Source: an optimization exercise on an open RTL-to-GDS flow (aim: small area). Production flows keep margins and buffers that such runs may drop.
At most, simulation tests tie the RTL to the original design; equivalence was not proved.
Not every run is shown, and edits may drop behaviour that the tests do not exercise.
The RTL of runs 8 to 10 was laid out without a check of its function.
Power and IR drop assume default switching activity.

### Wires after detailed routing, run 1

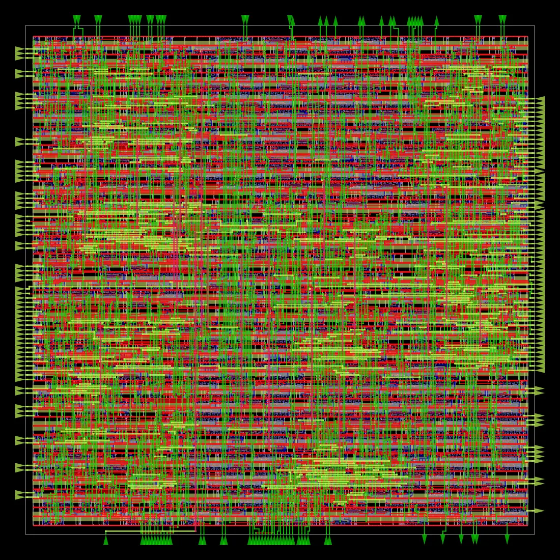
### Selected gate families, run 1

Scale: 2 px per µm.
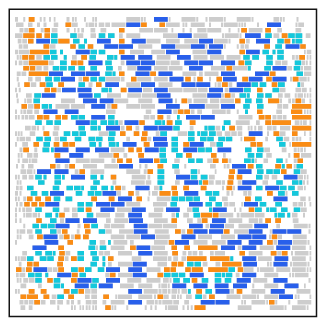
### Cells colored by class, run 1

Scale: 2 px per µm. Fill, decap, tap and diode cells in gray.
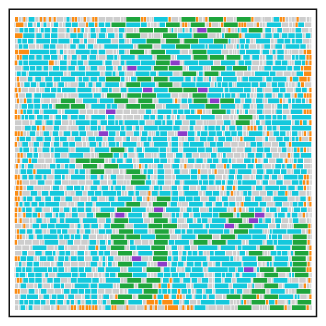
### Pin map, run 1

Scale: 3 px per µm. Pins as bars across the die edge, other pins in gray.
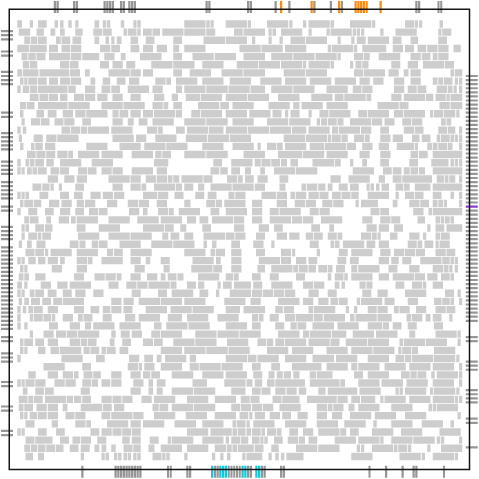
## flow/design.v in outline (module list and top-level ports)
// module a21o_cell: 5 lines
// module and2_cell: 5 lines
// module dsel_cell: 7 lines
// module fa_cell: 6 lines
// module nand3_cell: 5 lines
// module or2_cell: 5 lines
// module sel2_cell: 5 lines
// module sel3_cell: 5 lines
// module xnor2_cell: 5 lines
// module xor2_cell: 5 lines
// module sparse_matrix_mul: 2115 lines
module sparse_matrix_mul(clk,m1i1,m1i2,m1i3,m1i4,m2c1,m2c2,m2c3,m2c4,m2c5, m2c6, m2c7, m2c8, m2c9, m2c10, m2c11, m2c12, m2c13, m2c14, m2c15, m2c16, f11, f12, f13, f14, f21, f22, f23, f24, f31, f32, f33, f34, f41, f42, f43, f44, o1,o2,o3,o4);
  // ...
==> flow/flow/run.sh <==
#!/bin/bash
# Standard ORFS layout (standard.sh, unchanged) with two placement/CTS options:
#  - port buffers use the smallest buffer (buf_1) instead of buffer_ports' default pick
#  - CTS with clkbuf_8 and without dummy loads
set -euo pipefail
export BUFFER_PORTS_ARGS="-buffer_cell sky130_fd_sc_hd__buf_1"
export CTS_ARGS="-sink_clustering_enable -repair_clock_nets -buf_list sky130_fd_sc_hd__clkbuf_8 -dont_use_dummy_load"
bash standard.sh > standard.log 2>&1
==> flow/standard.sh <==
#!/bin/bash
# synth_recipe.tcl (not shown) runs the flow's synth.tcl, then flattens the netlist and writes it again
# the make line also repeats each setting of config.mk as NAME=value (left out here)
make -C /OpenROAD-flow-scripts/flow DESIGN_CONFIG=/design/flow/config.mk WORK_HOME=/design/flow/orfs CLKGATE_MAP_FILE= SYNTH_SCRIPT=/design/flow/synth_recipe.tcl "${@:-finish}"
==> flow/config.mk <==
export PLATFORM = sky130hd
export DESIGN_NAME = sparse_matrix_mul
export DESIGN_NICKNAME = sparse_matrix_mul
export VERILOG_FILES = /design/flow/design.v
export SDC_FILE = /design/flow/constraint.sdc
export NUM_CORES = 4
export LEC_CHECK = 0
export CAP_MARGIN = 20
export CORE_MARGIN = 2
export CORE_UTILIZATION = 60
export GPL_TIMING_DRIVEN = 0
export SLEW_MARGIN = 20
export SYNTH_HIERARCHICAL = 1
==> flow/constraint.sdc <==
create_clock -name core_clock -period 5.0 [get_ports {clk}]
set_input_delay 1.0000 -clock core_clock [delete_from_list [all_inputs] [get_ports {clk}]]
set_output_delay 1.0000 -clock core_clock [all_outputs]
set_load 0.01 [all_outputs]
==> results.yml, run 1 <==
outcome:
  run_status: "timing/DRC/antenna clean"
timing:
  max_slew_margin_pct: 22.6
  timing_max_transition_violations_final: 0
  clock-skew-final_ns: 0.0256
  post-route-period-util_pct: 98.2
  max_freq_mhz: 204
  timing.final.setup_violations: 0
  timing_hold_violations_final: 0
  finalWorstPathRequiredPeriod_ns: 4.91
  tightest_slew_ns: 1.16
final_layout:
  areaGrowthSynthToFinish_pct: 13.9
  layout.nets: 1754
  final_area_mm2: 0.0151
detailed_routing:
  wirelength_mm: 36.1
  dr_drc_count: 0
  routed_via_density: 6.91
  detail_route.wirelength.met1_mm: 14.3
  antenna_left: 0
  first_iteration_detailed_routing_drc_count: 2768
  routedWlPerCell_um: 21.6
floorplanning:
  ioPinCount: 213
  start_util_pct: 61.0
hold_path:
  min_path_cells: 1
  hold_path_class: "reg2reg"
synthesis:
  synth_cell_area_mm2: 0.0133
  postSynthNetCount: 1521
  synth_top_area_share_pct: 27.1
  synth.yosys.seq_area_share_pct: 21.1
  area_contributors_post_synth: "sky130_fd_sc_hd__fa_1 27%, sky130_fd_sc_hd__dfxtp_1 21%, sky130_fd_sc_hd__a222oi_1 18%"
  synthDistinctLibCells: 13
  postSynthRegisterBits: 140
  yosysWarningCount: 7
  postSynthCellCount: 1164
cts:
  cts_root_buf: "sky130_fd_sc_hd__clkbuf_8"
  clk-insertion-delay-late_ns: 0.45
  max-clock-path-buffers: 2
  cts_inserted_buffers: 17
  ctsHtreeMaxLevel: 4
global_route:
  grt_max_degree: 35
  first_global_vias: 10700
  globalRouteTotalUtil_pct: 30.4
  number_of_antenna_violations_at_the_first_check_in_global_routing: 2
  grt_first_pass_wirelength_mm: 56.9
power_and_ir_drop:
  p_leak_nw: 5.10
  vdd_drop_max_mv: 0.177
critical_path:
  reg2reg_setup_slack_ns: 1.40
  critPathLaunchType: "primary input"
  path_class: "in2reg"
  timing.critical_path.to_type: "register"
  crit_arrival_ns: 5.25
placement:
  dp.cells: 1657
  place_congestion: 0.902
  place_hpwl_mm: 26.7
job:
  timing.max_cap.violations: 0
About 'Wires after detailed routing':
uppermost layer routed: met4
vias after detailed routing: 11,600
met3 wire length: 3.59 mm

About 'Selected gate families':
orange -> xor and xnor cells  # cells 232, most used xor2_1, where spread over the die
cyan -> aoi and oai cells  # cells 288, most used a222oi_1, where spread over the die
blue -> fa/ha/maj cells  # cells 180, most used fa_1, where spread over the die
Layout Cells excl Fill: 1,677
leading cell type in the layout, fill and taps excluded: sky130_fd_sc_hd__a222oi_1
multi-input combinational area share: 70.9%

About 'Cells colored by class':
orange -> remaining buffers and delay cells  # cells 214, share of their area 6.1%
green -> sequential cells  # cells 140, share of their area 19%
cyan -> combinational and other logic  # cells 1,024, share of their area 73%
purple -> clock drivers  # cells 17, share of their area 1.6%
Seq/total area: 18.5%
standard-cell row count: 54
final standard cell utilization of the core: 69.4%
placeable core area: 0.0218 mm²

About 'Pin map':
purple -> f42  # pins 1, direction input, edge right
cyan -> m2c11  # pins 8, direction input, edge bottom
orange -> o1  # pins 9, direction output, edge top
die span in x: 153 µm
height of the chip: 153 µm

run 1: cell families (layout without fill, tap and decap cells):
group                    count (synthesis)  after routing  share of synthesized area [%]
AO/OA/AOI/OAI                          308            308                           21.0
flip-flops                             140            140                           21.1
XOR/XNOR                               232            232                           15.3
buffers and inverters                   28            259                          0.790
adder cells (fa/ha/maj)                180            180                           27.1
other                                    0              2                              0
AND/OR/NAND/NOR                        276            276                           14.8
run 1: cell usage after synthesis:
| library cell | instances |
|---|---|
| sky130_fd_sc_hd__xnor2_1 | 76 |
| sky130_fd_sc_hd__and3_2 | 48 |
| sky130_fd_sc_hd__inv_1 | 28 |
| sky130_fd_sc_hd__nand3_1 | 48 |
| sky130_fd_sc_hd__fa_1 | 180 |
| sky130_fd_sc_hd__and3b_1 | 96 |
| sky130_fd_sc_hd__o21ai_1 | 48 |
| sky130_fd_sc_hd__and2_1 | 24 |
| sky130_fd_sc_hd__or2_1 | 60 |
| sky130_fd_sc_hd__dfxtp_1 | 140 |
| sky130_fd_sc_hd__a222oi_1 | 240 |
| sky130_fd_sc_hd__xor2_1 | 156 |
| sky130_fd_sc_hd__a21o_1 | 20 |
run 1: per-stage QoR:
step / worst slack [ns] / TNS [ns] / power, mW
after floorplan: 0.175 / 0 / 3.43
after global placement: -1.65 / -66.57 / 4.23
after detailed placement: -1.13 / -35.74 / 4.30
after CTS: 0.00174 / 0 / 5.00
after global routing: -0.00856 / -0.00856 / 5.40
final: 0.0923 / 0 / 4.98
run 1: layout by cell type, fill, tap and decap left out, types with 4 or more instances in the layout:
cell type / instances
sky130_fd_sc_hd__a21o_1: 17
sky130_fd_sc_hd__a222oi_1: 240
sky130_fd_sc_hd__and2_1: 22
sky130_fd_sc_hd__and3_2: 48
sky130_fd_sc_hd__and3b_1: 96
sky130_fd_sc_hd__buf_1: 194
sky130_fd_sc_hd__buf_2: 4
sky130_fd_sc_hd__buf_6: 6
sky130_fd_sc_hd__clkbuf_8: 17
sky130_fd_sc_hd__dfxtp_1: 140
sky130_fd_sc_hd__fa_1: 178
sky130_fd_sc_hd__inv_1: 28
sky130_fd_sc_hd__nand3_1: 48
sky130_fd_sc_hd__o21ai_1: 48
sky130_fd_sc_hd__or2_1: 60
sky130_fd_sc_hd__xnor2_1: 75
sky130_fd_sc_hd__xor2_1: 134
sky130_fd_sc_hd__xor2_2: 9
sky130_fd_sc_hd__xor2_4: 13
run 1: routing by layer:
metal	up-vias	track usage, %
met5	-	0
met4	0	8.73
met3	60	4.79
met2	770	49.6
met1	5589	42.5
li1	5167	-
run 1: critical path, cell delays in order:
cell,delay (ns)
sky130_fd_sc_hd__buf_8,0.16
sky130_fd_sc_hd__and2_2,0.26
sky130_fd_sc_hd__a21o_4,0.25
sky130_fd_sc_hd__a21o_1,0.23
sky130_fd_sc_hd__a21o_1,0.24
sky130_fd_sc_hd__xor2_4,0.25
sky130_fd_sc_hd__a222oi_1,0.46
sky130_fd_sc_hd__fa_1,0.49
sky130_fd_sc_hd__fa_1,0.49
sky130_fd_sc_hd__fa_1,0.45
sky130_fd_sc_hd__fa_1,0.39
sky130_fd_sc_hd__fa_1,0.41
sky130_fd_sc_hd__xnor2_2,0.16
run 1: cell type report:
cell class,instances,area (µm²)
diodes,2,5.00
clock buffers,17,234
fillers,1759,6680
inverters,28,105
multi-input cells,996,10700
flip-flops and latches,140,2800
well taps,280,350
repair buffers,214,906
run 1: power by group:
group | switching, mW | internal [mW]
logic | 1.41 | 1.06
registers | 0.235 | 1.62
clock network | 0.358 | 0.298
total | 2.00 | 2.97
run 1: repair_timing:
action | in CTS | in global routing
hold buffers | 0 | 0
setup endpoints to repair | 36 | 24
resized for setup | 43 | 38
pin swaps | 0 | 11
endpoints found under the hold margin | 0 | 0
setup buffers | 0 | 1
--- run 2 (diff from run 1) ---
--- a/flow/config.mk
+++ b/flow/config.mk
@@ -9,3 +9,3 @@
 export CORE_MARGIN = 2
-export CORE_UTILIZATION = 60
+export CORE_UTILIZATION = 40
 export GPL_TIMING_DRIVEN = 0
### The metal 2 layer, run 2

Scale: 4 px per µm.
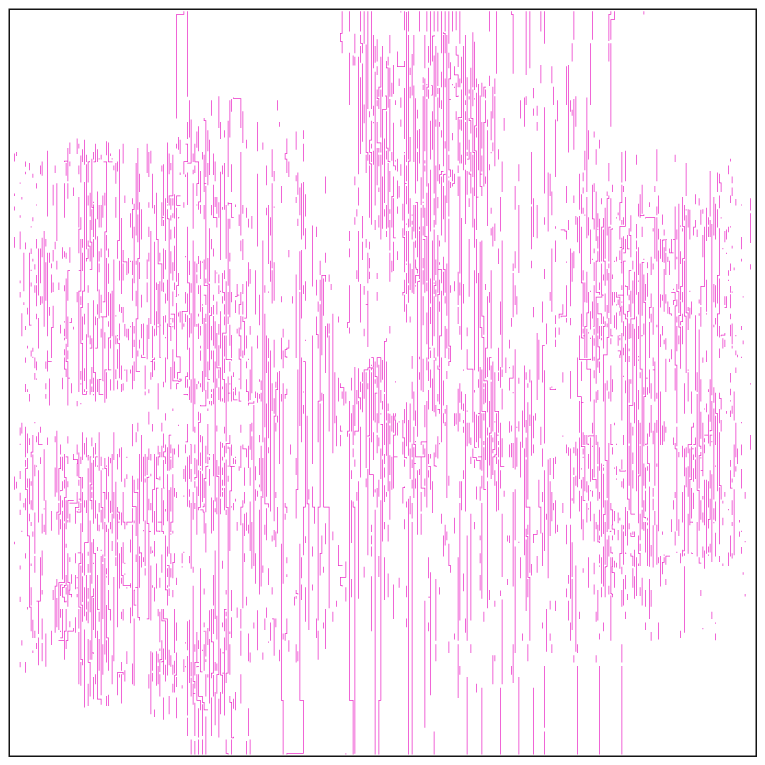
nets with wire on the layer = 1,532
wire length on this layer = 17,400 µm
share of all routed wire = 46%
main direction = vertical
longest straight run = 70.0 µm
final routed wirelength across all metal layers: 37.9 mm
vias after detailed routing: 11,500
global routing met2 resource utilization: 34.1%

### Cells colored by class, run 2

Scale: 2 px per µm. Fill, decap, tap and diode cells in gray.
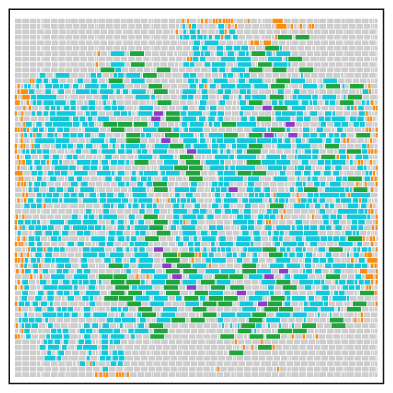
green -> sequential cells  # cells 140, share of their area 19%
purple -> clock drivers  # cells 17, share of their area 1.6%
orange -> remaining buffers and delay cells  # cells 212, share of their area 6.0%
cyan -> combinational and other logic  # cells 1,024, share of their area 73%
Seq/total area: 18.2%
standard-cell row count: 66

### Pin map, run 2

Scale: 2 px per µm. Pins as bars across the die edge, other pins in gray.
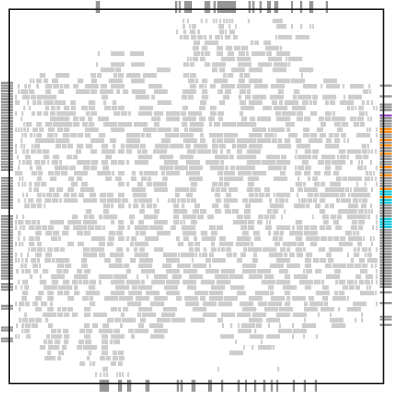
die span in x: 186 µm
height of the chip: 186 µm

==> results.yml, run 2 <==
synthesis:
  synth_edf_count: 0
  synth.yosys.seq_area_share_pct: 21.1
  synth_flop_cell: "sky130_fd_sc_hd__dfxtp_1"
  synth_most_common_cell: "sky130_fd_sc_hd__a222oi_1"
  postSynthCellCount: 1164
  area_contributors_post_synth: "sky130_fd_sc_hd__fa_1 27%, sky130_fd_sc_hd__dfxtp_1 21%, sky130_fd_sc_hd__a222oi_1 18%"
  postSynthRegisterBits: 140
placement:
  dp.cells: 1818
  place_congestion: 0.856
final_layout:
  final_cell_count_no_fill: 1836
  areaGrowthSynthToFinish_pct: 15.6
  sequential_cell_area_mm2: 0.00280
  layout.nets: 1752
  most_frequent_cells_in_the_layout: "240 x sky130_fd_sc_hd__a222oi_1, 193 x sky130_fd_sc_hd__buf_1, 180 x sky130_fd_sc_hd__fa_1"
  fillerInstances: 3073
global_route:
  met3_usage_pct: 3.40
  busiest_layer: "met2"
  grt_first_pass_wirelength_mm: 60.9
  globalRouteTotalUtil_pct: 21.6
outcome:
  run_status: "timing/DRC/antenna clean"
floorplanning:
  ioPinCount: 213
  core_area_mm2: 0.0326
hold_path:
  min_path_cells: 1
  hold_path_class: "reg2reg"
cts:
  clk-insertion-delay-late_ns: 0.45
  cts_hold_repair.buffers: 0
  cts_inserted_buffers: 17
  cts_root_buf: "sky130_fd_sc_hd__clkbuf_8"
power_and_ir_drop:
  combPwrFrac_pct: 49.5
  seq_power_share_pct: 37.2
  p_switching_mw: 2.03
  p_leak_nw: 5.10
  p_int_mw: 2.98
  vdd_drop_max_mv: 0.154
  clockPowerShare_pct: 13.3
critical_path:
  crit_arrival_ns: 5.24
  reg2reg_setup_slack_ns: 1.40
timing:
  max_freq_mhz: 204
  max_slew_margin_pct: 33.9
  timing_max_transition_violations_final: 0
  tightest_slew_ns: 0.992
  timing_hold_violations_final: 0
==> run 2: cell counts after synthesis <==
No cell type changed its count.
==> run 2: cell type report <==
class,count,area share (%)
Antenna cell,1,0.0163
Clock buffer,17,1.52
Inverter,28,0.683
Multi-Input combinational cell,996,70.1
Sequential cell,140,18.2
Tap cell,442,3.60
Timing Repair Buffer,212,5.82
==> run 2: worst max-delay path: stages <==
cell and delay, ns:
sky130_fd_sc_hd__buf_8 0.16, sky130_fd_sc_hd__xor2_4 0.23, sky130_fd_sc_hd__a21o_4 0.26, sky130_fd_sc_hd__a21o_1 0.23, sky130_fd_sc_hd__a21o_1 0.25, sky130_fd_sc_hd__xor2_4 0.25
sky130_fd_sc_hd__a222oi_1 0.44, sky130_fd_sc_hd__fa_1 0.49, sky130_fd_sc_hd__fa_1 0.49, sky130_fd_sc_hd__fa_1 0.43, sky130_fd_sc_hd__fa_1 0.40, sky130_fd_sc_hd__fa_1 0.39
sky130_fd_sc_hd__xnor2_1 0.21
==> run 2: power by group through the flow <==
stage	logic (mW)	clock network, mW	registers (mW)
after floorplan	1.53	0	1.91
after global placement	2.40	0	1.89
after detailed placement	2.45	0	1.91
after CTS	2.49	0.697	1.88
after global routing	2.82	0.733	1.92
final	2.48	0.666	1.86
==> run 2: routing by layer <==
layer / routed length [µm] / vias up
li1: - / 5152
met5: 14 / -
met4: 809 / 2
met1: 15900 / 5575
met3: 3870 / 45
met2: 17400 / 727
==> run 2: kinds of logic after synthesis <==
group                      share of synthesized area, %
and+or+nand+nor                                    14.8
adders and majority gates                          27.1
DFF                                                21.1
xor gates and xnor gates                           15.3
buffers and inverters                             0.790
AOI/OAI and AO/OA                                  21.0
==> run 2: what timing repair did <==
action / 4_1_cts / 5_1_grt
gates resized for setup: 52 / 30
pin swaps: 0 / 6
setup buffers: 0 / 0
setup endpoints to repair: 36 / 24
endpoints found under the hold margin: 0 / 0
==> run 2: through the flow <==
stage	utilization (%)	instance area (µm²)	setup slack, ns
floorplan	-	13300	0.175
global placement	44.9	14700	-1.80
detailed placement	45.1	14700	-1.07
CTS	46.7	15200	0.00288
global route	47.1	15400	-0.000647
finish	47.2	15400	0.0922
--- run 3 (diff from run 2) ---
==> flow/flow/run.sh (replaced) <==
#!/bin/bash
# Standard ORFS layout (standard.sh, unchanged) with two placement/CTS options:
#  - port buffers use the smallest buffer (buf_1) instead of buffer_ports' default pick
#  - CTS with clkbuf_8, clusters of up to 25 flops, without dummy loads
set -euo pipefail
export BUFFER_PORTS_ARGS="-buffer_cell sky130_fd_sc_hd__buf_1"
export CTS_ARGS="-sink_clustering_enable -repair_clock_nets -buf_list sky130_fd_sc_hd__clkbuf_8 -sink_clustering_size 25 -sink_clustering_max_diameter 120 -dont_use_dummy_load"
bash standard.sh > standard.log 2>&1
### Selected gate families, run 3

Scale: 2 px per µm.
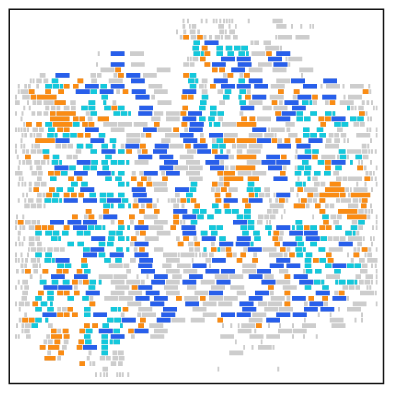
orange -> xor and xnor cells  # cells 232, most used xor2_1
cyan -> aoi and oai cells  # cells 288, most used a222oi_1
blue -> fa/ha/maj cells  # cells 180, most used fa_1
multi-input combinational area share: 70.1%
Layout Cells excl Fill: 1,836

### Wires after detailed routing, run 3

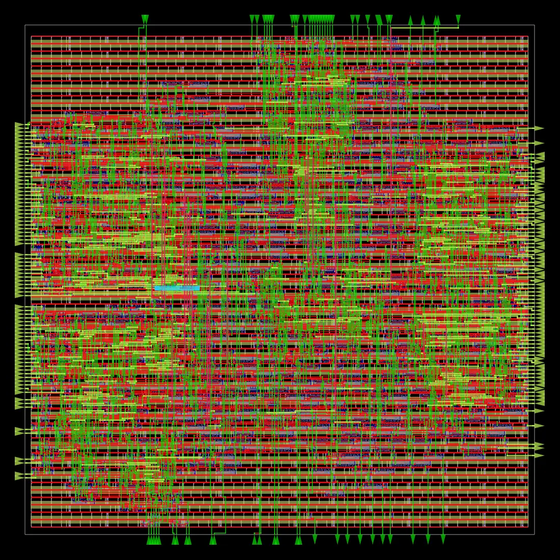
met3 wire length: 3.87 mm
combined global-route utilization of all metal layers: 21.6%
uppermost layer routed: met5
DR WL/cell: 20.7 µm

==> results.yml, run 3 <==
outcome:
  run_status: "timing/DRC/antenna clean"
critical_path:
  worst_path_dominant_cell_family: "adder cells"
  slowest_stage: "sky130_fd_sc_hd__fa_1"
  crit_buf_inv: 1
final_layout:
  final_area_mm2: 0.0154
  finish.utilization_pct: 47.2
  fillerInstances: 3073
hold_path:
  min_path_cells: 1
detailed_routing:
  detail_route.wirelength.met1_mm: 15.9
  routed-wl-met2_mm: 17.4
  route.vias.total: 11500
synthesis:
  synth_edf_count: 0
  synth_most_common_cell: "sky130_fd_sc_hd__a222oi_1"
  postSynthCellCount: 1164
  synth.yosys.seq_area_share_pct: 21.1
floorplanning:
  standard_cell_row_count: 66
  die_width_um: 186
  core_area_mm2: 0.0326
cts:
  clk-insertion-delay-late_ns: 0.45
  cts_inserted_buffers: 17
  cts.repair_timing.setup_buffer_count: 0
placement:
  dp.cells: 1818
  place_congestion: 0.856
  placement.cell_area_mm2: 0.0147
power_and_ir_drop:
  vdd_drop_max_mv: 0.154
timing:
  max_slew_margin_pct: 33.9
  max_freq_mhz: 204
  tightest_slew_ns: 0.992
==> run 3: cell counts in the layout (fill, tap and decap cells not counted) <==
Identical to the previous run, type by type.
==> run 3: final cells by class <==
| type | instances | area [µm²] | share of cell area [%] |
|---|---|---|---|
| clock buffer | 17 | 234 | 1.52 |
| tap | 442 | 553 | 3.60 |
| sequential | 140 | 2800 | 18.2 |
| inverter | 28 | 105 | 0.683 |
| antenna | 1 | 2.50 | 0.0163 |
| multi-input combinational | 996 | 10800 | 70.1 |
| timing repair buffer | 212 | 895 | 5.82 |
==> run 3: per-layer routing <==
layer / global-route usage [%] / vias to the layer above
met1: 30.3 / 5575
li1: - / 5152
met5: 0 / -
met3: 3.40 / 45
met4: 7.20 / 2
met2: 34.1 / 727
==> run 3: where the power goes <==
part	switching (mW)	internal, mW	total, mW
clock network	0.367	0.300	0.666
registers	0.245	1.62	1.86
logic	1.42	1.06	2.48
==> run 3: cells by family (layout without fill, tap and decap cells) <==
| logic type | after synthesis | count (layout) | synth area share [%] |
|---|---|---|---|
| fa+ha+maj | 180 | 180 | 27.1 |
| xor+xnor | 232 | 232 | 15.3 |
| buf+inv | 28 | 257 | 0.790 |
| flops | 140 | 140 | 21.1 |
| compound gates | 308 | 308 | 21.0 |
| simple gates | 276 | 276 | 14.8 |
| other cells | 0 | 1 | 0 |
==> run 3: worst register-to-register path, delay by kind of cell, from the launching register on <==
| kind | cells | cell delay, ns |
|---|---|---|
| AND/OR/NAND/NOR | 1 | 0.23 |
| adder cells (fa/ha/maj) | 7 | 2.77 |
| flip-flops | 1 | 0.33 |
| XOR/XNOR | 1 | 0.21 |
==> run 3: metrics by stage <==
stage	setup TNS (ns)	total power, mW
after floorplan	0	3.43
after global placement	-71.88	4.30
after detailed placement	-33.66	4.35
after CTS	0	5.07
after global routing	-0.000647	5.48
final	0	5.01
==> run 3: timing repair <==
| item | CTS | global route |
|---|---|---|
| endpoints found under the setup margin | 36 | 24 |
| resized for setup | 52 | 30 |
| cloned | 0 | 0 |
| hold buffers | 0 | 0 |
| pin swaps | 0 | 6 |
--- run 4 (diff from run 3) ---
--- a/flow/design.v
+++ b/flow/design.v
@@ -10,8 +10,11 @@
 endmodule
-module dsel_cell(lo, hi, f, s1, s2, s3);
-  input lo, hi, f;
-  output s1, s2, s3;
-  assign s1 = f & lo & ~hi;
-  assign s2 = f & ~lo & hi;
-  assign s3 = f & lo & hi;
+module and3_cell(a, b, c, y);
+  input a, b, c;
+  output y;
+  assign y = a & b & c;
+endmodule
+module and3b_cell(an, b, c, y);
+  input an, b, c;
+  output y;
+  assign y = ~an & b & c;
 endmodule
@@ -1335,3 +1338,5 @@
   xor2_cell u_t4_24(t4_23, t4_22, t4_24);
-  dsel_cell u_p11_1(m2c1[0], m2c1[1], f11, p11_1, p11_2, p11_3);
+  and3b_cell u_p11_1(m2c1[1], m2c1[0], f11, p11_1);
+  and3b_cell u_p11_2(m2c1[0], m2c1[1], f11, p11_2);
+  and3_cell u_p11_3(m2c1[0], m2c1[1], f11, p11_3);
   sel2_cell u_p11_4(p11_1, p11_3, m1i1[0], p11_4);
@@ -1344,3 +1349,5 @@
   sel3_cell u_p11_11(p11_1, m1i1[7], p11_2, m1i1[6], p11_3, t1[7], p11_11);
-  dsel_cell u_p11_12(m2c1[2], m2c1[3], f11, p11_12, p11_13, p11_14);
+  and3b_cell u_p11_12(m2c1[3], m2c1[2], f11, p11_12);
+  and3b_cell u_p11_13(m2c1[2], m2c1[3], f11, p11_13);
+  and3_cell u_p11_14(m2c1[2], m2c1[3], f11, p11_14);
   sel2_cell u_p11_15(p11_12, p11_14, m1i1[0], p11_15);
@@ -1351,3 +1358,5 @@
   sel3_cell u_p11_20(p11_12, m1i1[5], p11_13, m1i1[4], p11_14, t1[5], p11_20);
-  dsel_cell u_p11_21(m2c1[4], m2c1[5], f11, p11_21, p11_22, p11_23);
+  and3b_cell u_p11_21(m2c1[5], m2c1[4], f11, p11_21);
+  and3b_cell u_p11_22(m2c1[4], m2c1[5], f11, p11_22);
+  and3_cell u_p11_23(m2c1[4], m2c1[5], f11, p11_23);
   sel2_cell u_p11_24(p11_21, p11_23, m1i1[0], p11_24);
@@ -1378,3 +1387,5 @@
   xnor2_cell u_p11_55(p11_54, p11_48, p11_55);
-  dsel_cell u_p12_1(m2c2[0], m2c2[1], f12, p12_1, p12_2, p12_3);
+  and3b_cell u_p12_1(m2c2[1], m2c2[0], f12, p12_1);
+  and3b_cell u_p12_2(m2c2[0], m2c2[1], f12, p12_2);
+  and3_cell u_p12_3(m2c2[0], m2c2[1], f12, p12_3);
   sel2_cell u_p12_4(p12_1, p12_3, m1i1[0], p12_4);
@@ -1387,3 +1398,5 @@
   sel3_cell u_p12_11(p12_1, m1i1[7], p12_2, m1i1[6], p12_3, t1[7], p12_11);
-  dsel_cell u_p12_12(m2c2[2], m2c2[3], f12, p12_12, p12_13, p12_14);
+  and3b_cell u_p12_12(m2c2[3], m2c2[2], f12, p12_12);
+  and3b_cell u_p12_13(m2c2[2], m2c2[3], f12, p12_13);
+  and3_cell u_p12_14(m2c2[2], m2c2[3], f12, p12_14);
   sel2_cell u_p12_15(p12_12, p12_14, m1i1[0], p12_15);
@@ -1394,3 +1407,5 @@
   sel3_cell u_p12_20(p12_12, m1i1[5], p12_13, m1i1[4], p12_14, t1[5], p12_20);
-  dsel_cell u_p12_21(m2c2[4], m2c2[5], f12, p12_21, p12_22, p12_23);
+  and3b_cell u_p12_21(m2c2[5], m2c2[4], f12, p12_21);
+  and3b_cell u_p12_22(m2c2[4], m2c2[5], f12, p12_22);
+  and3_cell u_p12_23(m2c2[4], m2c2[5], f12, p12_23);
   sel2_cell u_p12_24(p12_21, p12_23, m1i1[0], p12_24);
@@ -1421,3 +1436,5 @@
   xnor2_cell u_p12_55(p12_54, p12_48, p12_55);
-  dsel_cell u_p13_1(m2c3[0], m2c3[1], f13, p13_1, p13_2, p13_3);
+  and3b_cell u_p13_1(m2c3[1], m2c3[0], f13, p13_1);
+  and3b_cell u_p13_2(m2c3[0], m2c3[1], f13, p13_2);
+  and3_cell u_p13_3(m2c3[0], m2c3[1], f13, p13_3);
   sel2_cell u_p13_4(p13_1, p13_3, m1i1[0], p13_4);
@@ -1430,3 +1447,5 @@
   sel3_cell u_p13_11(p13_1, m1i1[7], p13_2, m1i1[6], p13_3, t1[7], p13_11);
-  dsel_cell u_p13_12(m2c3[2], m2c3[3], f13, p13_12, p13_13, p13_14);
+  and3b_cell u_p13_12(m2c3[3], m2c3[2], f13, p13_12);
+  and3b_cell u_p13_13(m2c3[2], m2c3[3], f13, p13_13);
+  and3_cell u_p13_14(m2c3[2], m2c3[3], f13, p13_14);
   sel2_cell u_p13_15(p13_12, p13_14, m1i1[0], p13_15);
@@ -1437,3 +1456,5 @@
   sel3_cell u_p13_20(p13_12, m1i1[5], p13_13, m1i1[4], p13_14, t1[5], p13_20);
-  dsel_cell u_p13_21(m2c3[4], m2c3[5], f13, p13_21, p13_22, p13_23);
+  and3b_cell u_p13_21(m2c3[5], m2c3[4], f13, p13_21);
+  and3b_cell u_p13_22(m2c3[4], m2c3[5], f13, p13_22);
+  and3_cell u_p13_23(m2c3[4], m2c3[5], f13, p13_23);
   sel2_cell u_p13_24(p13_21, p13_23, m1i1[0], p13_24);
@@ -1464,3 +1485,5 @@
   xnor2_cell u_p13_55(p13_54, p13_48, p13_55);
-  dsel_cell u_p14_1(m2c4[0], m2c4[1], f14, p14_1, p14_2, p14_3);
+  and3b_cell u_p14_1(m2c4[1], m2c4[0], f14, p14_1);
+  and3b_cell u_p14_2(m2c4[0], m2c4[1], f14, p14_2);
+  and3_cell u_p14_3(m2c4[0], m2c4[1], f14, p14_3);
   sel2_cell u_p14_4(p14_1, p14_3, m1i1[0], p14_4);
@@ -1473,3 +1496,5 @@
   sel3_cell u_p14_11(p14_1, m1i1[7], p14_2, m1i1[6], p14_3, t1[7], p14_11);
-  dsel_cell u_p14_12(m2c4[2], m2c4[3], f14, p14_12, p14_13, p14_14);
+  and3b_cell u_p14_12(m2c4[3], m2c4[2], f14, p14_12);
+  and3b_cell u_p14_13(m2c4[2], m2c4[3], f14, p14_13);
+  and3_cell u_p14_14(m2c4[2], m2c4[3], f14, p14_14);
   sel2_cell u_p14_15(p14_12, p14_14, m1i1[0], p14_15);
@@ -1480,3 +1505,5 @@
   sel3_cell u_p14_20(p14_12, m1i1[5], p14_13, m1i1[4], p14_14, t1[5], p14_20);
-  dsel_cell u_p14_21(m2c4[4], m2c4[5], f14, p14_21, p14_22, p14_23);
+  and3b_cell u_p14_21(m2c4[5], m2c4[4], f14, p14_21);
+  and3b_cell u_p14_22(m2c4[4], m2c4[5], f14, p14_22);
+  and3_cell u_p14_23(m2c4[4], m2c4[5], f14, p14_23);
   sel2_cell u_p14_24(p14_21, p14_23, m1i1[0], p14_24);
@@ -1507,3 +1534,5 @@
   xnor2_cell u_p14_55(p14_54, p14_48, p14_55);
-  dsel_cell u_p21_1(m2c5[0], m2c5[1], f21, p21_1, p21_2, p21_3);
+  and3b_cell u_p21_1(m2c5[1], m2c5[0], f21, p21_1);
+  and3b_cell u_p21_2(m2c5[0], m2c5[1], f21, p21_2);
+  and3_cell u_p21_3(m2c5[0], m2c5[1], f21, p21_3);
   sel2_cell u_p21_4(p21_1, p21_3, m1i2[0], p21_4);
@@ -1516,3 +1545,5 @@
   sel3_cell u_p21_11(p21_1, m1i2[7], p21_2, m1i2[6], p21_3, t2[7], p21_11);
-  dsel_cell u_p21_12(m2c5[2], m2c5[3], f21, p21_12, p21_13, p21_14);
+  and3b_cell u_p21_12(m2c5[3], m2c5[2], f21, p21_12);
+  and3b_cell u_p21_13(m2c5[2], m2c5[3], f21, p21_13);
+  and3_cell u_p21_14(m2c5[2], m2c5[3], f21, p21_14);
   sel2_cell u_p21_15(p21_12, p21_14, m1i2[0], p21_15);
@@ -1523,3 +1554,5 @@
   sel3_cell u_p21_20(p21_12, m1i2[5], p21_13, m1i2[4], p21_14, t2[5], p21_20);
-  dsel_cell u_p21_21(m2c5[4], m2c5[5], f21, p21_21, p21_22, p21_23);
+  and3b_cell u_p21_21(m2c5[5], m2c5[4], f21, p21_21);
+  and3b_cell u_p21_22(m2c5[4], m2c5[5], f21, p21_22);
+  and3_cell u_p21_23(m2c5[4], m2c5[5], f21, p21_23);
   sel2_cell u_p21_24(p21_21, p21_23, m1i2[0], p21_24);
@@ -1559,3 +1592,5 @@
   fa_cell u_p21_70(s11[7], p21_55, p21_69, p21_70, p21_71);
-  dsel_cell u_p22_1(m2c6[0], m2c6[1], f22, p22_1, p22_2, p22_3);
+  and3b_cell u_p22_1(m2c6[1], m2c6[0], f22, p22_1);
+  and3b_cell u_p22_2(m2c6[0], m2c6[1], f22, p22_2);
+  and3_cell u_p22_3(m2c6[0], m2c6[1], f22, p22_3);
   sel2_cell u_p22_4(p22_1, p22_3, m1i2[0], p22_4);
@@ -1568,3 +1603,5 @@
   sel3_cell u_p22_11(p22_1, m1i2[7], p22_2, m1i2[6], p22_3, t2[7], p22_11);
-  dsel_cell u_p22_12(m2c6[2], m2c6[3], f22, p22_12, p22_13, p22_14);
+  and3b_cell u_p22_12(m2c6[3], m2c6[2], f22, p22_12);
+  and3b_cell u_p22_13(m2c6[2], m2c6[3], f22, p22_13);
+  and3_cell u_p22_14(m2c6[2], m2c6[3], f22, p22_14);
   sel2_cell u_p22_15(p22_12, p22_14, m1i2[0], p22_15);
@@ -1575,3 +1612,5 @@
   sel3_cell u_p22_20(p22_12, m1i2[5], p22_13, m1i2[4], p22_14, t2[5], p22_20);
-  dsel_cell u_p22_21(m2c6[4], m2c6[5], f22, p22_21, p22_22, p22_23);
+  and3b_cell u_p22_21(m2c6[5], m2c6[4], f22, p22_21);
+  and3b_cell u_p22_22(m2c6[4], m2c6[5], f22, p22_22);
+  and3_cell u_p22_23(m2c6[4], m2c6[5], f22, p22_23);
   sel2_cell u_p22_24(p22_21, p22_23, m1i2[0], p22_24);
@@ -1611,3 +1650,5 @@
   fa_cell u_p22_70(s12[7], p22_55, p22_69, p22_70, p22_71);
-  dsel_cell u_p23_1(m2c7[0], m2c7[1], f23, p23_1, p23_2, p23_3);
+  and3b_cell u_p23_1(m2c7[1], m2c7[0], f23, p23_1);
+  and3b_cell u_p23_2(m2c7[0], m2c7[1], f23, p23_2);
+  and3_cell u_p23_3(m2c7[0], m2c7[1], f23, p23_3);
   sel2_cell u_p23_4(p23_1, p23_3, m1i2[0], p23_4);
@@ -1620,3 +1661,5 @@
   sel3_cell u_p23_11(p23_1, m1i2[7], p23_2, m1i2[6], p23_3, t2[7], p23_11);
-  dsel_cell u_p23_12(m2c7[2], m2c7[3], f23, p23_12, p23_13, p23_14);
+  and3b_cell u_p23_12(m2c7[3], m2c7[2], f23, p23_12);
+  and3b_cell u_p23_13(m2c7[2], m2c7[3], f23, p23_13);
+  and3_cell u_p23_14(m2c7[2], m2c7[3], f23, p23_14);
   sel2_cell u_p23_15(p23_12, p23_14, m1i2[0], p23_15);
@@ -1627,3 +1670,5 @@
   sel3_cell u_p23_20(p23_12, m1i2[5], p23_13, m1i2[4], p23_14, t2[5], p23_20);
-  dsel_cell u_p23_21(m2c7[4], m2c7[5], f23, p23_21, p23_22, p23_23);
+  and3b_cell u_p23_21(m2c7[5], m2c7[4], f23, p23_21);
+  and3b_cell u_p23_22(m2c7[4], m2c7[5], f23, p23_22);
+  and3_cell u_p23_23(m2c7[4], m2c7[5], f23, p23_23);
   sel2_cell u_p23_24(p23_21, p23_23, m1i2[0], p23_24);
@@ -1663,3 +1708,5 @@
   fa_cell u_p23_70(s13[7], p23_55, p23_69, p23_70, p23_71);
-  dsel_cell u_p24_1(m2c8[0], m2c8[1], f24, p24_1, p24_2, p24_3);
+  and3b_cell u_p24_1(m2c8[1], m2c8[0], f24, p24_1);
+  and3b_cell u_p24_2(m2c8[0], m2c8[1], f24, p24_2);
+  and3_cell u_p24_3(m2c8[0], m2c8[1], f24, p24_3);
   sel2_cell u_p24_4(p24_1, p24_3, m1i2[0], p24_4);
@@ -1672,3 +1719,5 @@
   sel3_cell u_p24_11(p24_1, m1i2[7], p24_2, m1i2[6], p24_3, t2[7], p24_11);
-  dsel_cell u_p24_12(m2c8[2], m2c8[3], f24, p24_12, p24_13, p24_14);
+  and3b_cell u_p24_12(m2c8[3], m2c8[2], f24, p24_12);
+  and3b_cell u_p24_13(m2c8[2], m2c8[3], f24, p24_13);
+  and3_cell u_p24_14(m2c8[2], m2c8[3], f24, p24_14);
   sel2_cell u_p24_15(p24_12, p24_14, m1i2[0], p24_15);
@@ -1679,3 +1728,5 @@
   sel3_cell u_p24_20(p24_12, m1i2[5], p24_13, m1i2[4], p24_14, t2[5], p24_20);
-  dsel_cell u_p24_21(m2c8[4], m2c8[5], f24, p24_21, p24_22, p24_23);
+  and3b_cell u_p24_21(m2c8[5], m2c8[4], f24, p24_21);
+  and3b_cell u_p24_22(m2c8[4], m2c8[5], f24, p24_22);
+  and3_cell u_p24_23(m2c8[4], m2c8[5], f24, p24_23);
   sel2_cell u_p24_24(p24_21, p24_23, m1i2[0], p24_24);
@@ -1715,3 +1766,5 @@
   fa_cell u_p24_70(s14[7], p24_55, p24_69, p24_70, p24_71);
-  dsel_cell u_p31_1(m2c9[0], m2c9[1], f31, p31_1, p31_2, p31_3);
+  and3b_cell u_p31_1(m2c9[1], m2c9[0], f31, p31_1);
+  and3b_cell u_p31_2(m2c9[0], m2c9[1], f31, p31_2);
+  and3_cell u_p31_3(m2c9[0], m2c9[1], f31, p31_3);
   sel2_cell u_p31_4(p31_1, p31_3, m1i3[0], p31_4);
@@ -1724,3 +1777,5 @@
   sel3_cell u_p31_11(p31_1, m1i3[7], p31_2, m1i3[6], p31_3, t3[7], p31_11);
-  dsel_cell u_p31_12(m2c9[2], m2c9[3], f31, p31_12, p31_13, p31_14);
+  and3b_cell u_p31_12(m2c9[3], m2c9[2], f31, p31_12);
+  and3b_cell u_p31_13(m2c9[2], m2c9[3], f31, p31_13);
+  and3_cell u_p31_14(m2c9[2], m2c9[3], f31, p31_14);
   sel2_cell u_p31_15(p31_12, p31_14, m1i3[0], p31_15);
@@ -1731,3 +1786,5 @@
   sel3_cell u_p31_20(p31_12, m1i3[5], p31_13, m1i3[4], p31_14, t3[5], p31_20);
-  dsel_cell u_p31_21(m2c9[4], m2c9[5], f31, p31_21, p31_22, p31_23);
+  and3b_cell u_p31_21(m2c9[5], m2c9[4], f31, p31_21);
+  and3b_cell u_p31_22(m2c9[4], m2c9[5], f31, p31_22);
+  and3_cell u_p31_23(m2c9[4], m2c9[5], f31, p31_23);
   sel2_cell u_p31_24(p31_21, p31_23, m1i3[0], p31_24);
@@ -1768,3 +1825,5 @@
   xnor2_cell u_p31_72(s21[8], p31_71, p31_72);
-  dsel_cell u_p32_1(m2c10[0], m2c10[1], f32, p32_1, p32_2, p32_3);
+  and3b_cell u_p32_1(m2c10[1], m2c10[0], f32, p32_1);
+  and3b_cell u_p32_2(m2c10[0], m2c10[1], f32, p32_2);
+  and3_cell u_p32_3(m2c10[0], m2c10[1], f32, p32_3);
   sel2_cell u_p32_4(p32_1, p32_3, m1i3[0], p32_4);
@@ -1777,3 +1836,5 @@
   sel3_cell u_p32_11(p32_1, m1i3[7], p32_2, m1i3[6], p32_3, t3[7], p32_11);
-  dsel_cell u_p32_12(m2c10[2], m2c10[3], f32, p32_12, p32_13, p32_14);
+  and3b_cell u_p32_12(m2c10[3], m2c10[2], f32, p32_12);
+  and3b_cell u_p32_13(m2c10[2], m2c10[3], f32, p32_13);
+  and3_cell u_p32_14(m2c10[2], m2c10[3], f32, p32_14);
   sel2_cell u_p32_15(p32_12, p32_14, m1i3[0], p32_15);
@@ -1784,3 +1845,5 @@
   sel3_cell u_p32_20(p32_12, m1i3[5], p32_13, m1i3[4], p32_14, t3[5], p32_20);
-  dsel_cell u_p32_21(m2c10[4], m2c10[5], f32, p32_21, p32_22, p32_23);
+  and3b_cell u_p32_21(m2c10[5], m2c10[4], f32, p32_21);
+  and3b_cell u_p32_22(m2c10[4], m2c10[5], f32, p32_22);
+  and3_cell u_p32_23(m2c10[4], m2c10[5], f32, p32_23);
   sel2_cell u_p32_24(p32_21, p32_23, m1i3[0], p32_24);
@@ -1821,3 +1884,5 @@
   xnor2_cell u_p32_72(s22[8], p32_71, p32_72);
-  dsel_cell u_p33_1(m2c11[0], m2c11[1], f33, p33_1, p33_2, p33_3);
+  and3b_cell u_p33_1(m2c11[1], m2c11[0], f33, p33_1);
+  and3b_cell u_p33_2(m2c11[0], m2c11[1], f33, p33_2);
+  and3_cell u_p33_3(m2c11[0], m2c11[1], f33, p33_3);
   sel2_cell u_p33_4(p33_1, p33_3, m1i3[0], p33_4);
@@ -1830,3 +1895,5 @@
   sel3_cell u_p33_11(p33_1, m1i3[7], p33_2, m1i3[6], p33_3, t3[7], p33_11);
-  dsel_cell u_p33_12(m2c11[2], m2c11[3], f33, p33_12, p33_13, p33_14);
+  and3b_cell u_p33_12(m2c11[3], m2c11[2], f33, p33_12);
+  and3b_cell u_p33_13(m2c11[2], m2c11[3], f33, p33_13);
+  and3_cell u_p33_14(m2c11[2], m2c11[3], f33, p33_14);
   sel2_cell u_p33_15(p33_12, p33_14, m1i3[0], p33_15);
@@ -1837,3 +1904,5 @@
   sel3_cell u_p33_20(p33_12, m1i3[5], p33_13, m1i3[4], p33_14, t3[5], p33_20);
-  dsel_cell u_p33_21(m2c11[4], m2c11[5], f33, p33_21, p33_22, p33_23);
+  and3b_cell u_p33_21(m2c11[5], m2c11[4], f33, p33_21);
+  and3b_cell u_p33_22(m2c11[4], m2c11[5], f33, p33_22);
+  and3_cell u_p33_23(m2c11[4], m2c11[5], f33, p33_23);
   sel2_cell u_p33_24(p33_21, p33_23, m1i3[0], p33_24);
@@ -1874,3 +1943,5 @@
   xnor2_cell u_p33_72(s23[8], p33_71, p33_72);
-  dsel_cell u_p34_1(m2c12[0], m2c12[1], f34, p34_1, p34_2, p34_3);
+  and3b_cell u_p34_1(m2c12[1], m2c12[0], f34, p34_1);
+  and3b_cell u_p34_2(m2c12[0], m2c12[1], f34, p34_2);
+  and3_cell u_p34_3(m2c12[0], m2c12[1], f34, p34_3);
   sel2_cell u_p34_4(p34_1, p34_3, m1i3[0], p34_4);
@@ -1883,3 +1954,5 @@
   sel3_cell u_p34_11(p34_1, m1i3[7], p34_2, m1i3[6], p34_3, t3[7], p34_11);
-  dsel_cell u_p34_12(m2c12[2], m2c12[3], f34, p34_12, p34_13, p34_14);
+  and3b_cell u_p34_12(m2c12[3], m2c12[2], f34, p34_12);
+  and3b_cell u_p34_13(m2c12[2], m2c12[3], f34, p34_13);
+  and3_cell u_p34_14(m2c12[2], m2c12[3], f34, p34_14);
   sel2_cell u_p34_15(p34_12, p34_14, m1i3[0], p34_15);
@@ -1890,3 +1963,5 @@
   sel3_cell u_p34_20(p34_12, m1i3[5], p34_13, m1i3[4], p34_14, t3[5], p34_20);
-  dsel_cell u_p34_21(m2c12[4], m2c12[5], f34, p34_21, p34_22, p34_23);
+  and3b_cell u_p34_21(m2c12[5], m2c12[4], f34, p34_21);
+  and3b_cell u_p34_22(m2c12[4], m2c12[5], f34, p34_22);
+  and3_cell u_p34_23(m2c12[4], m2c12[5], f34, p34_23);
   sel2_cell u_p34_24(p34_21, p34_23, m1i3[0], p34_24);
@@ -1927,3 +2002,5 @@
   xnor2_cell u_p34_72(s24[8], p34_71, p34_72);
-  dsel_cell u_p41_1(m2c13[0], m2c13[1], f41, p41_1, p41_2, p41_3);
+  and3b_cell u_p41_1(m2c13[1], m2c13[0], f41, p41_1);
+  and3b_cell u_p41_2(m2c13[0], m2c13[1], f41, p41_2);
+  and3_cell u_p41_3(m2c13[0], m2c13[1], f41, p41_3);
   sel2_cell u_p41_4(p41_1, p41_3, m1i4[0], p41_4);
@@ -1936,3 +2013,5 @@
   sel3_cell u_p41_11(p41_1, m1i4[7], p41_2, m1i4[6], p41_3, t4[7], p41_11);
-  dsel_cell u_p41_12(m2c13[2], m2c13[3], f41, p41_12, p41_13, p41_14);
+  and3b_cell u_p41_12(m2c13[3], m2c13[2], f41, p41_12);
+  and3b_cell u_p41_13(m2c13[2], m2c13[3], f41, p41_13);
+  and3_cell u_p41_14(m2c13[2], m2c13[3], f41, p41_14);
   sel2_cell u_p41_15(p41_12, p41_14, m1i4[0], p41_15);
@@ -1943,3 +2022,5 @@
   sel3_cell u_p41_20(p41_12, m1i4[5], p41_13, m1i4[4], p41_14, t4[5], p41_20);
-  dsel_cell u_p41_21(m2c13[4], m2c13[5], f41, p41_21, p41_22, p41_23);
+  and3b_cell u_p41_21(m2c13[5], m2c13[4], f41, p41_21);
+  and3b_cell u_p41_22(m2c13[4], m2c13[5], f41, p41_22);
+  and3_cell u_p41_23(m2c13[4], m2c13[5], f41, p41_23);
   sel2_cell u_p41_24(p41_21, p41_23, m1i4[0], p41_24);
@@ -1980,3 +2061,5 @@
   xor2_cell u_p41_72(s31[8], p41_71, p41_72);
-  dsel_cell u_p42_1(m2c14[0], m2c14[1], f42, p42_1, p42_2, p42_3);
+  and3b_cell u_p42_1(m2c14[1], m2c14[0], f42, p42_1);
+  and3b_cell u_p42_2(m2c14[0], m2c14[1], f42, p42_2);
+  and3_cell u_p42_3(m2c14[0], m2c14[1], f42, p42_3);
   sel2_cell u_p42_4(p42_1, p42_3, m1i4[0], p42_4);
@@ -1989,3 +2072,5 @@
   sel3_cell u_p42_11(p42_1, m1i4[7], p42_2, m1i4[6], p42_3, t4[7], p42_11);
-  dsel_cell u_p42_12(m2c14[2], m2c14[3], f42, p42_12, p42_13, p42_14);
+  and3b_cell u_p42_12(m2c14[3], m2c14[2], f42, p42_12);
+  and3b_cell u_p42_13(m2c14[2], m2c14[3], f42, p42_13);
+  and3_cell u_p42_14(m2c14[2], m2c14[3], f42, p42_14);
   sel2_cell u_p42_15(p42_12, p42_14, m1i4[0], p42_15);
@@ -1996,3 +2081,5 @@
   sel3_cell u_p42_20(p42_12, m1i4[5], p42_13, m1i4[4], p42_14, t4[5], p42_20);
-  dsel_cell u_p42_21(m2c14[4], m2c14[5], f42, p42_21, p42_22, p42_23);
+  and3b_cell u_p42_21(m2c14[5], m2c14[4], f42, p42_21);
+  and3b_cell u_p42_22(m2c14[4], m2c14[5], f42, p42_22);
+  and3_cell u_p42_23(m2c14[4], m2c14[5], f42, p42_23);
   sel2_cell u_p42_24(p42_21, p42_23, m1i4[0], p42_24);
@@ -2033,3 +2120,5 @@
   xor2_cell u_p42_72(s32[8], p42_71, p42_72);
-  dsel_cell u_p43_1(m2c15[0], m2c15[1], f43, p43_1, p43_2, p43_3);
+  and3b_cell u_p43_1(m2c15[1], m2c15[0], f43, p43_1);
+  and3b_cell u_p43_2(m2c15[0], m2c15[1], f43, p43_2);
+  and3_cell u_p43_3(m2c15[0], m2c15[1], f43, p43_3);
   sel2_cell u_p43_4(p43_1, p43_3, m1i4[0], p43_4);
@@ -2042,3 +2131,5 @@
   sel3_cell u_p43_11(p43_1, m1i4[7], p43_2, m1i4[6], p43_3, t4[7], p43_11);
-  dsel_cell u_p43_12(m2c15[2], m2c15[3], f43, p43_12, p43_13, p43_14);
+  and3b_cell u_p43_12(m2c15[3], m2c15[2], f43, p43_12);
+  and3b_cell u_p43_13(m2c15[2], m2c15[3], f43, p43_13);
+  and3_cell u_p43_14(m2c15[2], m2c15[3], f43, p43_14);
   sel2_cell u_p43_15(p43_12, p43_14, m1i4[0], p43_15);
@@ -2049,3 +2140,5 @@
   sel3_cell u_p43_20(p43_12, m1i4[5], p43_13, m1i4[4], p43_14, t4[5], p43_20);
-  dsel_cell u_p43_21(m2c15[4], m2c15[5], f43, p43_21, p43_22, p43_23);
+  and3b_cell u_p43_21(m2c15[5], m2c15[4], f43, p43_21);
+  and3b_cell u_p43_22(m2c15[4], m2c15[5], f43, p43_22);
+  and3_cell u_p43_23(m2c15[4], m2c15[5], f43, p43_23);
   sel2_cell u_p43_24(p43_21, p43_23, m1i4[0], p43_24);
@@ -2086,3 +2179,5 @@
   xor2_cell u_p43_72(s33[8], p43_71, p43_72);
-  dsel_cell u_p44_1(m2c16[0], m2c16[1], f44, p44_1, p44_2, p44_3);
+  and3b_cell u_p44_1(m2c16[1], m2c16[0], f44, p44_1);
+  and3b_cell u_p44_2(m2c16[0], m2c16[1], f44, p44_2);
+  and3_cell u_p44_3(m2c16[0], m2c16[1], f44, p44_3);
   sel2_cell u_p44_4(p44_1, p44_3, m1i4[0], p44_4);
@@ -2095,3 +2190,5 @@
   sel3_cell u_p44_11(p44_1, m1i4[7], p44_2, m1i4[6], p44_3, t4[7], p44_11);
-  dsel_cell u_p44_12(m2c16[2], m2c16[3], f44, p44_12, p44_13, p44_14);
+  and3b_cell u_p44_12(m2c16[3], m2c16[2], f44, p44_12);
+  and3b_cell u_p44_13(m2c16[2], m2c16[3], f44, p44_13);
+  and3_cell u_p44_14(m2c16[2], m2c16[3], f44, p44_14);
   sel2_cell u_p44_15(p44_12, p44_14, m1i4[0], p44_15);
@@ -2102,3 +2199,5 @@
   sel3_cell u_p44_20(p44_12, m1i4[5], p44_13, m1i4[4], p44_14, t4[5], p44_20);
-  dsel_cell u_p44_21(m2c16[4], m2c16[5], f44, p44_21, p44_22, p44_23);
+  and3b_cell u_p44_21(m2c16[5], m2c16[4], f44, p44_21);
+  and3b_cell u_p44_22(m2c16[4], m2c16[5], f44, p44_22);
+  and3_cell u_p44_23(m2c16[4], m2c16[5], f44, p44_23);
   sel2_cell u_p44_24(p44_21, p44_23, m1i4[0], p44_24);
==> flow/flow/run.sh (replaced) <==
#!/bin/bash
# Standard ORFS layout (standard.sh, unchanged) with two placement/CTS options:
#  - port buffers use the smallest buffer (buf_1) instead of buffer_ports' default pick
#  - CTS with clkbuf_8 and without dummy loads
set -euo pipefail
export BUFFER_PORTS_ARGS="-buffer_cell sky130_fd_sc_hd__buf_1"
export CTS_ARGS="-sink_clustering_enable -repair_clock_nets -buf_list sky130_fd_sc_hd__clkbuf_8 -dont_use_dummy_load"
bash standard.sh > standard.log 2>&1
--- a/flow/config.mk
+++ b/flow/config.mk
@@ -9,4 +9,5 @@
 export CORE_MARGIN = 2
-export CORE_UTILIZATION = 40
+export CORE_UTILIZATION = 60
 export GPL_TIMING_DRIVEN = 0
+export PLACE_DENSITY = 0.7
 export SLEW_MARGIN = 20
### The metal 2 layer, run 4

Scale: 4 px per µm.
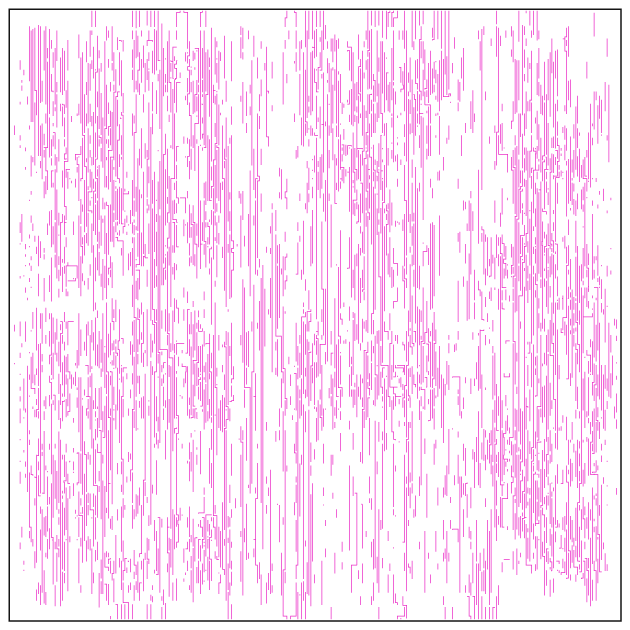
nets with wire on the layer = 1,551
wire length on this layer = 17,500 µm
main direction = vertical
longest straight run = 70.9 µm
share of all routed wire = 48%
global routing met2 resource utilization: 49.6%
vias after detailed routing: 11,700
final routed wirelength across all metal layers: 36.6 mm

### Cells colored by class, run 4

Scale: 2 px per µm. Fill, decap, tap and diode cells in gray.
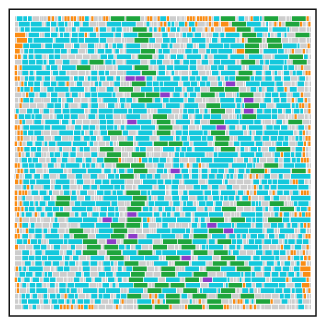
orange -> remaining buffers and delay cells  # cells 212, share of their area 6.1%
purple -> clock drivers  # cells 17, share of their area 1.6%
cyan -> combinational and other logic  # cells 1,024, share of their area 73%
green -> sequential cells  # cells 140, share of their area 19%
Seq/total area: 18.5%
Post-Layout Inst Area: 0.0151 mm²
standard-cell row count: 54
final standard cell utilization of the core: 69.6%

### Selected gate families, run 4

Scale: 2 px per µm.
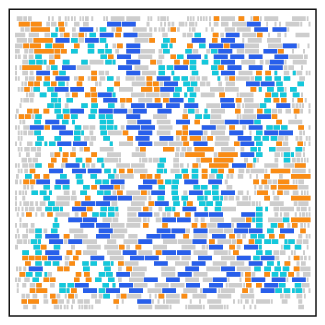
orange -> xor and xnor cells  # cells 232, most used xor2_1, where spread over the die
cyan -> aoi and oai cells  # cells 288, most used a222oi_1, where spread over the die
blue -> fa/ha/maj cells  # cells 180, most used fa_1, where spread over the die
Layout Cells excl Fill: 1,673
multi-input combinational area share: 71.0%

==> results.yml, run 4 <==
timing:
  timing_hold_violations_final: 0
  post-route-period-util_pct: 97.6
  timing_max_transition_violations_final: 0
  max_freq_mhz: 205
  tightest_slew_ns: 1.22
  max_slew_margin_pct: 18.7
placement:
  dp.cells: 1656
  place_congestion: 0.893
  io_buffers: 212
  place_worst_setup_slack_ns: -1.09
  place_hpwl_mm: 26.3
synthesis:
  synth.yosys.seq_area_share_pct: 21.2
  synth_top_area_share_pct: 27.2
  synth_edf_count: 0
  synth.cells.most_frequent: "240 x sky130_fd_sc_hd__a222oi_1, 180 x sky130_fd_sc_hd__fa_1, 156 x sky130_fd_sc_hd__xor2_1"
  synth_flop_cell: "sky130_fd_sc_hd__dfxtp_1"
  synthDistinctLibCells: 13
  synth_most_common_cell: "sky130_fd_sc_hd__a222oi_1"
  synth_cell_area_mm2: 0.0132
  postSynthCellCount: 1164
  postSynthNetCount: 1521
power_and_ir_drop:
  p_leak_nw: 5.12
  vdd_drop_max_mv: 0.180
cts:
  ctsHtreeMaxLevel: 4
  cts_tree: "built"
  clock_sinks: 140
  cts_inserted_buffers: 17
  cts_hold_repair.buffers: 0
  clk-insertion-delay-late_ns: 0.45
detailed_routing:
  dr_drc_count: 0
  routedWlPerCell_um: 21.9
  detail_route.wirelength.met1_mm: 14.0
  routed_via_density: 7.00
  antenna_left: 0
  top_layer: "met5"
  drt-pass1-iter-count: 17
  wl_met3_mm: 4.13
  routed-wl-met2_mm: 17.5
floorplanning:
  core_area_mm2: 0.0218
  start_util_pct: 60.9
  ioPinCount: 213
  die_width_um: 153
final_layout:
  areaGrowthSynthToFinish_pct: 14.3
  layout.nets: 1752
  antenna_cells_inserted: 0
  multi_input_area_mm2: 0.0107
  fillerInstances: 1753
  sequential_cell_area_mm2: 0.00280
critical_path:
  worst-endpoint-required_ns: 5.32
  worstRegToRegCells: 9
  crit_arrival_ns: 5.20
  timing.critical_path.to_type: "register"
global_route:
  number_of_antenna_violations_at_the_first_check_in_global_routing: 2
  grt_first_pass_wirelength_mm: 57.8
  globalRouteTotalUtil_pct: 30.6
  globalRouteOverflowTotal: 0
  first_global_vias: 11000
outcome:
  run_status: "timing/DRC/antenna clean"
hold_path:
  hold_path_class: "reg2reg"
  min_path_cells: 1
-- run 4: layout make-up --
| type | instances | share of cell area (%) |
|---|---|---|
| Tap cell | 280 | 2.32 |
| Multi-Input combinational cell | 996 | 71.0 |
| Clock buffer | 17 | 1.55 |
| Timing Repair Buffer | 212 | 5.94 |
| Sequential cell | 140 | 18.5 |
| Inverter | 28 | 0.695 |
-- run 4: per-layer routing --
| metal | vias up | GRT usage [%] |
|---|---|---|
| met2 | 883 | 49.6 |
| met5 | - | 0 |
| met4 | 4 | 10.7 |
| met3 | 84 | 5.26 |
| met1 | 5584 | 41.8 |
| li1 | 5152 | - |
-- run 4: logic make-up after synthesis --
logic type      after synthesis  synth area share, %
compound gates              308                 21.1
xor+xnor                    232                 15.3
fa+ha+maj                   180                 27.2
buf+inv                      28                0.794
flops                       140                 21.2
simple gates                276                 14.4
-- run 4: metrics by stage --
| stage | TNS [ns] | total power, mW | instance area (µm²) | utilization [%] |
|---|---|---|---|---|
| after floorplan | 0 | 3.43 | 13200 | - |
| after global placement | -68.93 | 4.19 | 14400 | 66.1 |
| after detailed placement | -32.53 | 4.27 | 14400 | 66.3 |
| after CTS | -0.0102 | 4.98 | 15000 | 68.9 |
| after global routing | 0 | 5.42 | 15100 | 69.6 |
| final | 0 | 4.99 | 15100 | 69.6 |
-- run 4: power by group --
group,total [mW],leakage [nW],switching [mW],internal (mW)
Combinational,2.46,3.82,1.41,1.05
Sequential,1.87,1.18,0.246,1.62
Clock,0.659,0.122,0.360,0.299
Total,4.99,5.12,2.02,2.97
-- run 4: critical path, cell delays in order --
cell	delay, ns
sky130_fd_sc_hd__buf_8	0.16
sky130_fd_sc_hd__xor2_4	0.22
sky130_fd_sc_hd__a21o_4	0.27
sky130_fd_sc_hd__a21o_4	0.24
sky130_fd_sc_hd__a21o_4	0.23
sky130_fd_sc_hd__xor2_4	0.22
sky130_fd_sc_hd__a222oi_1	0.40
sky130_fd_sc_hd__fa_1	0.54
sky130_fd_sc_hd__fa_1	0.53
sky130_fd_sc_hd__fa_1	0.43
sky130_fd_sc_hd__fa_1	0.39
sky130_fd_sc_hd__fa_1	0.38
sky130_fd_sc_hd__xor2_1	0.18
-- run 4: what timing repair did --
item / CTS / global route
gates resized for setup: 49 / 40
endpoints found under the setup margin: 36 / 24
pin swaps: 0 / 8
hold endpoints to repair: 0 / 0
setup buffers: 0 / 0
--- run 5 (diff from run 4) ---
--- a/flow/config.mk
+++ b/flow/config.mk
@@ -9,5 +9,4 @@
 export CORE_MARGIN = 2
-export CORE_UTILIZATION = 60
+export CORE_UTILIZATION = 40
 export GPL_TIMING_DRIVEN = 0
-export PLACE_DENSITY = 0.7
 export SLEW_MARGIN = 20
### The metal 2 layer, run 5

Scale: 4 px per µm.
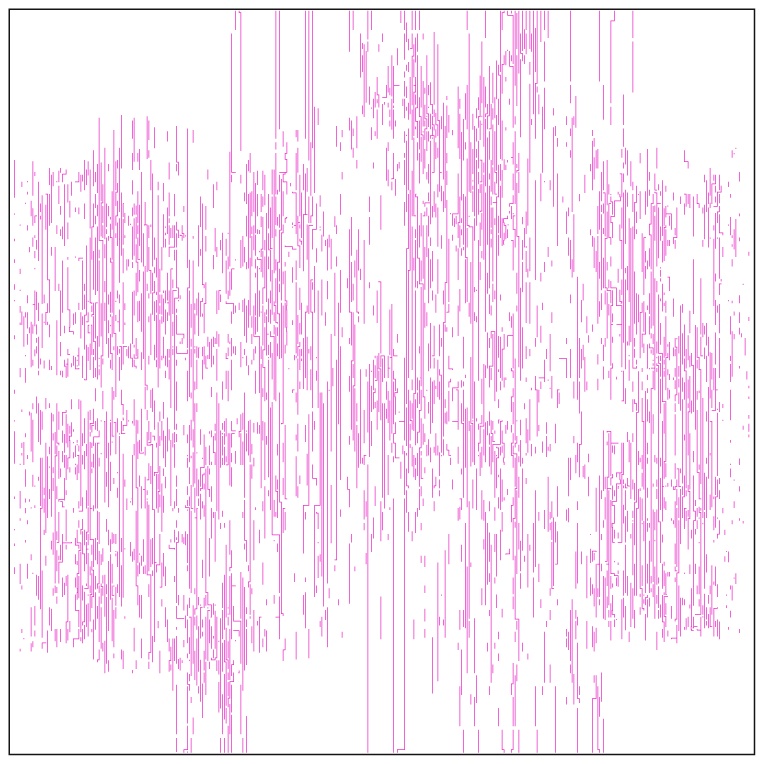
wire length on this layer = 17,800 µm
longest straight run = 71.9 µm
nets with wire on the layer = 1,557
global routing met2 resource utilization: 35.6%
final routed wirelength across all metal layers: 38.5 mm

### Cells colored by class, run 5

Scale: 2 px per µm. Fill, decap, tap and diode cells in gray.
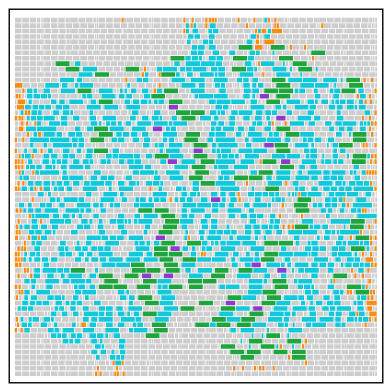
green -> sequential cells  # cells 140, share of their area 19%
orange -> remaining buffers and delay cells  # cells 213, share of their area 6.1%
cyan -> combinational and other logic  # cells 1,024, share of their area 73%
purple -> clock drivers  # cells 17, share of their area 1.6%
Seq/total area: 18.3%
placeable core area: 0.0325 mm²
final standard cell utilization of the core: 47.1%
standard-cell row count: 66
Post-Layout Inst Area: 0.0153 mm²

### Pin map, run 5

Scale: 2 px per µm. Pins as bars across the die edge, other pins in gray.
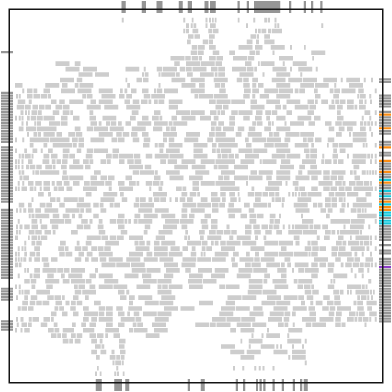
purple -> f42  # pins 1, direction input, edge right
orange -> o1  # pins 9, direction output, edge right
cyan -> m2c11  # pins 8, direction input, edge right
all pins by edge = 78 right, 76 left, 36 top, 23 bottom
height of the chip: 186 µm
port buffer count: 212
die span in x: 186 µm

==> results.yml, run 5 <==
critical_path:
  worst-endpoint-required_ns: 5.32
  critical-path-max-stage-delay_ns: 0.51
  worstSetupPathDepth: 13
  worstRegToRegCells: 9
  timing.critical_path.to_type: "register"
  worst_path_dominant_cell_family: "adder cells"
synthesis:
  postSynthNetCount: 1521
  synth_cell_area_mm2: 0.0132
  synth.cells.most_frequent: "240 x sky130_fd_sc_hd__a222oi_1, 180 x sky130_fd_sc_hd__fa_1, 156 x sky130_fd_sc_hd__xor2_1"
  synthDistinctLibCells: 13
  synth_flop_cell: "sky130_fd_sc_hd__dfxtp_1"
  postSynthCellCount: 1164
  synth_top_area_share_pct: 27.2
detailed_routing:
  dr_drc_count: 0
  drt-pass1-iter-count: 13
cts:
  ctsHtreeMaxLevel: 4
power_and_ir_drop:
  p_total_mw: 5.05
  p_leak_nw: 5.12
outcome:
  run_status: "timing/DRC/antenna clean"
final_layout:
  areaGrowthSynthToFinish_pct: 15.8
  fillerInstances: 3143
placement:
  place_congestion: 0.860
timing:
  timing_hold_violations_final: 0
  setup-tns-final_ns: 0
  max_freq_mhz: 205
global_route:
  number_of_antenna_violations_at_the_first_check_in_global_routing: 3
  grt_first_pass_wirelength_mm: 60.2
  gr-usage-met1_pct: 31.2
[run 5: cells by family (layout without fill, tap and decap cells)]
group	count (synthesis)	in the layout	synth area share, %
compound gates	308	308	21.1
simple gates	276	276	14.4
xor+xnor	232	232	15.3
fa+ha+maj	180	180	27.2
flops	140	140	21.2
buf+inv	28	258	0.794
[run 5: timing repair]
item                                    4_1_cts  5_1_grt
endpoints found under the setup margin       36       24
hold buffers                                  0        0
pin swaps                                     0        6
resized for setup                            52       30
buffers inserted                              0        0
[run 5: cell type report]
class	count	share of cell area, %
multi-input cells	996	70.0
flip-flops and latches	140	18.3
repair buffers	213	5.88
well taps	442	3.61
clock buffers	17	1.53
inverters	28	0.685
[run 5: routing by layer]
layer / vias up / part of all wire, %
met5: - / 0.088
met4: 6 / 1.2
met3: 47 / 10
met2: 750 / 46
met1: 5713 / 42
li1: 5161 / -
[run 5: report_power, final]
| part | total [mW] | switching [mW] | leakage (nW) | internal, mW |
|---|---|---|---|---|
| sequential | 1.86 | 0.237 | 1.18 | 1.62 |
| clock | 0.662 | 0.363 | 0.122 | 0.299 |
| combinational | 2.53 | 1.45 | 3.82 | 1.08 |
| total | 5.05 | 2.05 | 5.12 | 3.00 |
[run 5: per-stage QoR]
step / hold WS (ns) / setup slack, ns
finish: 0.416 / 0.127
CTS: 0.415 / 0.00263
floorplan: 0.404 / 0.175
global route: 0.445 / -0.00862
global placement: 0.415 / -1.75
detailed placement: 0.410 / -1.07
--- run 6 (diff from run 5) ---
--- a/flow/design.v
+++ b/flow/design.v
@@ -31,2 +31,7 @@
 endmodule
+module nor2_cell(a, b, y);
+  input a, b;
+  output y;
+  assign y = ~(a | b);
+endmodule
 module or2_cell(a, b, y);
@@ -1379,3 +1384,3 @@
   xnor2_cell u_p11_47(p11_45, p11_42, p11_47);
-  or2_cell u_p11_48(p11_45, p11_42, p11_48);
+  nor2_cell u_p11_48(p11_45, p11_42, p11_48);
   xor2_cell u_p11_49(p11_29, p11_30, p11_49);
@@ -1386,3 +1391,3 @@
   xor2_cell u_p11_54(p11_53, p11_46, p11_54);
-  xnor2_cell u_p11_55(p11_54, p11_48, p11_55);
+  xor2_cell u_p11_55(p11_54, p11_48, p11_55);
   and3b_cell u_p12_1(m2c2[1], m2c2[0], f12, p12_1);
@@ -1428,3 +1433,3 @@
   xnor2_cell u_p12_47(p12_45, p12_42, p12_47);
-  or2_cell u_p12_48(p12_45, p12_42, p12_48);
+  nor2_cell u_p12_48(p12_45, p12_42, p12_48);
   xor2_cell u_p12_49(p12_29, p12_30, p12_49);
@@ -1435,3 +1440,3 @@
   xor2_cell u_p12_54(p12_53, p12_46, p12_54);
-  xnor2_cell u_p12_55(p12_54, p12_48, p12_55);
+  xor2_cell u_p12_55(p12_54, p12_48, p12_55);
   and3b_cell u_p13_1(m2c3[1], m2c3[0], f13, p13_1);
@@ -1477,3 +1482,3 @@
   xnor2_cell u_p13_47(p13_45, p13_42, p13_47);
-  or2_cell u_p13_48(p13_45, p13_42, p13_48);
+  nor2_cell u_p13_48(p13_45, p13_42, p13_48);
   xor2_cell u_p13_49(p13_29, p13_30, p13_49);
@@ -1484,3 +1489,3 @@
   xor2_cell u_p13_54(p13_53, p13_46, p13_54);
-  xnor2_cell u_p13_55(p13_54, p13_48, p13_55);
+  xor2_cell u_p13_55(p13_54, p13_48, p13_55);
   and3b_cell u_p14_1(m2c4[1], m2c4[0], f14, p14_1);
@@ -1526,3 +1531,3 @@
   xnor2_cell u_p14_47(p14_45, p14_42, p14_47);
-  or2_cell u_p14_48(p14_45, p14_42, p14_48);
+  nor2_cell u_p14_48(p14_45, p14_42, p14_48);
   xor2_cell u_p14_49(p14_29, p14_30, p14_49);
@@ -1533,3 +1538,3 @@
   xor2_cell u_p14_54(p14_53, p14_46, p14_54);
-  xnor2_cell u_p14_55(p14_54, p14_48, p14_55);
+  xor2_cell u_p14_55(p14_54, p14_48, p14_55);
   and3b_cell u_p21_1(m2c5[1], m2c5[0], f21, p21_1);
@@ -1575,3 +1580,3 @@
   xnor2_cell u_p21_47(p21_45, p21_42, p21_47);
-  or2_cell u_p21_48(p21_45, p21_42, p21_48);
+  nor2_cell u_p21_48(p21_45, p21_42, p21_48);
   xor2_cell u_p21_49(p21_29, p21_30, p21_49);
@@ -1582,3 +1587,3 @@
   xor2_cell u_p21_54(p21_53, p21_46, p21_54);
-  xnor2_cell u_p21_55(p21_54, p21_48, p21_55);
+  xor2_cell u_p21_55(p21_54, p21_48, p21_55);
   xnor2_cell u_p21_56(s11[0], p21_4, p21_56);
@@ -1633,3 +1638,3 @@
   xnor2_cell u_p22_47(p22_45, p22_42, p22_47);
-  or2_cell u_p22_48(p22_45, p22_42, p22_48);
+  nor2_cell u_p22_48(p22_45, p22_42, p22_48);
   xor2_cell u_p22_49(p22_29, p22_30, p22_49);
@@ -1640,3 +1645,3 @@
   xor2_cell u_p22_54(p22_53, p22_46, p22_54);
-  xnor2_cell u_p22_55(p22_54, p22_48, p22_55);
+  xor2_cell u_p22_55(p22_54, p22_48, p22_55);
   xnor2_cell u_p22_56(s12[0], p22_4, p22_56);
@@ -1691,3 +1696,3 @@
   xnor2_cell u_p23_47(p23_45, p23_42, p23_47);
-  or2_cell u_p23_48(p23_45, p23_42, p23_48);
+  nor2_cell u_p23_48(p23_45, p23_42, p23_48);
   xor2_cell u_p23_49(p23_29, p23_30, p23_49);
@@ -1698,3 +1703,3 @@
   xor2_cell u_p23_54(p23_53, p23_46, p23_54);
-  xnor2_cell u_p23_55(p23_54, p23_48, p23_55);
+  xor2_cell u_p23_55(p23_54, p23_48, p23_55);
   xnor2_cell u_p23_56(s13[0], p23_4, p23_56);
@@ -1749,3 +1754,3 @@
   xnor2_cell u_p24_47(p24_45, p24_42, p24_47);
-  or2_cell u_p24_48(p24_45, p24_42, p24_48);
+  nor2_cell u_p24_48(p24_45, p24_42, p24_48);
   xor2_cell u_p24_49(p24_29, p24_30, p24_49);
@@ -1756,3 +1761,3 @@
   xor2_cell u_p24_54(p24_53, p24_46, p24_54);
-  xnor2_cell u_p24_55(p24_54, p24_48, p24_55);
+  xor2_cell u_p24_55(p24_54, p24_48, p24_55);
   xnor2_cell u_p24_56(s14[0], p24_4, p24_56);
@@ -1807,3 +1812,3 @@
   xnor2_cell u_p31_47(p31_45, p31_42, p31_47);
-  or2_cell u_p31_48(p31_45, p31_42, p31_48);
+  nor2_cell u_p31_48(p31_45, p31_42, p31_48);
   xor2_cell u_p31_49(p31_29, p31_30, p31_49);
@@ -1814,3 +1819,3 @@
   xor2_cell u_p31_54(p31_53, p31_46, p31_54);
-  xnor2_cell u_p31_55(p31_54, p31_48, p31_55);
+  xor2_cell u_p31_55(p31_54, p31_48, p31_55);
   xnor2_cell u_p31_56(s21[0], p31_4, p31_56);
@@ -1866,3 +1871,3 @@
   xnor2_cell u_p32_47(p32_45, p32_42, p32_47);
-  or2_cell u_p32_48(p32_45, p32_42, p32_48);
+  nor2_cell u_p32_48(p32_45, p32_42, p32_48);
   xor2_cell u_p32_49(p32_29, p32_30, p32_49);
@@ -1873,3 +1878,3 @@
   xor2_cell u_p32_54(p32_53, p32_46, p32_54);
-  xnor2_cell u_p32_55(p32_54, p32_48, p32_55);
+  xor2_cell u_p32_55(p32_54, p32_48, p32_55);
   xnor2_cell u_p32_56(s22[0], p32_4, p32_56);
@@ -1925,3 +1930,3 @@
   xnor2_cell u_p33_47(p33_45, p33_42, p33_47);
-  or2_cell u_p33_48(p33_45, p33_42, p33_48);
+  nor2_cell u_p33_48(p33_45, p33_42, p33_48);
   xor2_cell u_p33_49(p33_29, p33_30, p33_49);
@@ -1932,3 +1937,3 @@
   xor2_cell u_p33_54(p33_53, p33_46, p33_54);
-  xnor2_cell u_p33_55(p33_54, p33_48, p33_55);
+  xor2_cell u_p33_55(p33_54, p33_48, p33_55);
   xnor2_cell u_p33_56(s23[0], p33_4, p33_56);
@@ -1984,3 +1989,3 @@
   xnor2_cell u_p34_47(p34_45, p34_42, p34_47);
-  or2_cell u_p34_48(p34_45, p34_42, p34_48);
+  nor2_cell u_p34_48(p34_45, p34_42, p34_48);
   xor2_cell u_p34_49(p34_29, p34_30, p34_49);
@@ -1991,3 +1996,3 @@
   xor2_cell u_p34_54(p34_53, p34_46, p34_54);
-  xnor2_cell u_p34_55(p34_54, p34_48, p34_55);
+  xor2_cell u_p34_55(p34_54, p34_48, p34_55);
   xnor2_cell u_p34_56(s24[0], p34_4, p34_56);
@@ -2043,3 +2048,3 @@
   xnor2_cell u_p41_47(p41_45, p41_42, p41_47);
-  or2_cell u_p41_48(p41_45, p41_42, p41_48);
+  nor2_cell u_p41_48(p41_45, p41_42, p41_48);
   xor2_cell u_p41_49(p41_29, p41_30, p41_49);
@@ -2050,3 +2055,3 @@
   xor2_cell u_p41_54(p41_53, p41_46, p41_54);
-  xnor2_cell u_p41_55(p41_54, p41_48, p41_55);
+  xor2_cell u_p41_55(p41_54, p41_48, p41_55);
   xor2_cell u_p41_56(s31[0], p41_4, p41_56);
@@ -2102,3 +2107,3 @@
   xnor2_cell u_p42_47(p42_45, p42_42, p42_47);
-  or2_cell u_p42_48(p42_45, p42_42, p42_48);
+  nor2_cell u_p42_48(p42_45, p42_42, p42_48);
   xor2_cell u_p42_49(p42_29, p42_30, p42_49);
@@ -2109,3 +2114,3 @@
   xor2_cell u_p42_54(p42_53, p42_46, p42_54);
-  xnor2_cell u_p42_55(p42_54, p42_48, p42_55);
+  xor2_cell u_p42_55(p42_54, p42_48, p42_55);
   xor2_cell u_p42_56(s32[0], p42_4, p42_56);
@@ -2161,3 +2166,3 @@
   xnor2_cell u_p43_47(p43_45, p43_42, p43_47);
-  or2_cell u_p43_48(p43_45, p43_42, p43_48);
+  nor2_cell u_p43_48(p43_45, p43_42, p43_48);
   xor2_cell u_p43_49(p43_29, p43_30, p43_49);
@@ -2168,3 +2173,3 @@
   xor2_cell u_p43_54(p43_53, p43_46, p43_54);
-  xnor2_cell u_p43_55(p43_54, p43_48, p43_55);
+  xor2_cell u_p43_55(p43_54, p43_48, p43_55);
   xor2_cell u_p43_56(s33[0], p43_4, p43_56);
@@ -2220,3 +2225,3 @@
   xnor2_cell u_p44_47(p44_45, p44_42, p44_47);
-  or2_cell u_p44_48(p44_45, p44_42, p44_48);
+  nor2_cell u_p44_48(p44_45, p44_42, p44_48);
   xor2_cell u_p44_49(p44_29, p44_30, p44_49);
@@ -2227,3 +2232,3 @@
   xor2_cell u_p44_54(p44_53, p44_46, p44_54);
-  xnor2_cell u_p44_55(p44_54, p44_48, p44_55);
+  xor2_cell u_p44_55(p44_54, p44_48, p44_55);
   xor2_cell u_p44_56(s34[0], p44_4, p44_56);
### The metal 2 layer, run 6

Scale: 4 px per µm.
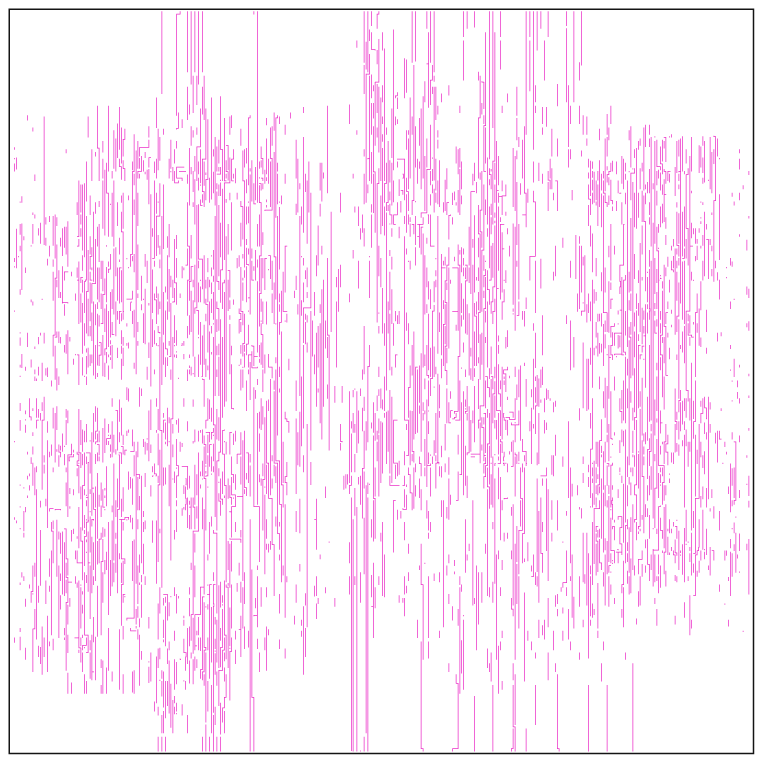
global routing met2 resource utilization: 37.2%
vias after detailed routing: 11,600
final routed wirelength across all metal layers: 39.4 mm

### Selected gate families, run 6

Scale: 2 px per µm.
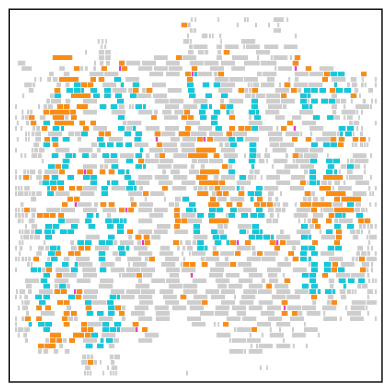
Layout Cells excl Fill: 1,837
multi-input combinational area share: 69.9%

### Cells colored by class, run 6

Scale: 2 px per µm. Fill, decap, tap and diode cells in gray.
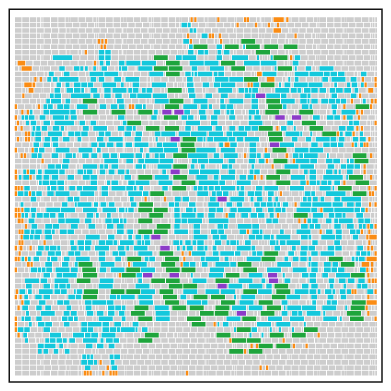
green -> sequential cells  # cells 140, share of their area 19%
orange -> remaining buffers and delay cells  # cells 213, share of their area 6.2%
cyan -> combinational and other logic  # cells 1,024, share of their area 73%
purple -> clock drivers  # cells 17, share of their area 1.6%
Seq/total area: 18.3%
Post-Layout Inst Area: 0.0153 mm²
final standard cell utilization of the core: 47.1%

==> results.yml, run 6 <==
outcome:
  run_status: "timing/DRC/antenna clean"
floorplanning:
  die_width_um: 186
  ioPinCount: 213
  core_area_mm2: 0.0325
  standard_cell_row_count: 66
  dieHeight_um: 186
synthesis:
  synthDistinctLibCells: 14
  synth.cells.most_frequent: "240 x sky130_fd_sc_hd__a222oi_1, 180 x sky130_fd_sc_hd__fa_1, 172 x sky130_fd_sc_hd__xor2_1"
  synth_top_area_share_pct: 27.3
  postSynthCellCount: 1164
  postSynthNetCount: 1521
  synth_cell_area_mm2: 0.0132
  synth_most_common_cell: "sky130_fd_sc_hd__a222oi_1"
  synth_flop_cell: "sky130_fd_sc_hd__dfxtp_1"
detailed_routing:
  drt-pass1-iter-count: 12
  dr_drc_count: 0
timing:
  max_freq_mhz: 203
  timing_hold_violations_final: 0
  setup-tns-final_ns: 0
  timing.final.setup_violations: 0
  smallest_setup_slack_after_layout_ns: 0.0749
  fin_worst_hold_slack_ns: 0.428
critical_path:
  crit_arrival_ns: 5.22
  worstRegToRegCells: 9
  timing.critical_path.to_type: "register"
  worst-endpoint-required_ns: 5.30
cts:
  ctsHtreeMaxLevel: 4
  cts_inserted_buffers: 17
power_and_ir_drop:
  p_total_mw: 5.06
  p_leak_nw: 5.19
global_route:
  first_global_vias: 11100
  number_of_antenna_violations_at_the_first_check_in_global_routing: 4
  grt_max_degree: 35
  grt_first_pass_wirelength_mm: 61.4
placement:
  place_worst_setup_slack_ns: -1.13
  place_congestion: 0.892
  io_buffers: 212
final_layout:
  areaGrowthSynthToFinish_pct: 16.1
-- run 6: changes by cell type after synthesis --
cell,previous run,this run
sky130_fd_sc_hd__nor2_1,0,16
sky130_fd_sc_hd__or2_1,60,44
sky130_fd_sc_hd__xnor2_1,76,60
sky130_fd_sc_hd__xor2_1,156,172
-- run 6: kinds of logic (layout without fill, tap and decap cells) --
group	after synthesis	count (layout)	share of synthesized area, %
AND/OR/NAND/NOR	276	276	14.1
adder cells (fa/ha/maj)	180	180	27.3
flip-flops	140	140	21.2
buffers and inverters	28	258	0.796
XOR/XNOR	232	232	15.4
other	0	1	0
AO/OA/AOI/OAI	308	308	21.2
-- run 6: timing repair --
item / in CTS / in global routing
pin swaps: 1 / 13
setup buffers: 0 / 1
gates resized for setup: 62 / 28
setup endpoints to repair: 36 / 23
-- run 6: layout make-up --
cell class,instances,area (µm²)
diodes,1,2.50
clock buffers,17,234
fillers,3116,17200
inverters,28,105
multi-input cells,996,10700
flip-flops and latches,140,2800
well taps,442,553
repair buffers,213,912
-- run 6: critical path, cell delays in order --
cell                       delay (ns)
sky130_fd_sc_hd__clkbuf_4        0.32
sky130_fd_sc_hd__xor2_1          0.42
sky130_fd_sc_hd__a21o_1          0.32
sky130_fd_sc_hd__xor2_4          0.17
sky130_fd_sc_hd__a222oi_1        0.37
sky130_fd_sc_hd__fa_1            0.52
sky130_fd_sc_hd__or2_1           0.26
sky130_fd_sc_hd__fa_1            0.52
sky130_fd_sc_hd__fa_1            0.44
sky130_fd_sc_hd__fa_1            0.39
sky130_fd_sc_hd__fa_1            0.48
-- run 6: metal layers --
| metal | track usage, % | part of all wire [%] | vias to the layer above |
|---|---|---|---|
| li1 | - | - | 5158 |
| met1 | 31.8 | 41 | 5650 |
| met2 | 37.2 | 47 | 757 |
| met3 | 3.82 | 11 | 31 |
| met4 | 5.51 | 1.1 | 6 |
| met5 | 0 | 0.091 | - |
-- run 6: report_power, final --
group,leakage [nW],internal [mW],switching [mW],total (mW)
Clock,0.122,0.299,0.365,0.664
Sequential,1.18,1.62,0.240,1.86
Combinational,3.89,1.08,1.46,2.54
-- run 6: stage by stage --
step                util (%)  instances
finish                  47.1       1837
floorplan                  -       1164
global placement        44.7       1818
detailed placement      45.0       1818
CTS                     46.7       1835
global route            47.1       1836
--- run 7 (diff from run 6) ---
--- a/flow/config.mk
+++ b/flow/config.mk
@@ -9,4 +9,5 @@
 export CORE_MARGIN = 2
-export CORE_UTILIZATION = 40
+export CORE_UTILIZATION = 55
 export GPL_TIMING_DRIVEN = 0
+export PLACE_DENSITY = 0.75
 export SLEW_MARGIN = 20
### Cells colored by class, run 7

Scale: 2 px per µm. Fill, decap, tap and diode cells in gray.
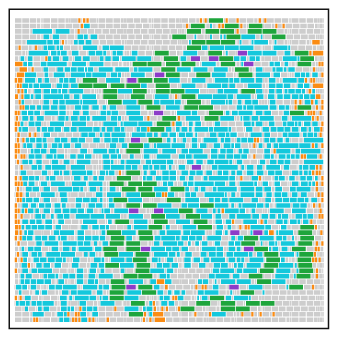
purple -> clock drivers  # cells 17, share of their area 1.6%
orange -> remaining buffers and delay cells  # cells 212, share of their area 6.1%
cyan -> combinational and other logic  # cells 1,024, share of their area 73%
green -> sequential cells  # cells 140, share of their area 19%
Seq/total area: 18.5%
final standard cell utilization of the core: 64.3%
placeable core area: 0.0235 mm²

### Wires after detailed routing, run 7

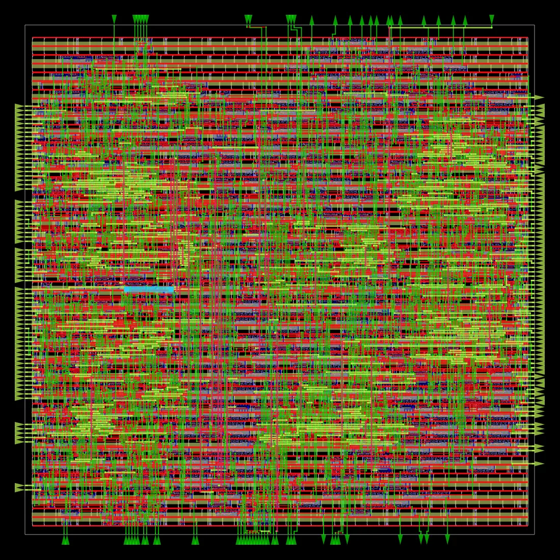
combined global-route utilization of all metal layers: 28.4%
met3 wire length: 3.91 mm

### The metal 2 layer, run 7

Scale: 4 px per µm.
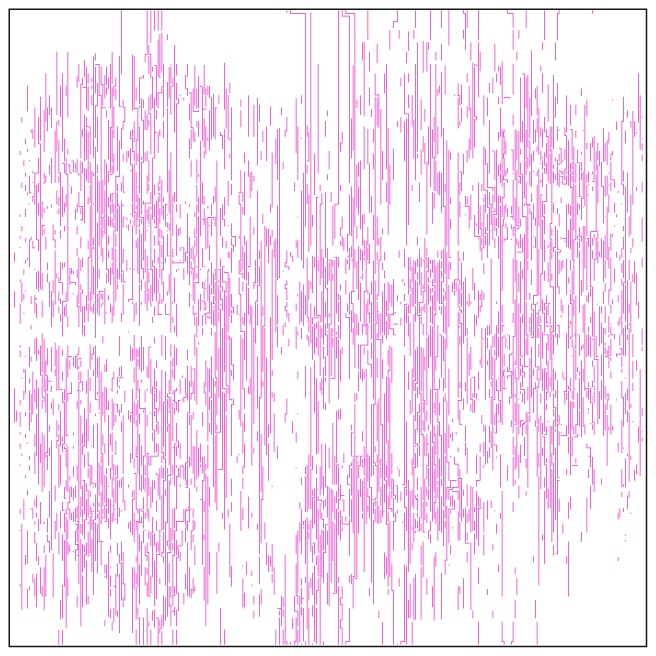
main direction = vertical
wire length on this layer = 17,400 µm
share of all routed wire = 48%
longest straight run = 58.1 µm
nets with wire on the layer = 1,555
final routed wirelength across all metal layers: 36.6 mm
global routing met2 resource utilization: 45.9%

==> results.yml, run 7 <==
timing:
  fin_worst_hold_slack_ns: 0.408
  setup-tns-final_ns: 0
  max_freq_mhz: 203
  smallest_setup_slack_after_layout_ns: 0.0737
critical_path:
  timing.critical_path.to_type: "register"
  crit_arrival_ns: 5.26
  critical_path.most_common_cell: "sky130_fd_sc_hd__fa_1"
  path_cells: "buf_8, and2_2, a21o_4, a21o_1, a21o_1, xor2_4, a222oi_1, fa_1, fa_1, fa_1, fa_1, fa_1, xor2_2"
  worst-endpoint-required_ns: 5.33
  worstRegToRegCells: 9
power_and_ir_drop:
  seq_power_share_pct: 37.3
  swShare_pct: 40.6
  clockPowerShare_pct: 13.1
  p_switching_mw: 2.02
synthesis:
  synth.cells.most_frequent: "240 x sky130_fd_sc_hd__a222oi_1, 180 x sky130_fd_sc_hd__fa_1, 172 x sky130_fd_sc_hd__xor2_1"
  synth_top_area_share_pct: 27.3
  postSynthNetCount: 1521
  synth_flop_cell: "sky130_fd_sc_hd__dfxtp_1"
  postSynthCellCount: 1164
  synth_cell_area_mm2: 0.0132
global_route:
  number_of_antenna_violations_at_the_first_check_in_global_routing: 3
  first_global_vias: 11000
detailed_routing:
  dr_drc_count: 0
outcome:
  run_status: "timing/DRC/antenna clean"
floorplanning:
  dieHeight_um: 159
placement:
  place_worst_setup_slack_ns: -1.15
## run 7: cell counts after synthesis
No cell type changed its count.
## run 7: cells by family after synthesis
group | share of synthesized area [%]
flops | 21.2
buf+inv | 0.796
fa+ha+maj | 27.3
simple gates | 14.1
compound gates | 21.2
xor+xnor | 15.4
## run 7: layer usage
| layer | GRT usage (%) | part of all wire [%] | vias up |
|---|---|---|---|
| li1 | - | - | 5155 |
| met1 | 39.0 | 39 | 5603 |
| met2 | 45.9 | 48 | 879 |
| met3 | 4.48 | 11 | 75 |
| met4 | 10.7 | 3.1 | 2 |
| met5 | 0 | 0.036 | - |
## run 7: layout make-up
class	instances	area (µm²)	share of cell area [%]
Multi-Input combinational cell	996	10700	70.6
Sequential cell	140	2800	18.5
Timing Repair Buffer	212	898	5.93
Tap cell	319	399	2.64
Clock buffer	17	234	1.55
Inverter	28	105	0.694
Antenna cell	2	5.00	0.0331
## run 7: power groups by stage
stage | clock network [mW] | registers [mW] | logic (mW)
floorplan | 0 | 1.91 | 1.51
global placement | 0 | 1.88 | 2.34
detailed placement | 0 | 1.89 | 2.40
CTS | 0.674 | 1.87 | 2.46
global route | 0.721 | 1.91 | 2.78
finish | 0.652 | 1.86 | 2.47
## run 7: timing repair
action                                  CTS  global route
pin swaps                                 0            13
endpoints found under the setup margin   36            24
resized for setup                        53            36
## run 7: per-stage QoR
stage,instances,power (mW)
after CTS,1712,5.00
after global placement,1695,4.22
after global routing,1714,5.41
after floorplan,1164,3.42
final,1714,4.98
after detailed placement,1695,4.30
==> run 8: too many edits to list; what changed since run 7 <==
flow/design.v: 2272 -> 2200 lines; modules unchanged: 9
  dsel_cell: new, 7 lines
  sparse_matrix_mul: edited, 2211 -> 2147 lines
  removed: and3_cell, and3b_cell, nor2_cell
==> module dsel_cell as of run 8 <==
module dsel_cell(lo, hi, f, s1, s2, s3);
  input lo, hi, f;
  output s1, s2, s3;
  assign s1 = f & lo & ~hi;
  assign s2 = f & ~lo & hi;
  assign s3 = f & lo & hi;
endmodule
--- a/flow/config.mk
+++ b/flow/config.mk
@@ -8,7 +8,6 @@
 export CAP_MARGIN = 20
 export CORE_MARGIN = 2
-export CORE_UTILIZATION = 55
+export CORE_UTILIZATION = 40
 export GPL_TIMING_DRIVEN = 0
-export PLACE_DENSITY = 0.75
 export SLEW_MARGIN = 20
 export SYNTH_HIERARCHICAL = 1
### Selected gate families, run 8

Scale: 2 px per µm.
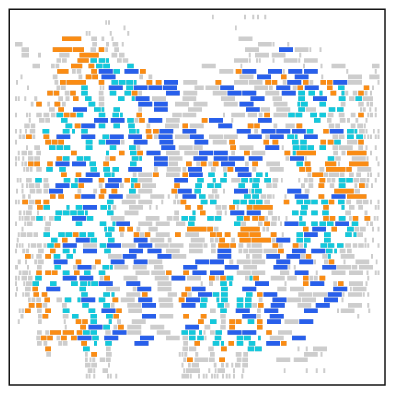
multi-input combinational area share: 69.9%
Layout Cells excl Fill: 1,869

### Pin map, run 8

Scale: 2 px per µm. Pins as bars across the die edge, other pins in gray.
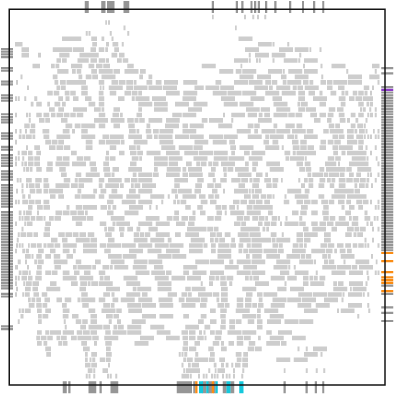
die span in x: 187 µm
height of the chip: 187 µm

### Cells colored by class, run 8

Scale: 2 px per µm. Fill, decap, tap and diode cells in gray.
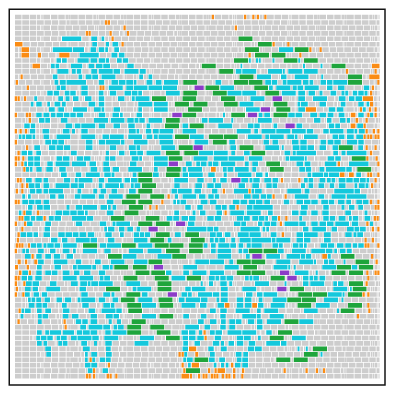
Seq/total area: 18.0%
placeable core area: 0.0333 mm²
standard-cell row count: 67
final standard cell utilization of the core: 46.8%
Post-Layout Inst Area: 0.0156 mm²

==> results.yml, run 8 <==
critical_path:
  crit_arrival_ns: 5.24
  reg2reg_setup_slack_ns: 1.24
  critical-path-max-stage-delay_ns: 0.50
  critical_path.most_common_cell: "sky130_fd_sc_hd__fa_1"
  critPathLaunchType: "primary input"
  path_cells: "buf_2, buf_8, xor2_4, xor2_4, a222oi_1, fa_1, fa_1, fa_1, fa_1, fa_1, fa_1, xor2_1"
  path_class: "in2reg"
  worst-endpoint-required_ns: 5.34
  worstRegToRegCells: 9
  timing.critical_path.to_type: "register"
synthesis:
  postSynthRegisterBits: 140
  synth_top_area_share_pct: 26.9
  synth_cell_area_mm2: 0.0134
  synth_most_common_cell: "sky130_fd_sc_hd__a222oi_1"
  postSynthNetCount: 1537
  synth.cells.most_frequent: "240 x sky130_fd_sc_hd__a222oi_1, 180 x sky130_fd_sc_hd__fa_1, 156 x sky130_fd_sc_hd__xor2_1"
  synth_flop_cell: "sky130_fd_sc_hd__dfxtp_1"
  postSynthCellCount: 1180
  synthDominantAreaCellType: "sky130_fd_sc_hd__fa_1"
  synthDistinctLibCells: 13
power_and_ir_drop:
  p_total_mw: 5.05
  p_leak_nw: 5.23
  pwr_density_cell_mw_per_mm2: 324
timing:
  post-route-period-util_pct: 98.0
  tightest_slew_ns: 1.16
  finalWorstPathRequiredPeriod_ns: 4.90
  max_freq_mhz: 204
cts:
  cts_root_buf: "sky130_fd_sc_hd__clkbuf_8"
  clk-insertion-delay-late_ns: 0.45
placement:
  io_buffers: 212
  place_hpwl_mm: 29.5
  placement.cell_area_mm2: 0.0148
  dp.cells: 1842
hold_path:
  min_path_cells: 1
  hold_path_class: "reg2reg"
detailed_routing:
  first_iteration_detailed_routing_drc_count: 2816
  routedWlPerCell_um: 21.2
  route.vias.total: 11800
  wirelength_mm: 39.6
  antenna_left: 0
  dr_drc_count: 0
global_route:
  first_global_vias: 11500
  number_of_antenna_violations_at_the_first_check_in_global_routing: 6
  globalRouteTotalUtil_pct: 22.3
  globalRouteOverflowTotal: 0
final_layout:
  multi_input_area_mm2: 0.0109
  layout.nets: 1778
  layout_cells_sized_above_1_pct: 8.88
  sequential_cell_area_mm2: 0.00280
outcome:
  run_status: "timing/DRC/antenna clean"
==> run 8: cell types whose count changed in the layout (fill, tap and decap cells not counted), moves of 9 or more <==
| cell | change |
|---|---|
| sky130_fd_sc_hd__and3_1 | -48 |
| sky130_fd_sc_hd__or2_1 | +16 |
| sky130_fd_sc_hd__xnor2_1 | +16 |
| sky130_fd_sc_hd__nor2_1 | -16 |
| sky130_fd_sc_hd__and2_1 | +9 |
| sky130_fd_sc_hd__and3_2 | +48 |
| sky130_fd_sc_hd__xor2_1 | -15 |
==> run 8: power by group <==
part	switching (mW)	internal, mW
registers	0.257	1.62
logic	1.44	1.07
clock network	0.373	0.299
==> run 8: per-stage QoR <==
step	setup slack, ns	util [%]	setup TNS [ns]	hold slack (ns)
CTS	-0.00603	46.3	-0.00603	0.420
detailed placement	-1.24	44.6	-36.27	0.413
global route	-0.00845	46.8	-0.0127	0.435
global placement	-1.81	44.4	-76.21	0.411
finish	0.100	46.8	0	0.413
floorplan	0.0653	-	0	0.404
==> run 8: cell type report <==
| class | count | share of cell area [%] |
|---|---|---|
| Tap cell | 448 | 3.60 |
| Multi-Input combinational cell | 1012 | 69.9 |
| Antenna cell | 2 | 0.0321 |
| Inverter | 28 | 0.675 |
| Timing Repair Buffer | 222 | 6.33 |
| Clock buffer | 17 | 1.50 |
| Sequential cell | 140 | 18.0 |
==> run 8: per-layer routing <==
layer / wire (µm) / GRT usage [%] / vias to the layer above
met3: 3910 / 4.07 / 61
met5: 46 / 0 / -
met2: 18300 / 35.6 / 757
met4: 853 / 7.63 / 8
met1: 16500 / 30.7 / 5765
li1: - / - / 5238
==> run 8: kinds of logic after synthesis <==
logic type,after synthesis,synth area share [%]
AO/OA/AOI/OAI,316,21.3
buffers and inverters,28,0.784
AND/OR/NAND/NOR,284,15.0
XOR/XNOR,232,15.1
flip-flops,140,20.9
adder cells (fa/ha/maj),180,26.9
==> run 8: worst max-delay path, delay by kind of cell <==
family,cells,cell delay (ns)
AOI/OAI and AO/OA,1,0.20
adders and majority gates,6,2.59
xor gates and xnor gates,3,0.99
buffers and inverters,2,0.45
==> run 8: timing repair <==
item | in CTS | in global routing
pin swaps | 3 | 9
gates resized for setup | 46 | 29
endpoints found under the setup margin | 35 | 24
setup buffers | 4 | 4
--- run 9: outline of the changes from run 8 ---
flow/design.v: 2200 -> 2228 lines; modules unchanged: 10
  sparse_matrix_mul: edited, 2147 -> 2175 lines
### Wires after detailed routing, run 9

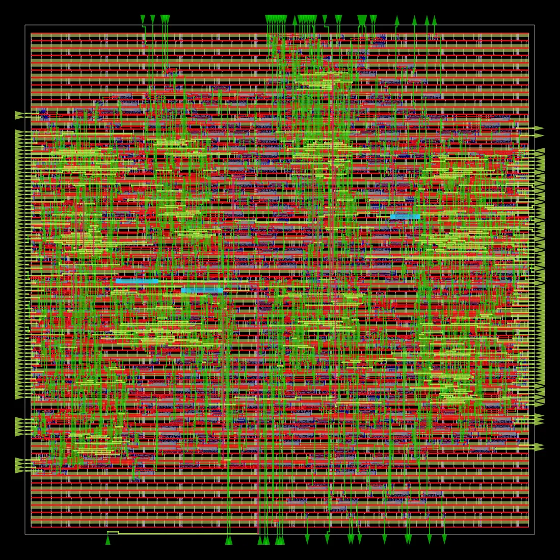
met3 wire length: 4.09 mm
vias after detailed routing: 11,700
combined global-route utilization of all metal layers: 21.0%

### Pin map, run 9

Scale: 2 px per µm. Pins as bars across the die edge, other pins in gray.
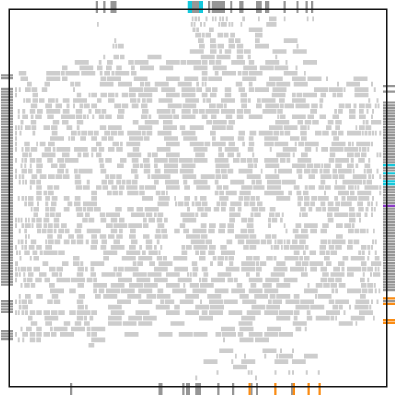
cyan -> m2c11  # pins 8, direction input, edge 4 right, 4 top
orange -> o1  # pins 9, direction output, edge 5 bottom, 4 right
purple -> f42  # pins 1, direction input, edge right
all pins by edge = 84 left, 77 right, 33 top, 19 bottom
die span in x: 188 µm
height of the chip: 188 µm

### The metal 2 layer, run 9

Scale: 4 px per µm.
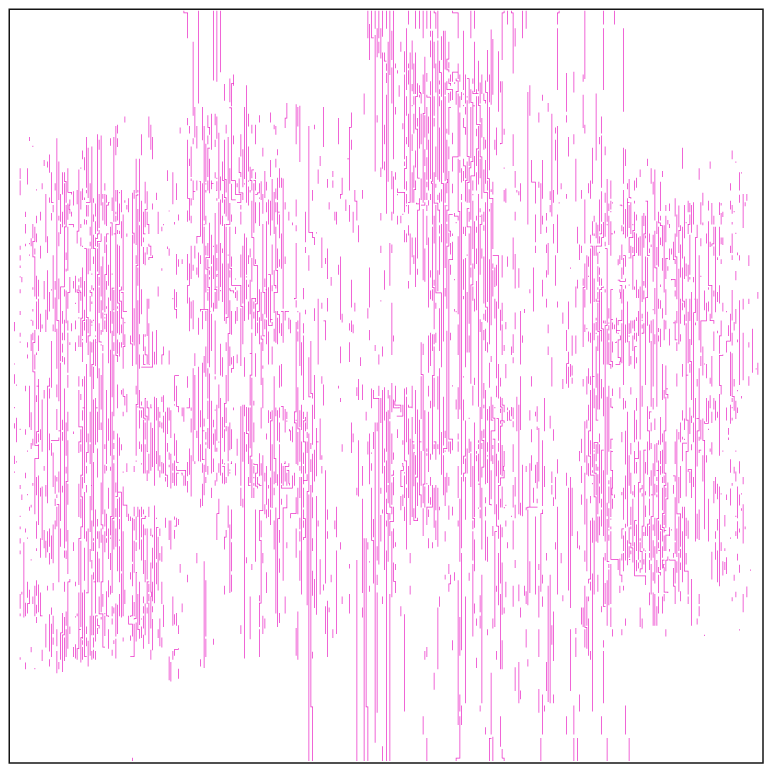
final routed wirelength across all metal layers: 38.1 mm
global routing met2 resource utilization: 32.8%

==> results.yml, run 9 <==
synthesis:
  synth_flop_cell: "sky130_fd_sc_hd__dfxtp_1"
  synth_cell_area_mm2: 0.0135
  synth_most_common_cell: "sky130_fd_sc_hd__a222oi_1"
  postSynthNetCount: 1549
  synthDominantAreaCellType: "sky130_fd_sc_hd__fa_1"
  synth.cells.most_frequent: "240 x sky130_fd_sc_hd__a222oi_1, 184 x sky130_fd_sc_hd__xor2_1, 180 x sky130_fd_sc_hd__fa_1"
  synthDistinctLibCells: 13
  postSynthCellCount: 1192
  postSynthRegisterBits: 140
  synth_top_area_share_pct: 26.6
  synth.yosys.seq_area_share_pct: 20.7
placement:
  io_buffers: 212
  place_hpwl_mm: 29.2
detailed_routing:
  antenna_left: 0
  top_layer: "met5"
  routed-wl-met2_mm: 17.3
  dr_drc_count: 0
  first_iteration_detailed_routing_drc_count: 2411
  routedWlPerCell_um: 20.3
  detail_route.wirelength.met1_mm: 16.2
floorplanning:
  core_area_mm2: 0.0334
  standard_cell_row_count: 67
critical_path:
  reg2reg_setup_slack_ns: 1.39
  worstSetupPathDepth: 13
  worstRegToRegCells: 9
  path_cells: "buf_8, and2_2, a21o_4, a21o_1, a21o_1, xor2_2, a222oi_1, fa_1, fa_1, fa_1, fa_1, fa_1, xor2_1"
  worst_path_dominant_cell_family: "adder cells"
  critical_path.most_common_cell: "sky130_fd_sc_hd__fa_1"
  path_class: "in2reg"
  critical-path-max-stage-delay_ns: 0.53
  critPathLaunchType: "primary input"
  crit_buf_inv: 1
  worst-endpoint-required_ns: 5.32
  crit_arrival_ns: 5.20
timing:
  tightest_slew_ns: 1.01
  fin_worst_hold_slack_ns: 0.418
  finalWorstPathRequiredPeriod_ns: 4.88
  post-route-period-util_pct: 97.7
  max_freq_mhz: 205
final_layout:
  finish.utilization_pct: 46.2
  layout_cells_sized_above_1_pct: 7.74
  layout_commonest_cell: "sky130_fd_sc_hd__a222oi_1"
  layout.nets: 1781
  final_area_mm2: 0.0155
cts:
  clkTransAtPathRegs_ns: 0.07
  cts.repair_timing.setup_buffer_count: 0
  clk-insertion-delay-late_ns: 0.45
  cts_root_buf: "sky130_fd_sc_hd__clkbuf_8"
  cts_tree: "built"
outcome:
  run_status: "timing/DRC/antenna clean"
hold_path:
  min_path_cells: 1
  hold_path_class: "reg2reg"
power_and_ir_drop:
  pwr_density_cell_mw_per_mm2: 326
  p_leak_nw: 5.21
global_route:
  globalRouteOverflowTotal: 0
  first_global_vias: 11000
  number_of_antenna_violations_at_the_first_check_in_global_routing: 6
==> run 9: cell count changes after synthesis, sizes merged <==
cell	before	now
xor2	156	184
a21o	28	20
and2	32	24
==> run 9: cell type report <==
| type | instances | area (µm²) | area share [%] |
|---|---|---|---|
| Tap cell | 448 | 561 | 3.63 |
| Sequential cell | 140 | 2800 | 18.1 |
| Multi-Input combinational cell | 1024 | 10900 | 70.2 |
| Antenna cell | 2 | 5.00 | 0.0324 |
| Clock buffer | 17 | 234 | 1.51 |
| Timing Repair Buffer | 213 | 905 | 5.85 |
| Inverter | 28 | 105 | 0.680 |
==> run 9: logic make-up (layout without fill, tap and decap cells) <==
group           Yosys count  in the layout  synth area share [%]
compound gates          308            308                  20.6
simple gates            276            276                  14.5
xor+xnor                260            260                  16.8
fa+ha+maj               180            180                  26.6
flops                   140            140                  20.7
buf+inv                  28            258                 0.776
other cells               0              2                     0
==> run 9: per-layer routing <==
layer | GRT usage, % | up-vias
li1 | - | 5248
met1 | 29.7 | 5695
met2 | 32.8 | 730
met3 | 4.60 | 42
met4 | 5.00 | 6
met5 | 0 | -
==> run 9: per-stage QoR <==
step	setup slack, ns	total power, mW	std cells	TNS [ns]
2_1_floorplan	0.255	3.46	1192	0
3_3_place_gp	-1.39	4.33	1852	-47.77
3_5_place_dp	-0.815	4.39	1853	-20.16
4_1_cts	0.0174	5.10	1870	0
5_1_grt	0.00429	5.47	1870	0
6_report	0.117	5.04	1872	0
==> run 9: report_power, final <==
part	leakage (nW)	internal (mW)	switching, mW
sequential	1.18	1.62	0.231
combinational	3.91	1.08	1.44
clock	0.122	0.299	0.373
==> run 9: what timing repair did <==
item / 4_1_cts / 5_1_grt
pin swaps: 0 / 4
endpoints found under the setup margin: 24 / 24
resized for setup: 31 / 40
==> run 10: too many edits to list; what changed since run 9 <==
flow/design.v: 2228 -> 3007 lines; modules unchanged: 1
  ha_cell: new, 6 lines
  sparse_matrix_mul: edited, 2175 -> 2995 lines
  removed: a21o_cell, and2_cell, dsel_cell, nand3_cell, or2_cell, sel2_cell, sel3_cell, xnor2_cell, xor2_cell
==> module ha_cell as of run 10 <==
module ha_cell(a, b, s, co);
  input a, b;
  output s, co;
  assign s = a ^ b;
  assign co = a & b;
endmodule
==> flow/run.sh (new file) <==
#!/bin/bash
# synth_recipe.tcl (not shown) runs the flow's synth.tcl, then flattens the netlist and writes it again
# the make line also repeats each setting of config.mk as NAME=value (left out here)
make -C /OpenROAD-flow-scripts/flow DESIGN_CONFIG=/design/flow/config.mk WORK_HOME=/design/flow/orfs CLKGATE_MAP_FILE= SYNTH_SCRIPT=/design/flow/synth_recipe.tcl finish
--- a/flow/config.mk
+++ b/flow/config.mk
@@ -9,5 +9,4 @@
 export CORE_MARGIN = 2
 export CORE_UTILIZATION = 40
-export GPL_TIMING_DRIVEN = 0
 export SLEW_MARGIN = 20
 export SYNTH_HIERARCHICAL = 1
removed: flow/flow/run.sh
removed: flow/standard.sh
### Pin map, run 10

Scale: 2 px per µm. Pins as bars across the die edge, other pins in gray.
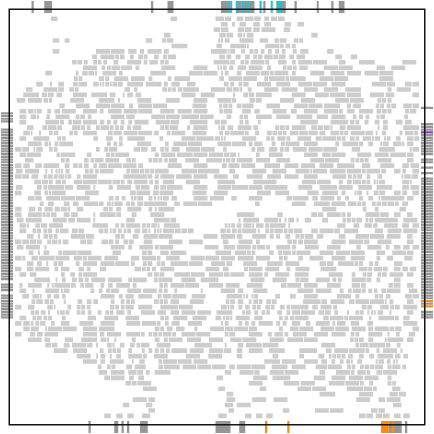
orange -> o1  # pins 9, direction output, edge 7 bottom, 2 right
purple -> f42  # pins 1, direction input, edge right
cyan -> m2c11  # pins 8, direction input, edge top
all pins by edge = 72 left, 68 right, 39 top, 34 bottom
height of the chip: 207 µm
die span in x: 207 µm

### Selected gate families, run 10

Scale: 2 px per µm.
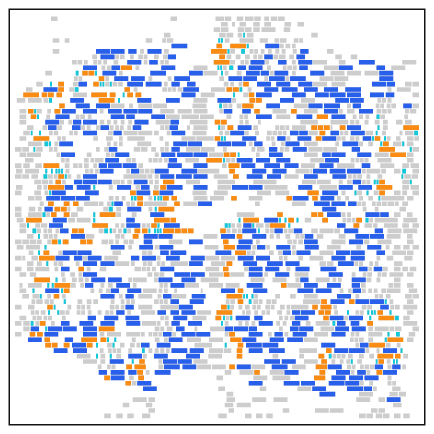
orange -> xor and xnor cells  # cells 184, most used xnor2_1, where spread over the die
cyan -> nand cells  # cells 144, most used nand2_1, where spread over the die
blue -> fa/ha/maj cells  # cells 432, most used fa_1, where spread over the die
Layout Cells excl Fill: 2,335
multi-input combinational area share: 62.4%
leading cell type in the layout, fill and taps excluded: sky130_fd_sc_hd__and3_1

### Wires after detailed routing, run 10

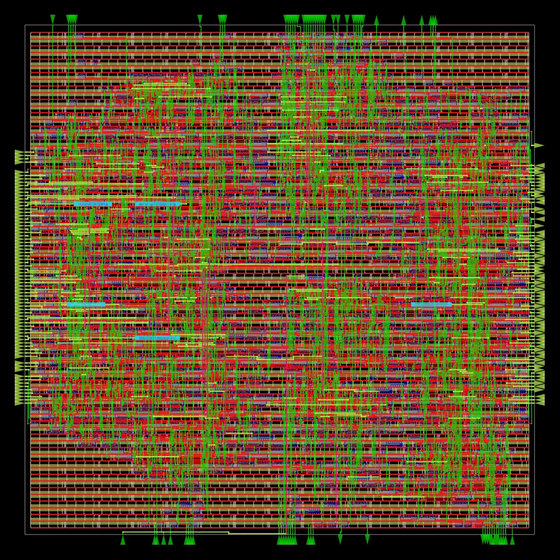
met1 layer wirelength in the final routing: 19.9 mm
DR WL/cell: 19.0 µm
combined global-route utilization of all metal layers: 20.9%

==> results.yml, run 10 <==
timing:
  post-route-period-util_pct: 98.6
  smallest_setup_slack_after_layout_ns: 0.0696
  max_freq_mhz: 203
  fin_worst_hold_slack_ns: 0.420
  finalWorstPathRequiredPeriod_ns: 4.93
synthesis:
  synth.cells.most_frequent: "438 x sky130_fd_sc_hd__and3_1, 324 x sky130_fd_sc_hd__fa_1, 140 x sky130_fd_sc_hd__dfxtp_1"
  synth_most_common_cell: "sky130_fd_sc_hd__and3_1"
  synth_flop_cell: "sky130_fd_sc_hd__dfxtp_1"
  postSynthRegisterBits: 140
  synth_top_area_share_pct: 39.3
  postSynthNetCount: 2053
  synth.yosys.seq_area_share_pct: 17.0
  yosysWarningCount: 7
  synth_top_family_by_area: "adder cells"
  yosys-mux-area-fraction_pct: 0
  postSynthCellCount: 1444
  synthDominantAreaCellType: "sky130_fd_sc_hd__fa_1"
  synthDistinctLibCells: 13
  yosys.area_share.adder_pct: 47.5
  xor_and_xnor_fraction_of_the_mapped_netlist_area_pct: 12.4
global_route:
  number_of_antenna_violations_at_the_first_check_in_global_routing: 7
  globalRouteOverflowTotal: 0
  first_global_vias: 13000
  grt_first_pass_wirelength_mm: 70.7
critical_path:
  critical-path-max-stage-delay_ns: 0.52
  worst_path_dominant_cell_family: "adder cells"
  path_class: "in2reg"
  path_cells: "clkdlybuf4s50_1, buf_4, and3_1, ha_1, fa_1, fa_1, fa_2, fa_1, fa_1, fa_1, fa_2, xor2_1"
  worstRegToRegCells: 9
  worst-endpoint-required_ns: 5.31
  worstSetupPathDepth: 12
  critPathLaunchType: "primary input"
  critical_path.most_common_cell: "sky130_fd_sc_hd__fa_1"
  reg2reg_setup_slack_ns: 1.46
  crit_arrival_ns: 5.24
  crit_buf_inv: 2
detailed_routing:
  dr_drc_count: 0
  first_iteration_detailed_routing_drc_count: 779
  wirelength_mm: 44.4
  route.vias.total: 12100
final_layout:
  layout.nets: 2397
  finish.utilization_pct: 53.3
  layout_cells_sized_above_1_pct: 18.7
power_and_ir_drop:
  p_leak_nw: 11.7
  pwr_density_cell_mw_per_mm2: 275
cts:
  cts_root_buf: "sky130_fd_sc_hd__clkbuf_16"
  cts_tree: "built"
  clkTransAtPathRegs_ns: 0.06
  clk-insertion-delay-late_ns: 0.43
placement:
  io_buffers: 212
  place_hpwl_mm: 35.5
  place_worst_setup_slack_ns: -0.624
hold_path:
  min_path_cells: 1
  hold_path_class: "reg2reg"
floorplanning:
  core_area_mm2: 0.0407
  standard_cell_row_count: 74
outcome:
  run_status: "timing/DRC/antenna clean"
==> run 10: changes by cell type in the layout (fill, tap and decap cells not counted), moves of 90 or more <==
cell | before | now
sky130_fd_sc_hd__and3_1 | 0 | 433
sky130_fd_sc_hd__ha_1 | 0 | 108
sky130_fd_sc_hd__buf_1 | 194 | 0
sky130_fd_sc_hd__buf_4 | 0 | 175
sky130_fd_sc_hd__nand2_1 | 0 | 116
sky130_fd_sc_hd__clkdlybuf4s50_1 | 0 | 178
sky130_fd_sc_hd__and3b_1 | 96 | 0
sky130_fd_sc_hd__a222oi_1 | 240 | 0
sky130_fd_sc_hd__xor2_1 | 162 | 40
sky130_fd_sc_hd__fa_1 | 180 | 270
==> run 10: area by class of cell <==
cell class | count | area, µm² | area share, %
diodes | 3 | 7.51 | 0.0346
clock buffers | 21 | 450 | 2.07
clock inverters | 10 | 93.8 | 0.432
multi-input cells | 1208 | 13600 | 62.4
flip-flops and latches | 140 | 2800 | 12.9
well taps | 532 | 666 | 3.06
repair buffers | 421 | 4140 | 19.1
==> run 10: what timing repair did <==
item                                    4_1_cts  5_1_grt
cloned                                        6        4
resized for setup                            19       51
pin swaps                                    30       65
endpoints found under the setup margin       21       23
==> run 10: cell families (layout without fill, tap and decap cells) <==
family,Yosys count,after routing
other cells,0,3
xor+xnor,184,184
simple gates,592,592
buf+inv,96,452
flops,140,140
fa+ha+maj,432,432
==> run 10: through the flow <==
step	setup TNS [ns]	area [µm²]	cells
2_1_floorplan	-0.0133	16800	1444
3_3_place_gp	-10.78	20800	2291
3_5_place_dp	-12.79	20800	2291
4_1_cts	0	21600	2328
5_1_grt	-0.0211	21700	2333
6_report	0	21700	2335
==> run 10: where the power goes <==
part | internal, mW | switching [mW]
registers | 1.63 | 0.293
logic | 1.57 | 1.29
clock network | 0.693 | 0.490
total | 3.90 | 2.08
==> run 10: layer usage <==
layer | vias up | wire (µm) | global-route usage [%]
li1 | 5554 | - | -
met1 | 6035 | 19900 | 29.1
met2 | 391 | 20800 | 33.3
met3 | 60 | 2690 | 4.20
met4 | 10 | 895 | 5.86
met5 | - | 75 | 0

-- afterwards: timing with drivers on the ports --
Ports are ideal in the flow. The routed layouts listed here were re-timed in OpenROAD. Step 1 assumes that a clkbuf_16 drives the clock port and a buf_2 every other input. Step 2 times the ports against the registers' clock, not the clock port: input delays grow and output delays shrink by t, the midpoint of the rising clock arrivals with the driver on. a / b / c = ideal ports / drivers / drivers and shift; a / b = the first two.
| run | shift t [ns] | setup WS [ns] | worst slew at a driven data input, ns |
|---|---|---|---|
| run 1 | 0.485 | 0.092 / 0.099 / -0.386 | 0.09 |
| run 2 | 0.468 | 0.092 / 0.095 / -0.373 | 0.11 |
| run 3 | 0.468 | 0.092 / 0.095 / -0.373 | 0.11 |
| run 4 | 0.464 | 0.119 / 0.114 / -0.350 | 0.09 |
| run 5 | 0.482 | 0.127 / 0.135 / -0.347 | 0.09 |
| run 6 | 0.480 | 0.075 / 0.095 / -0.385 | 0.10 |
| run 7 | 0.484 | 0.074 / 0.075 / -0.409 | 0.08 |
| run 8 | 0.485 | 0.100 / 0.128 / -0.357 | 0.11 |
| run 9 | 0.478 | 0.117 / 0.123 / -0.355 | 0.10 |
| run 10 | 0.476 | 0.070 / 0.094 / -0.382 | 0.09 |
Met with ideal ports but missed after step 2: setup timing in every run listed. For run 7, which loses most, drivers alone change the setup slack by +0.001 ns; drivers and shift together by -0.483 ns.
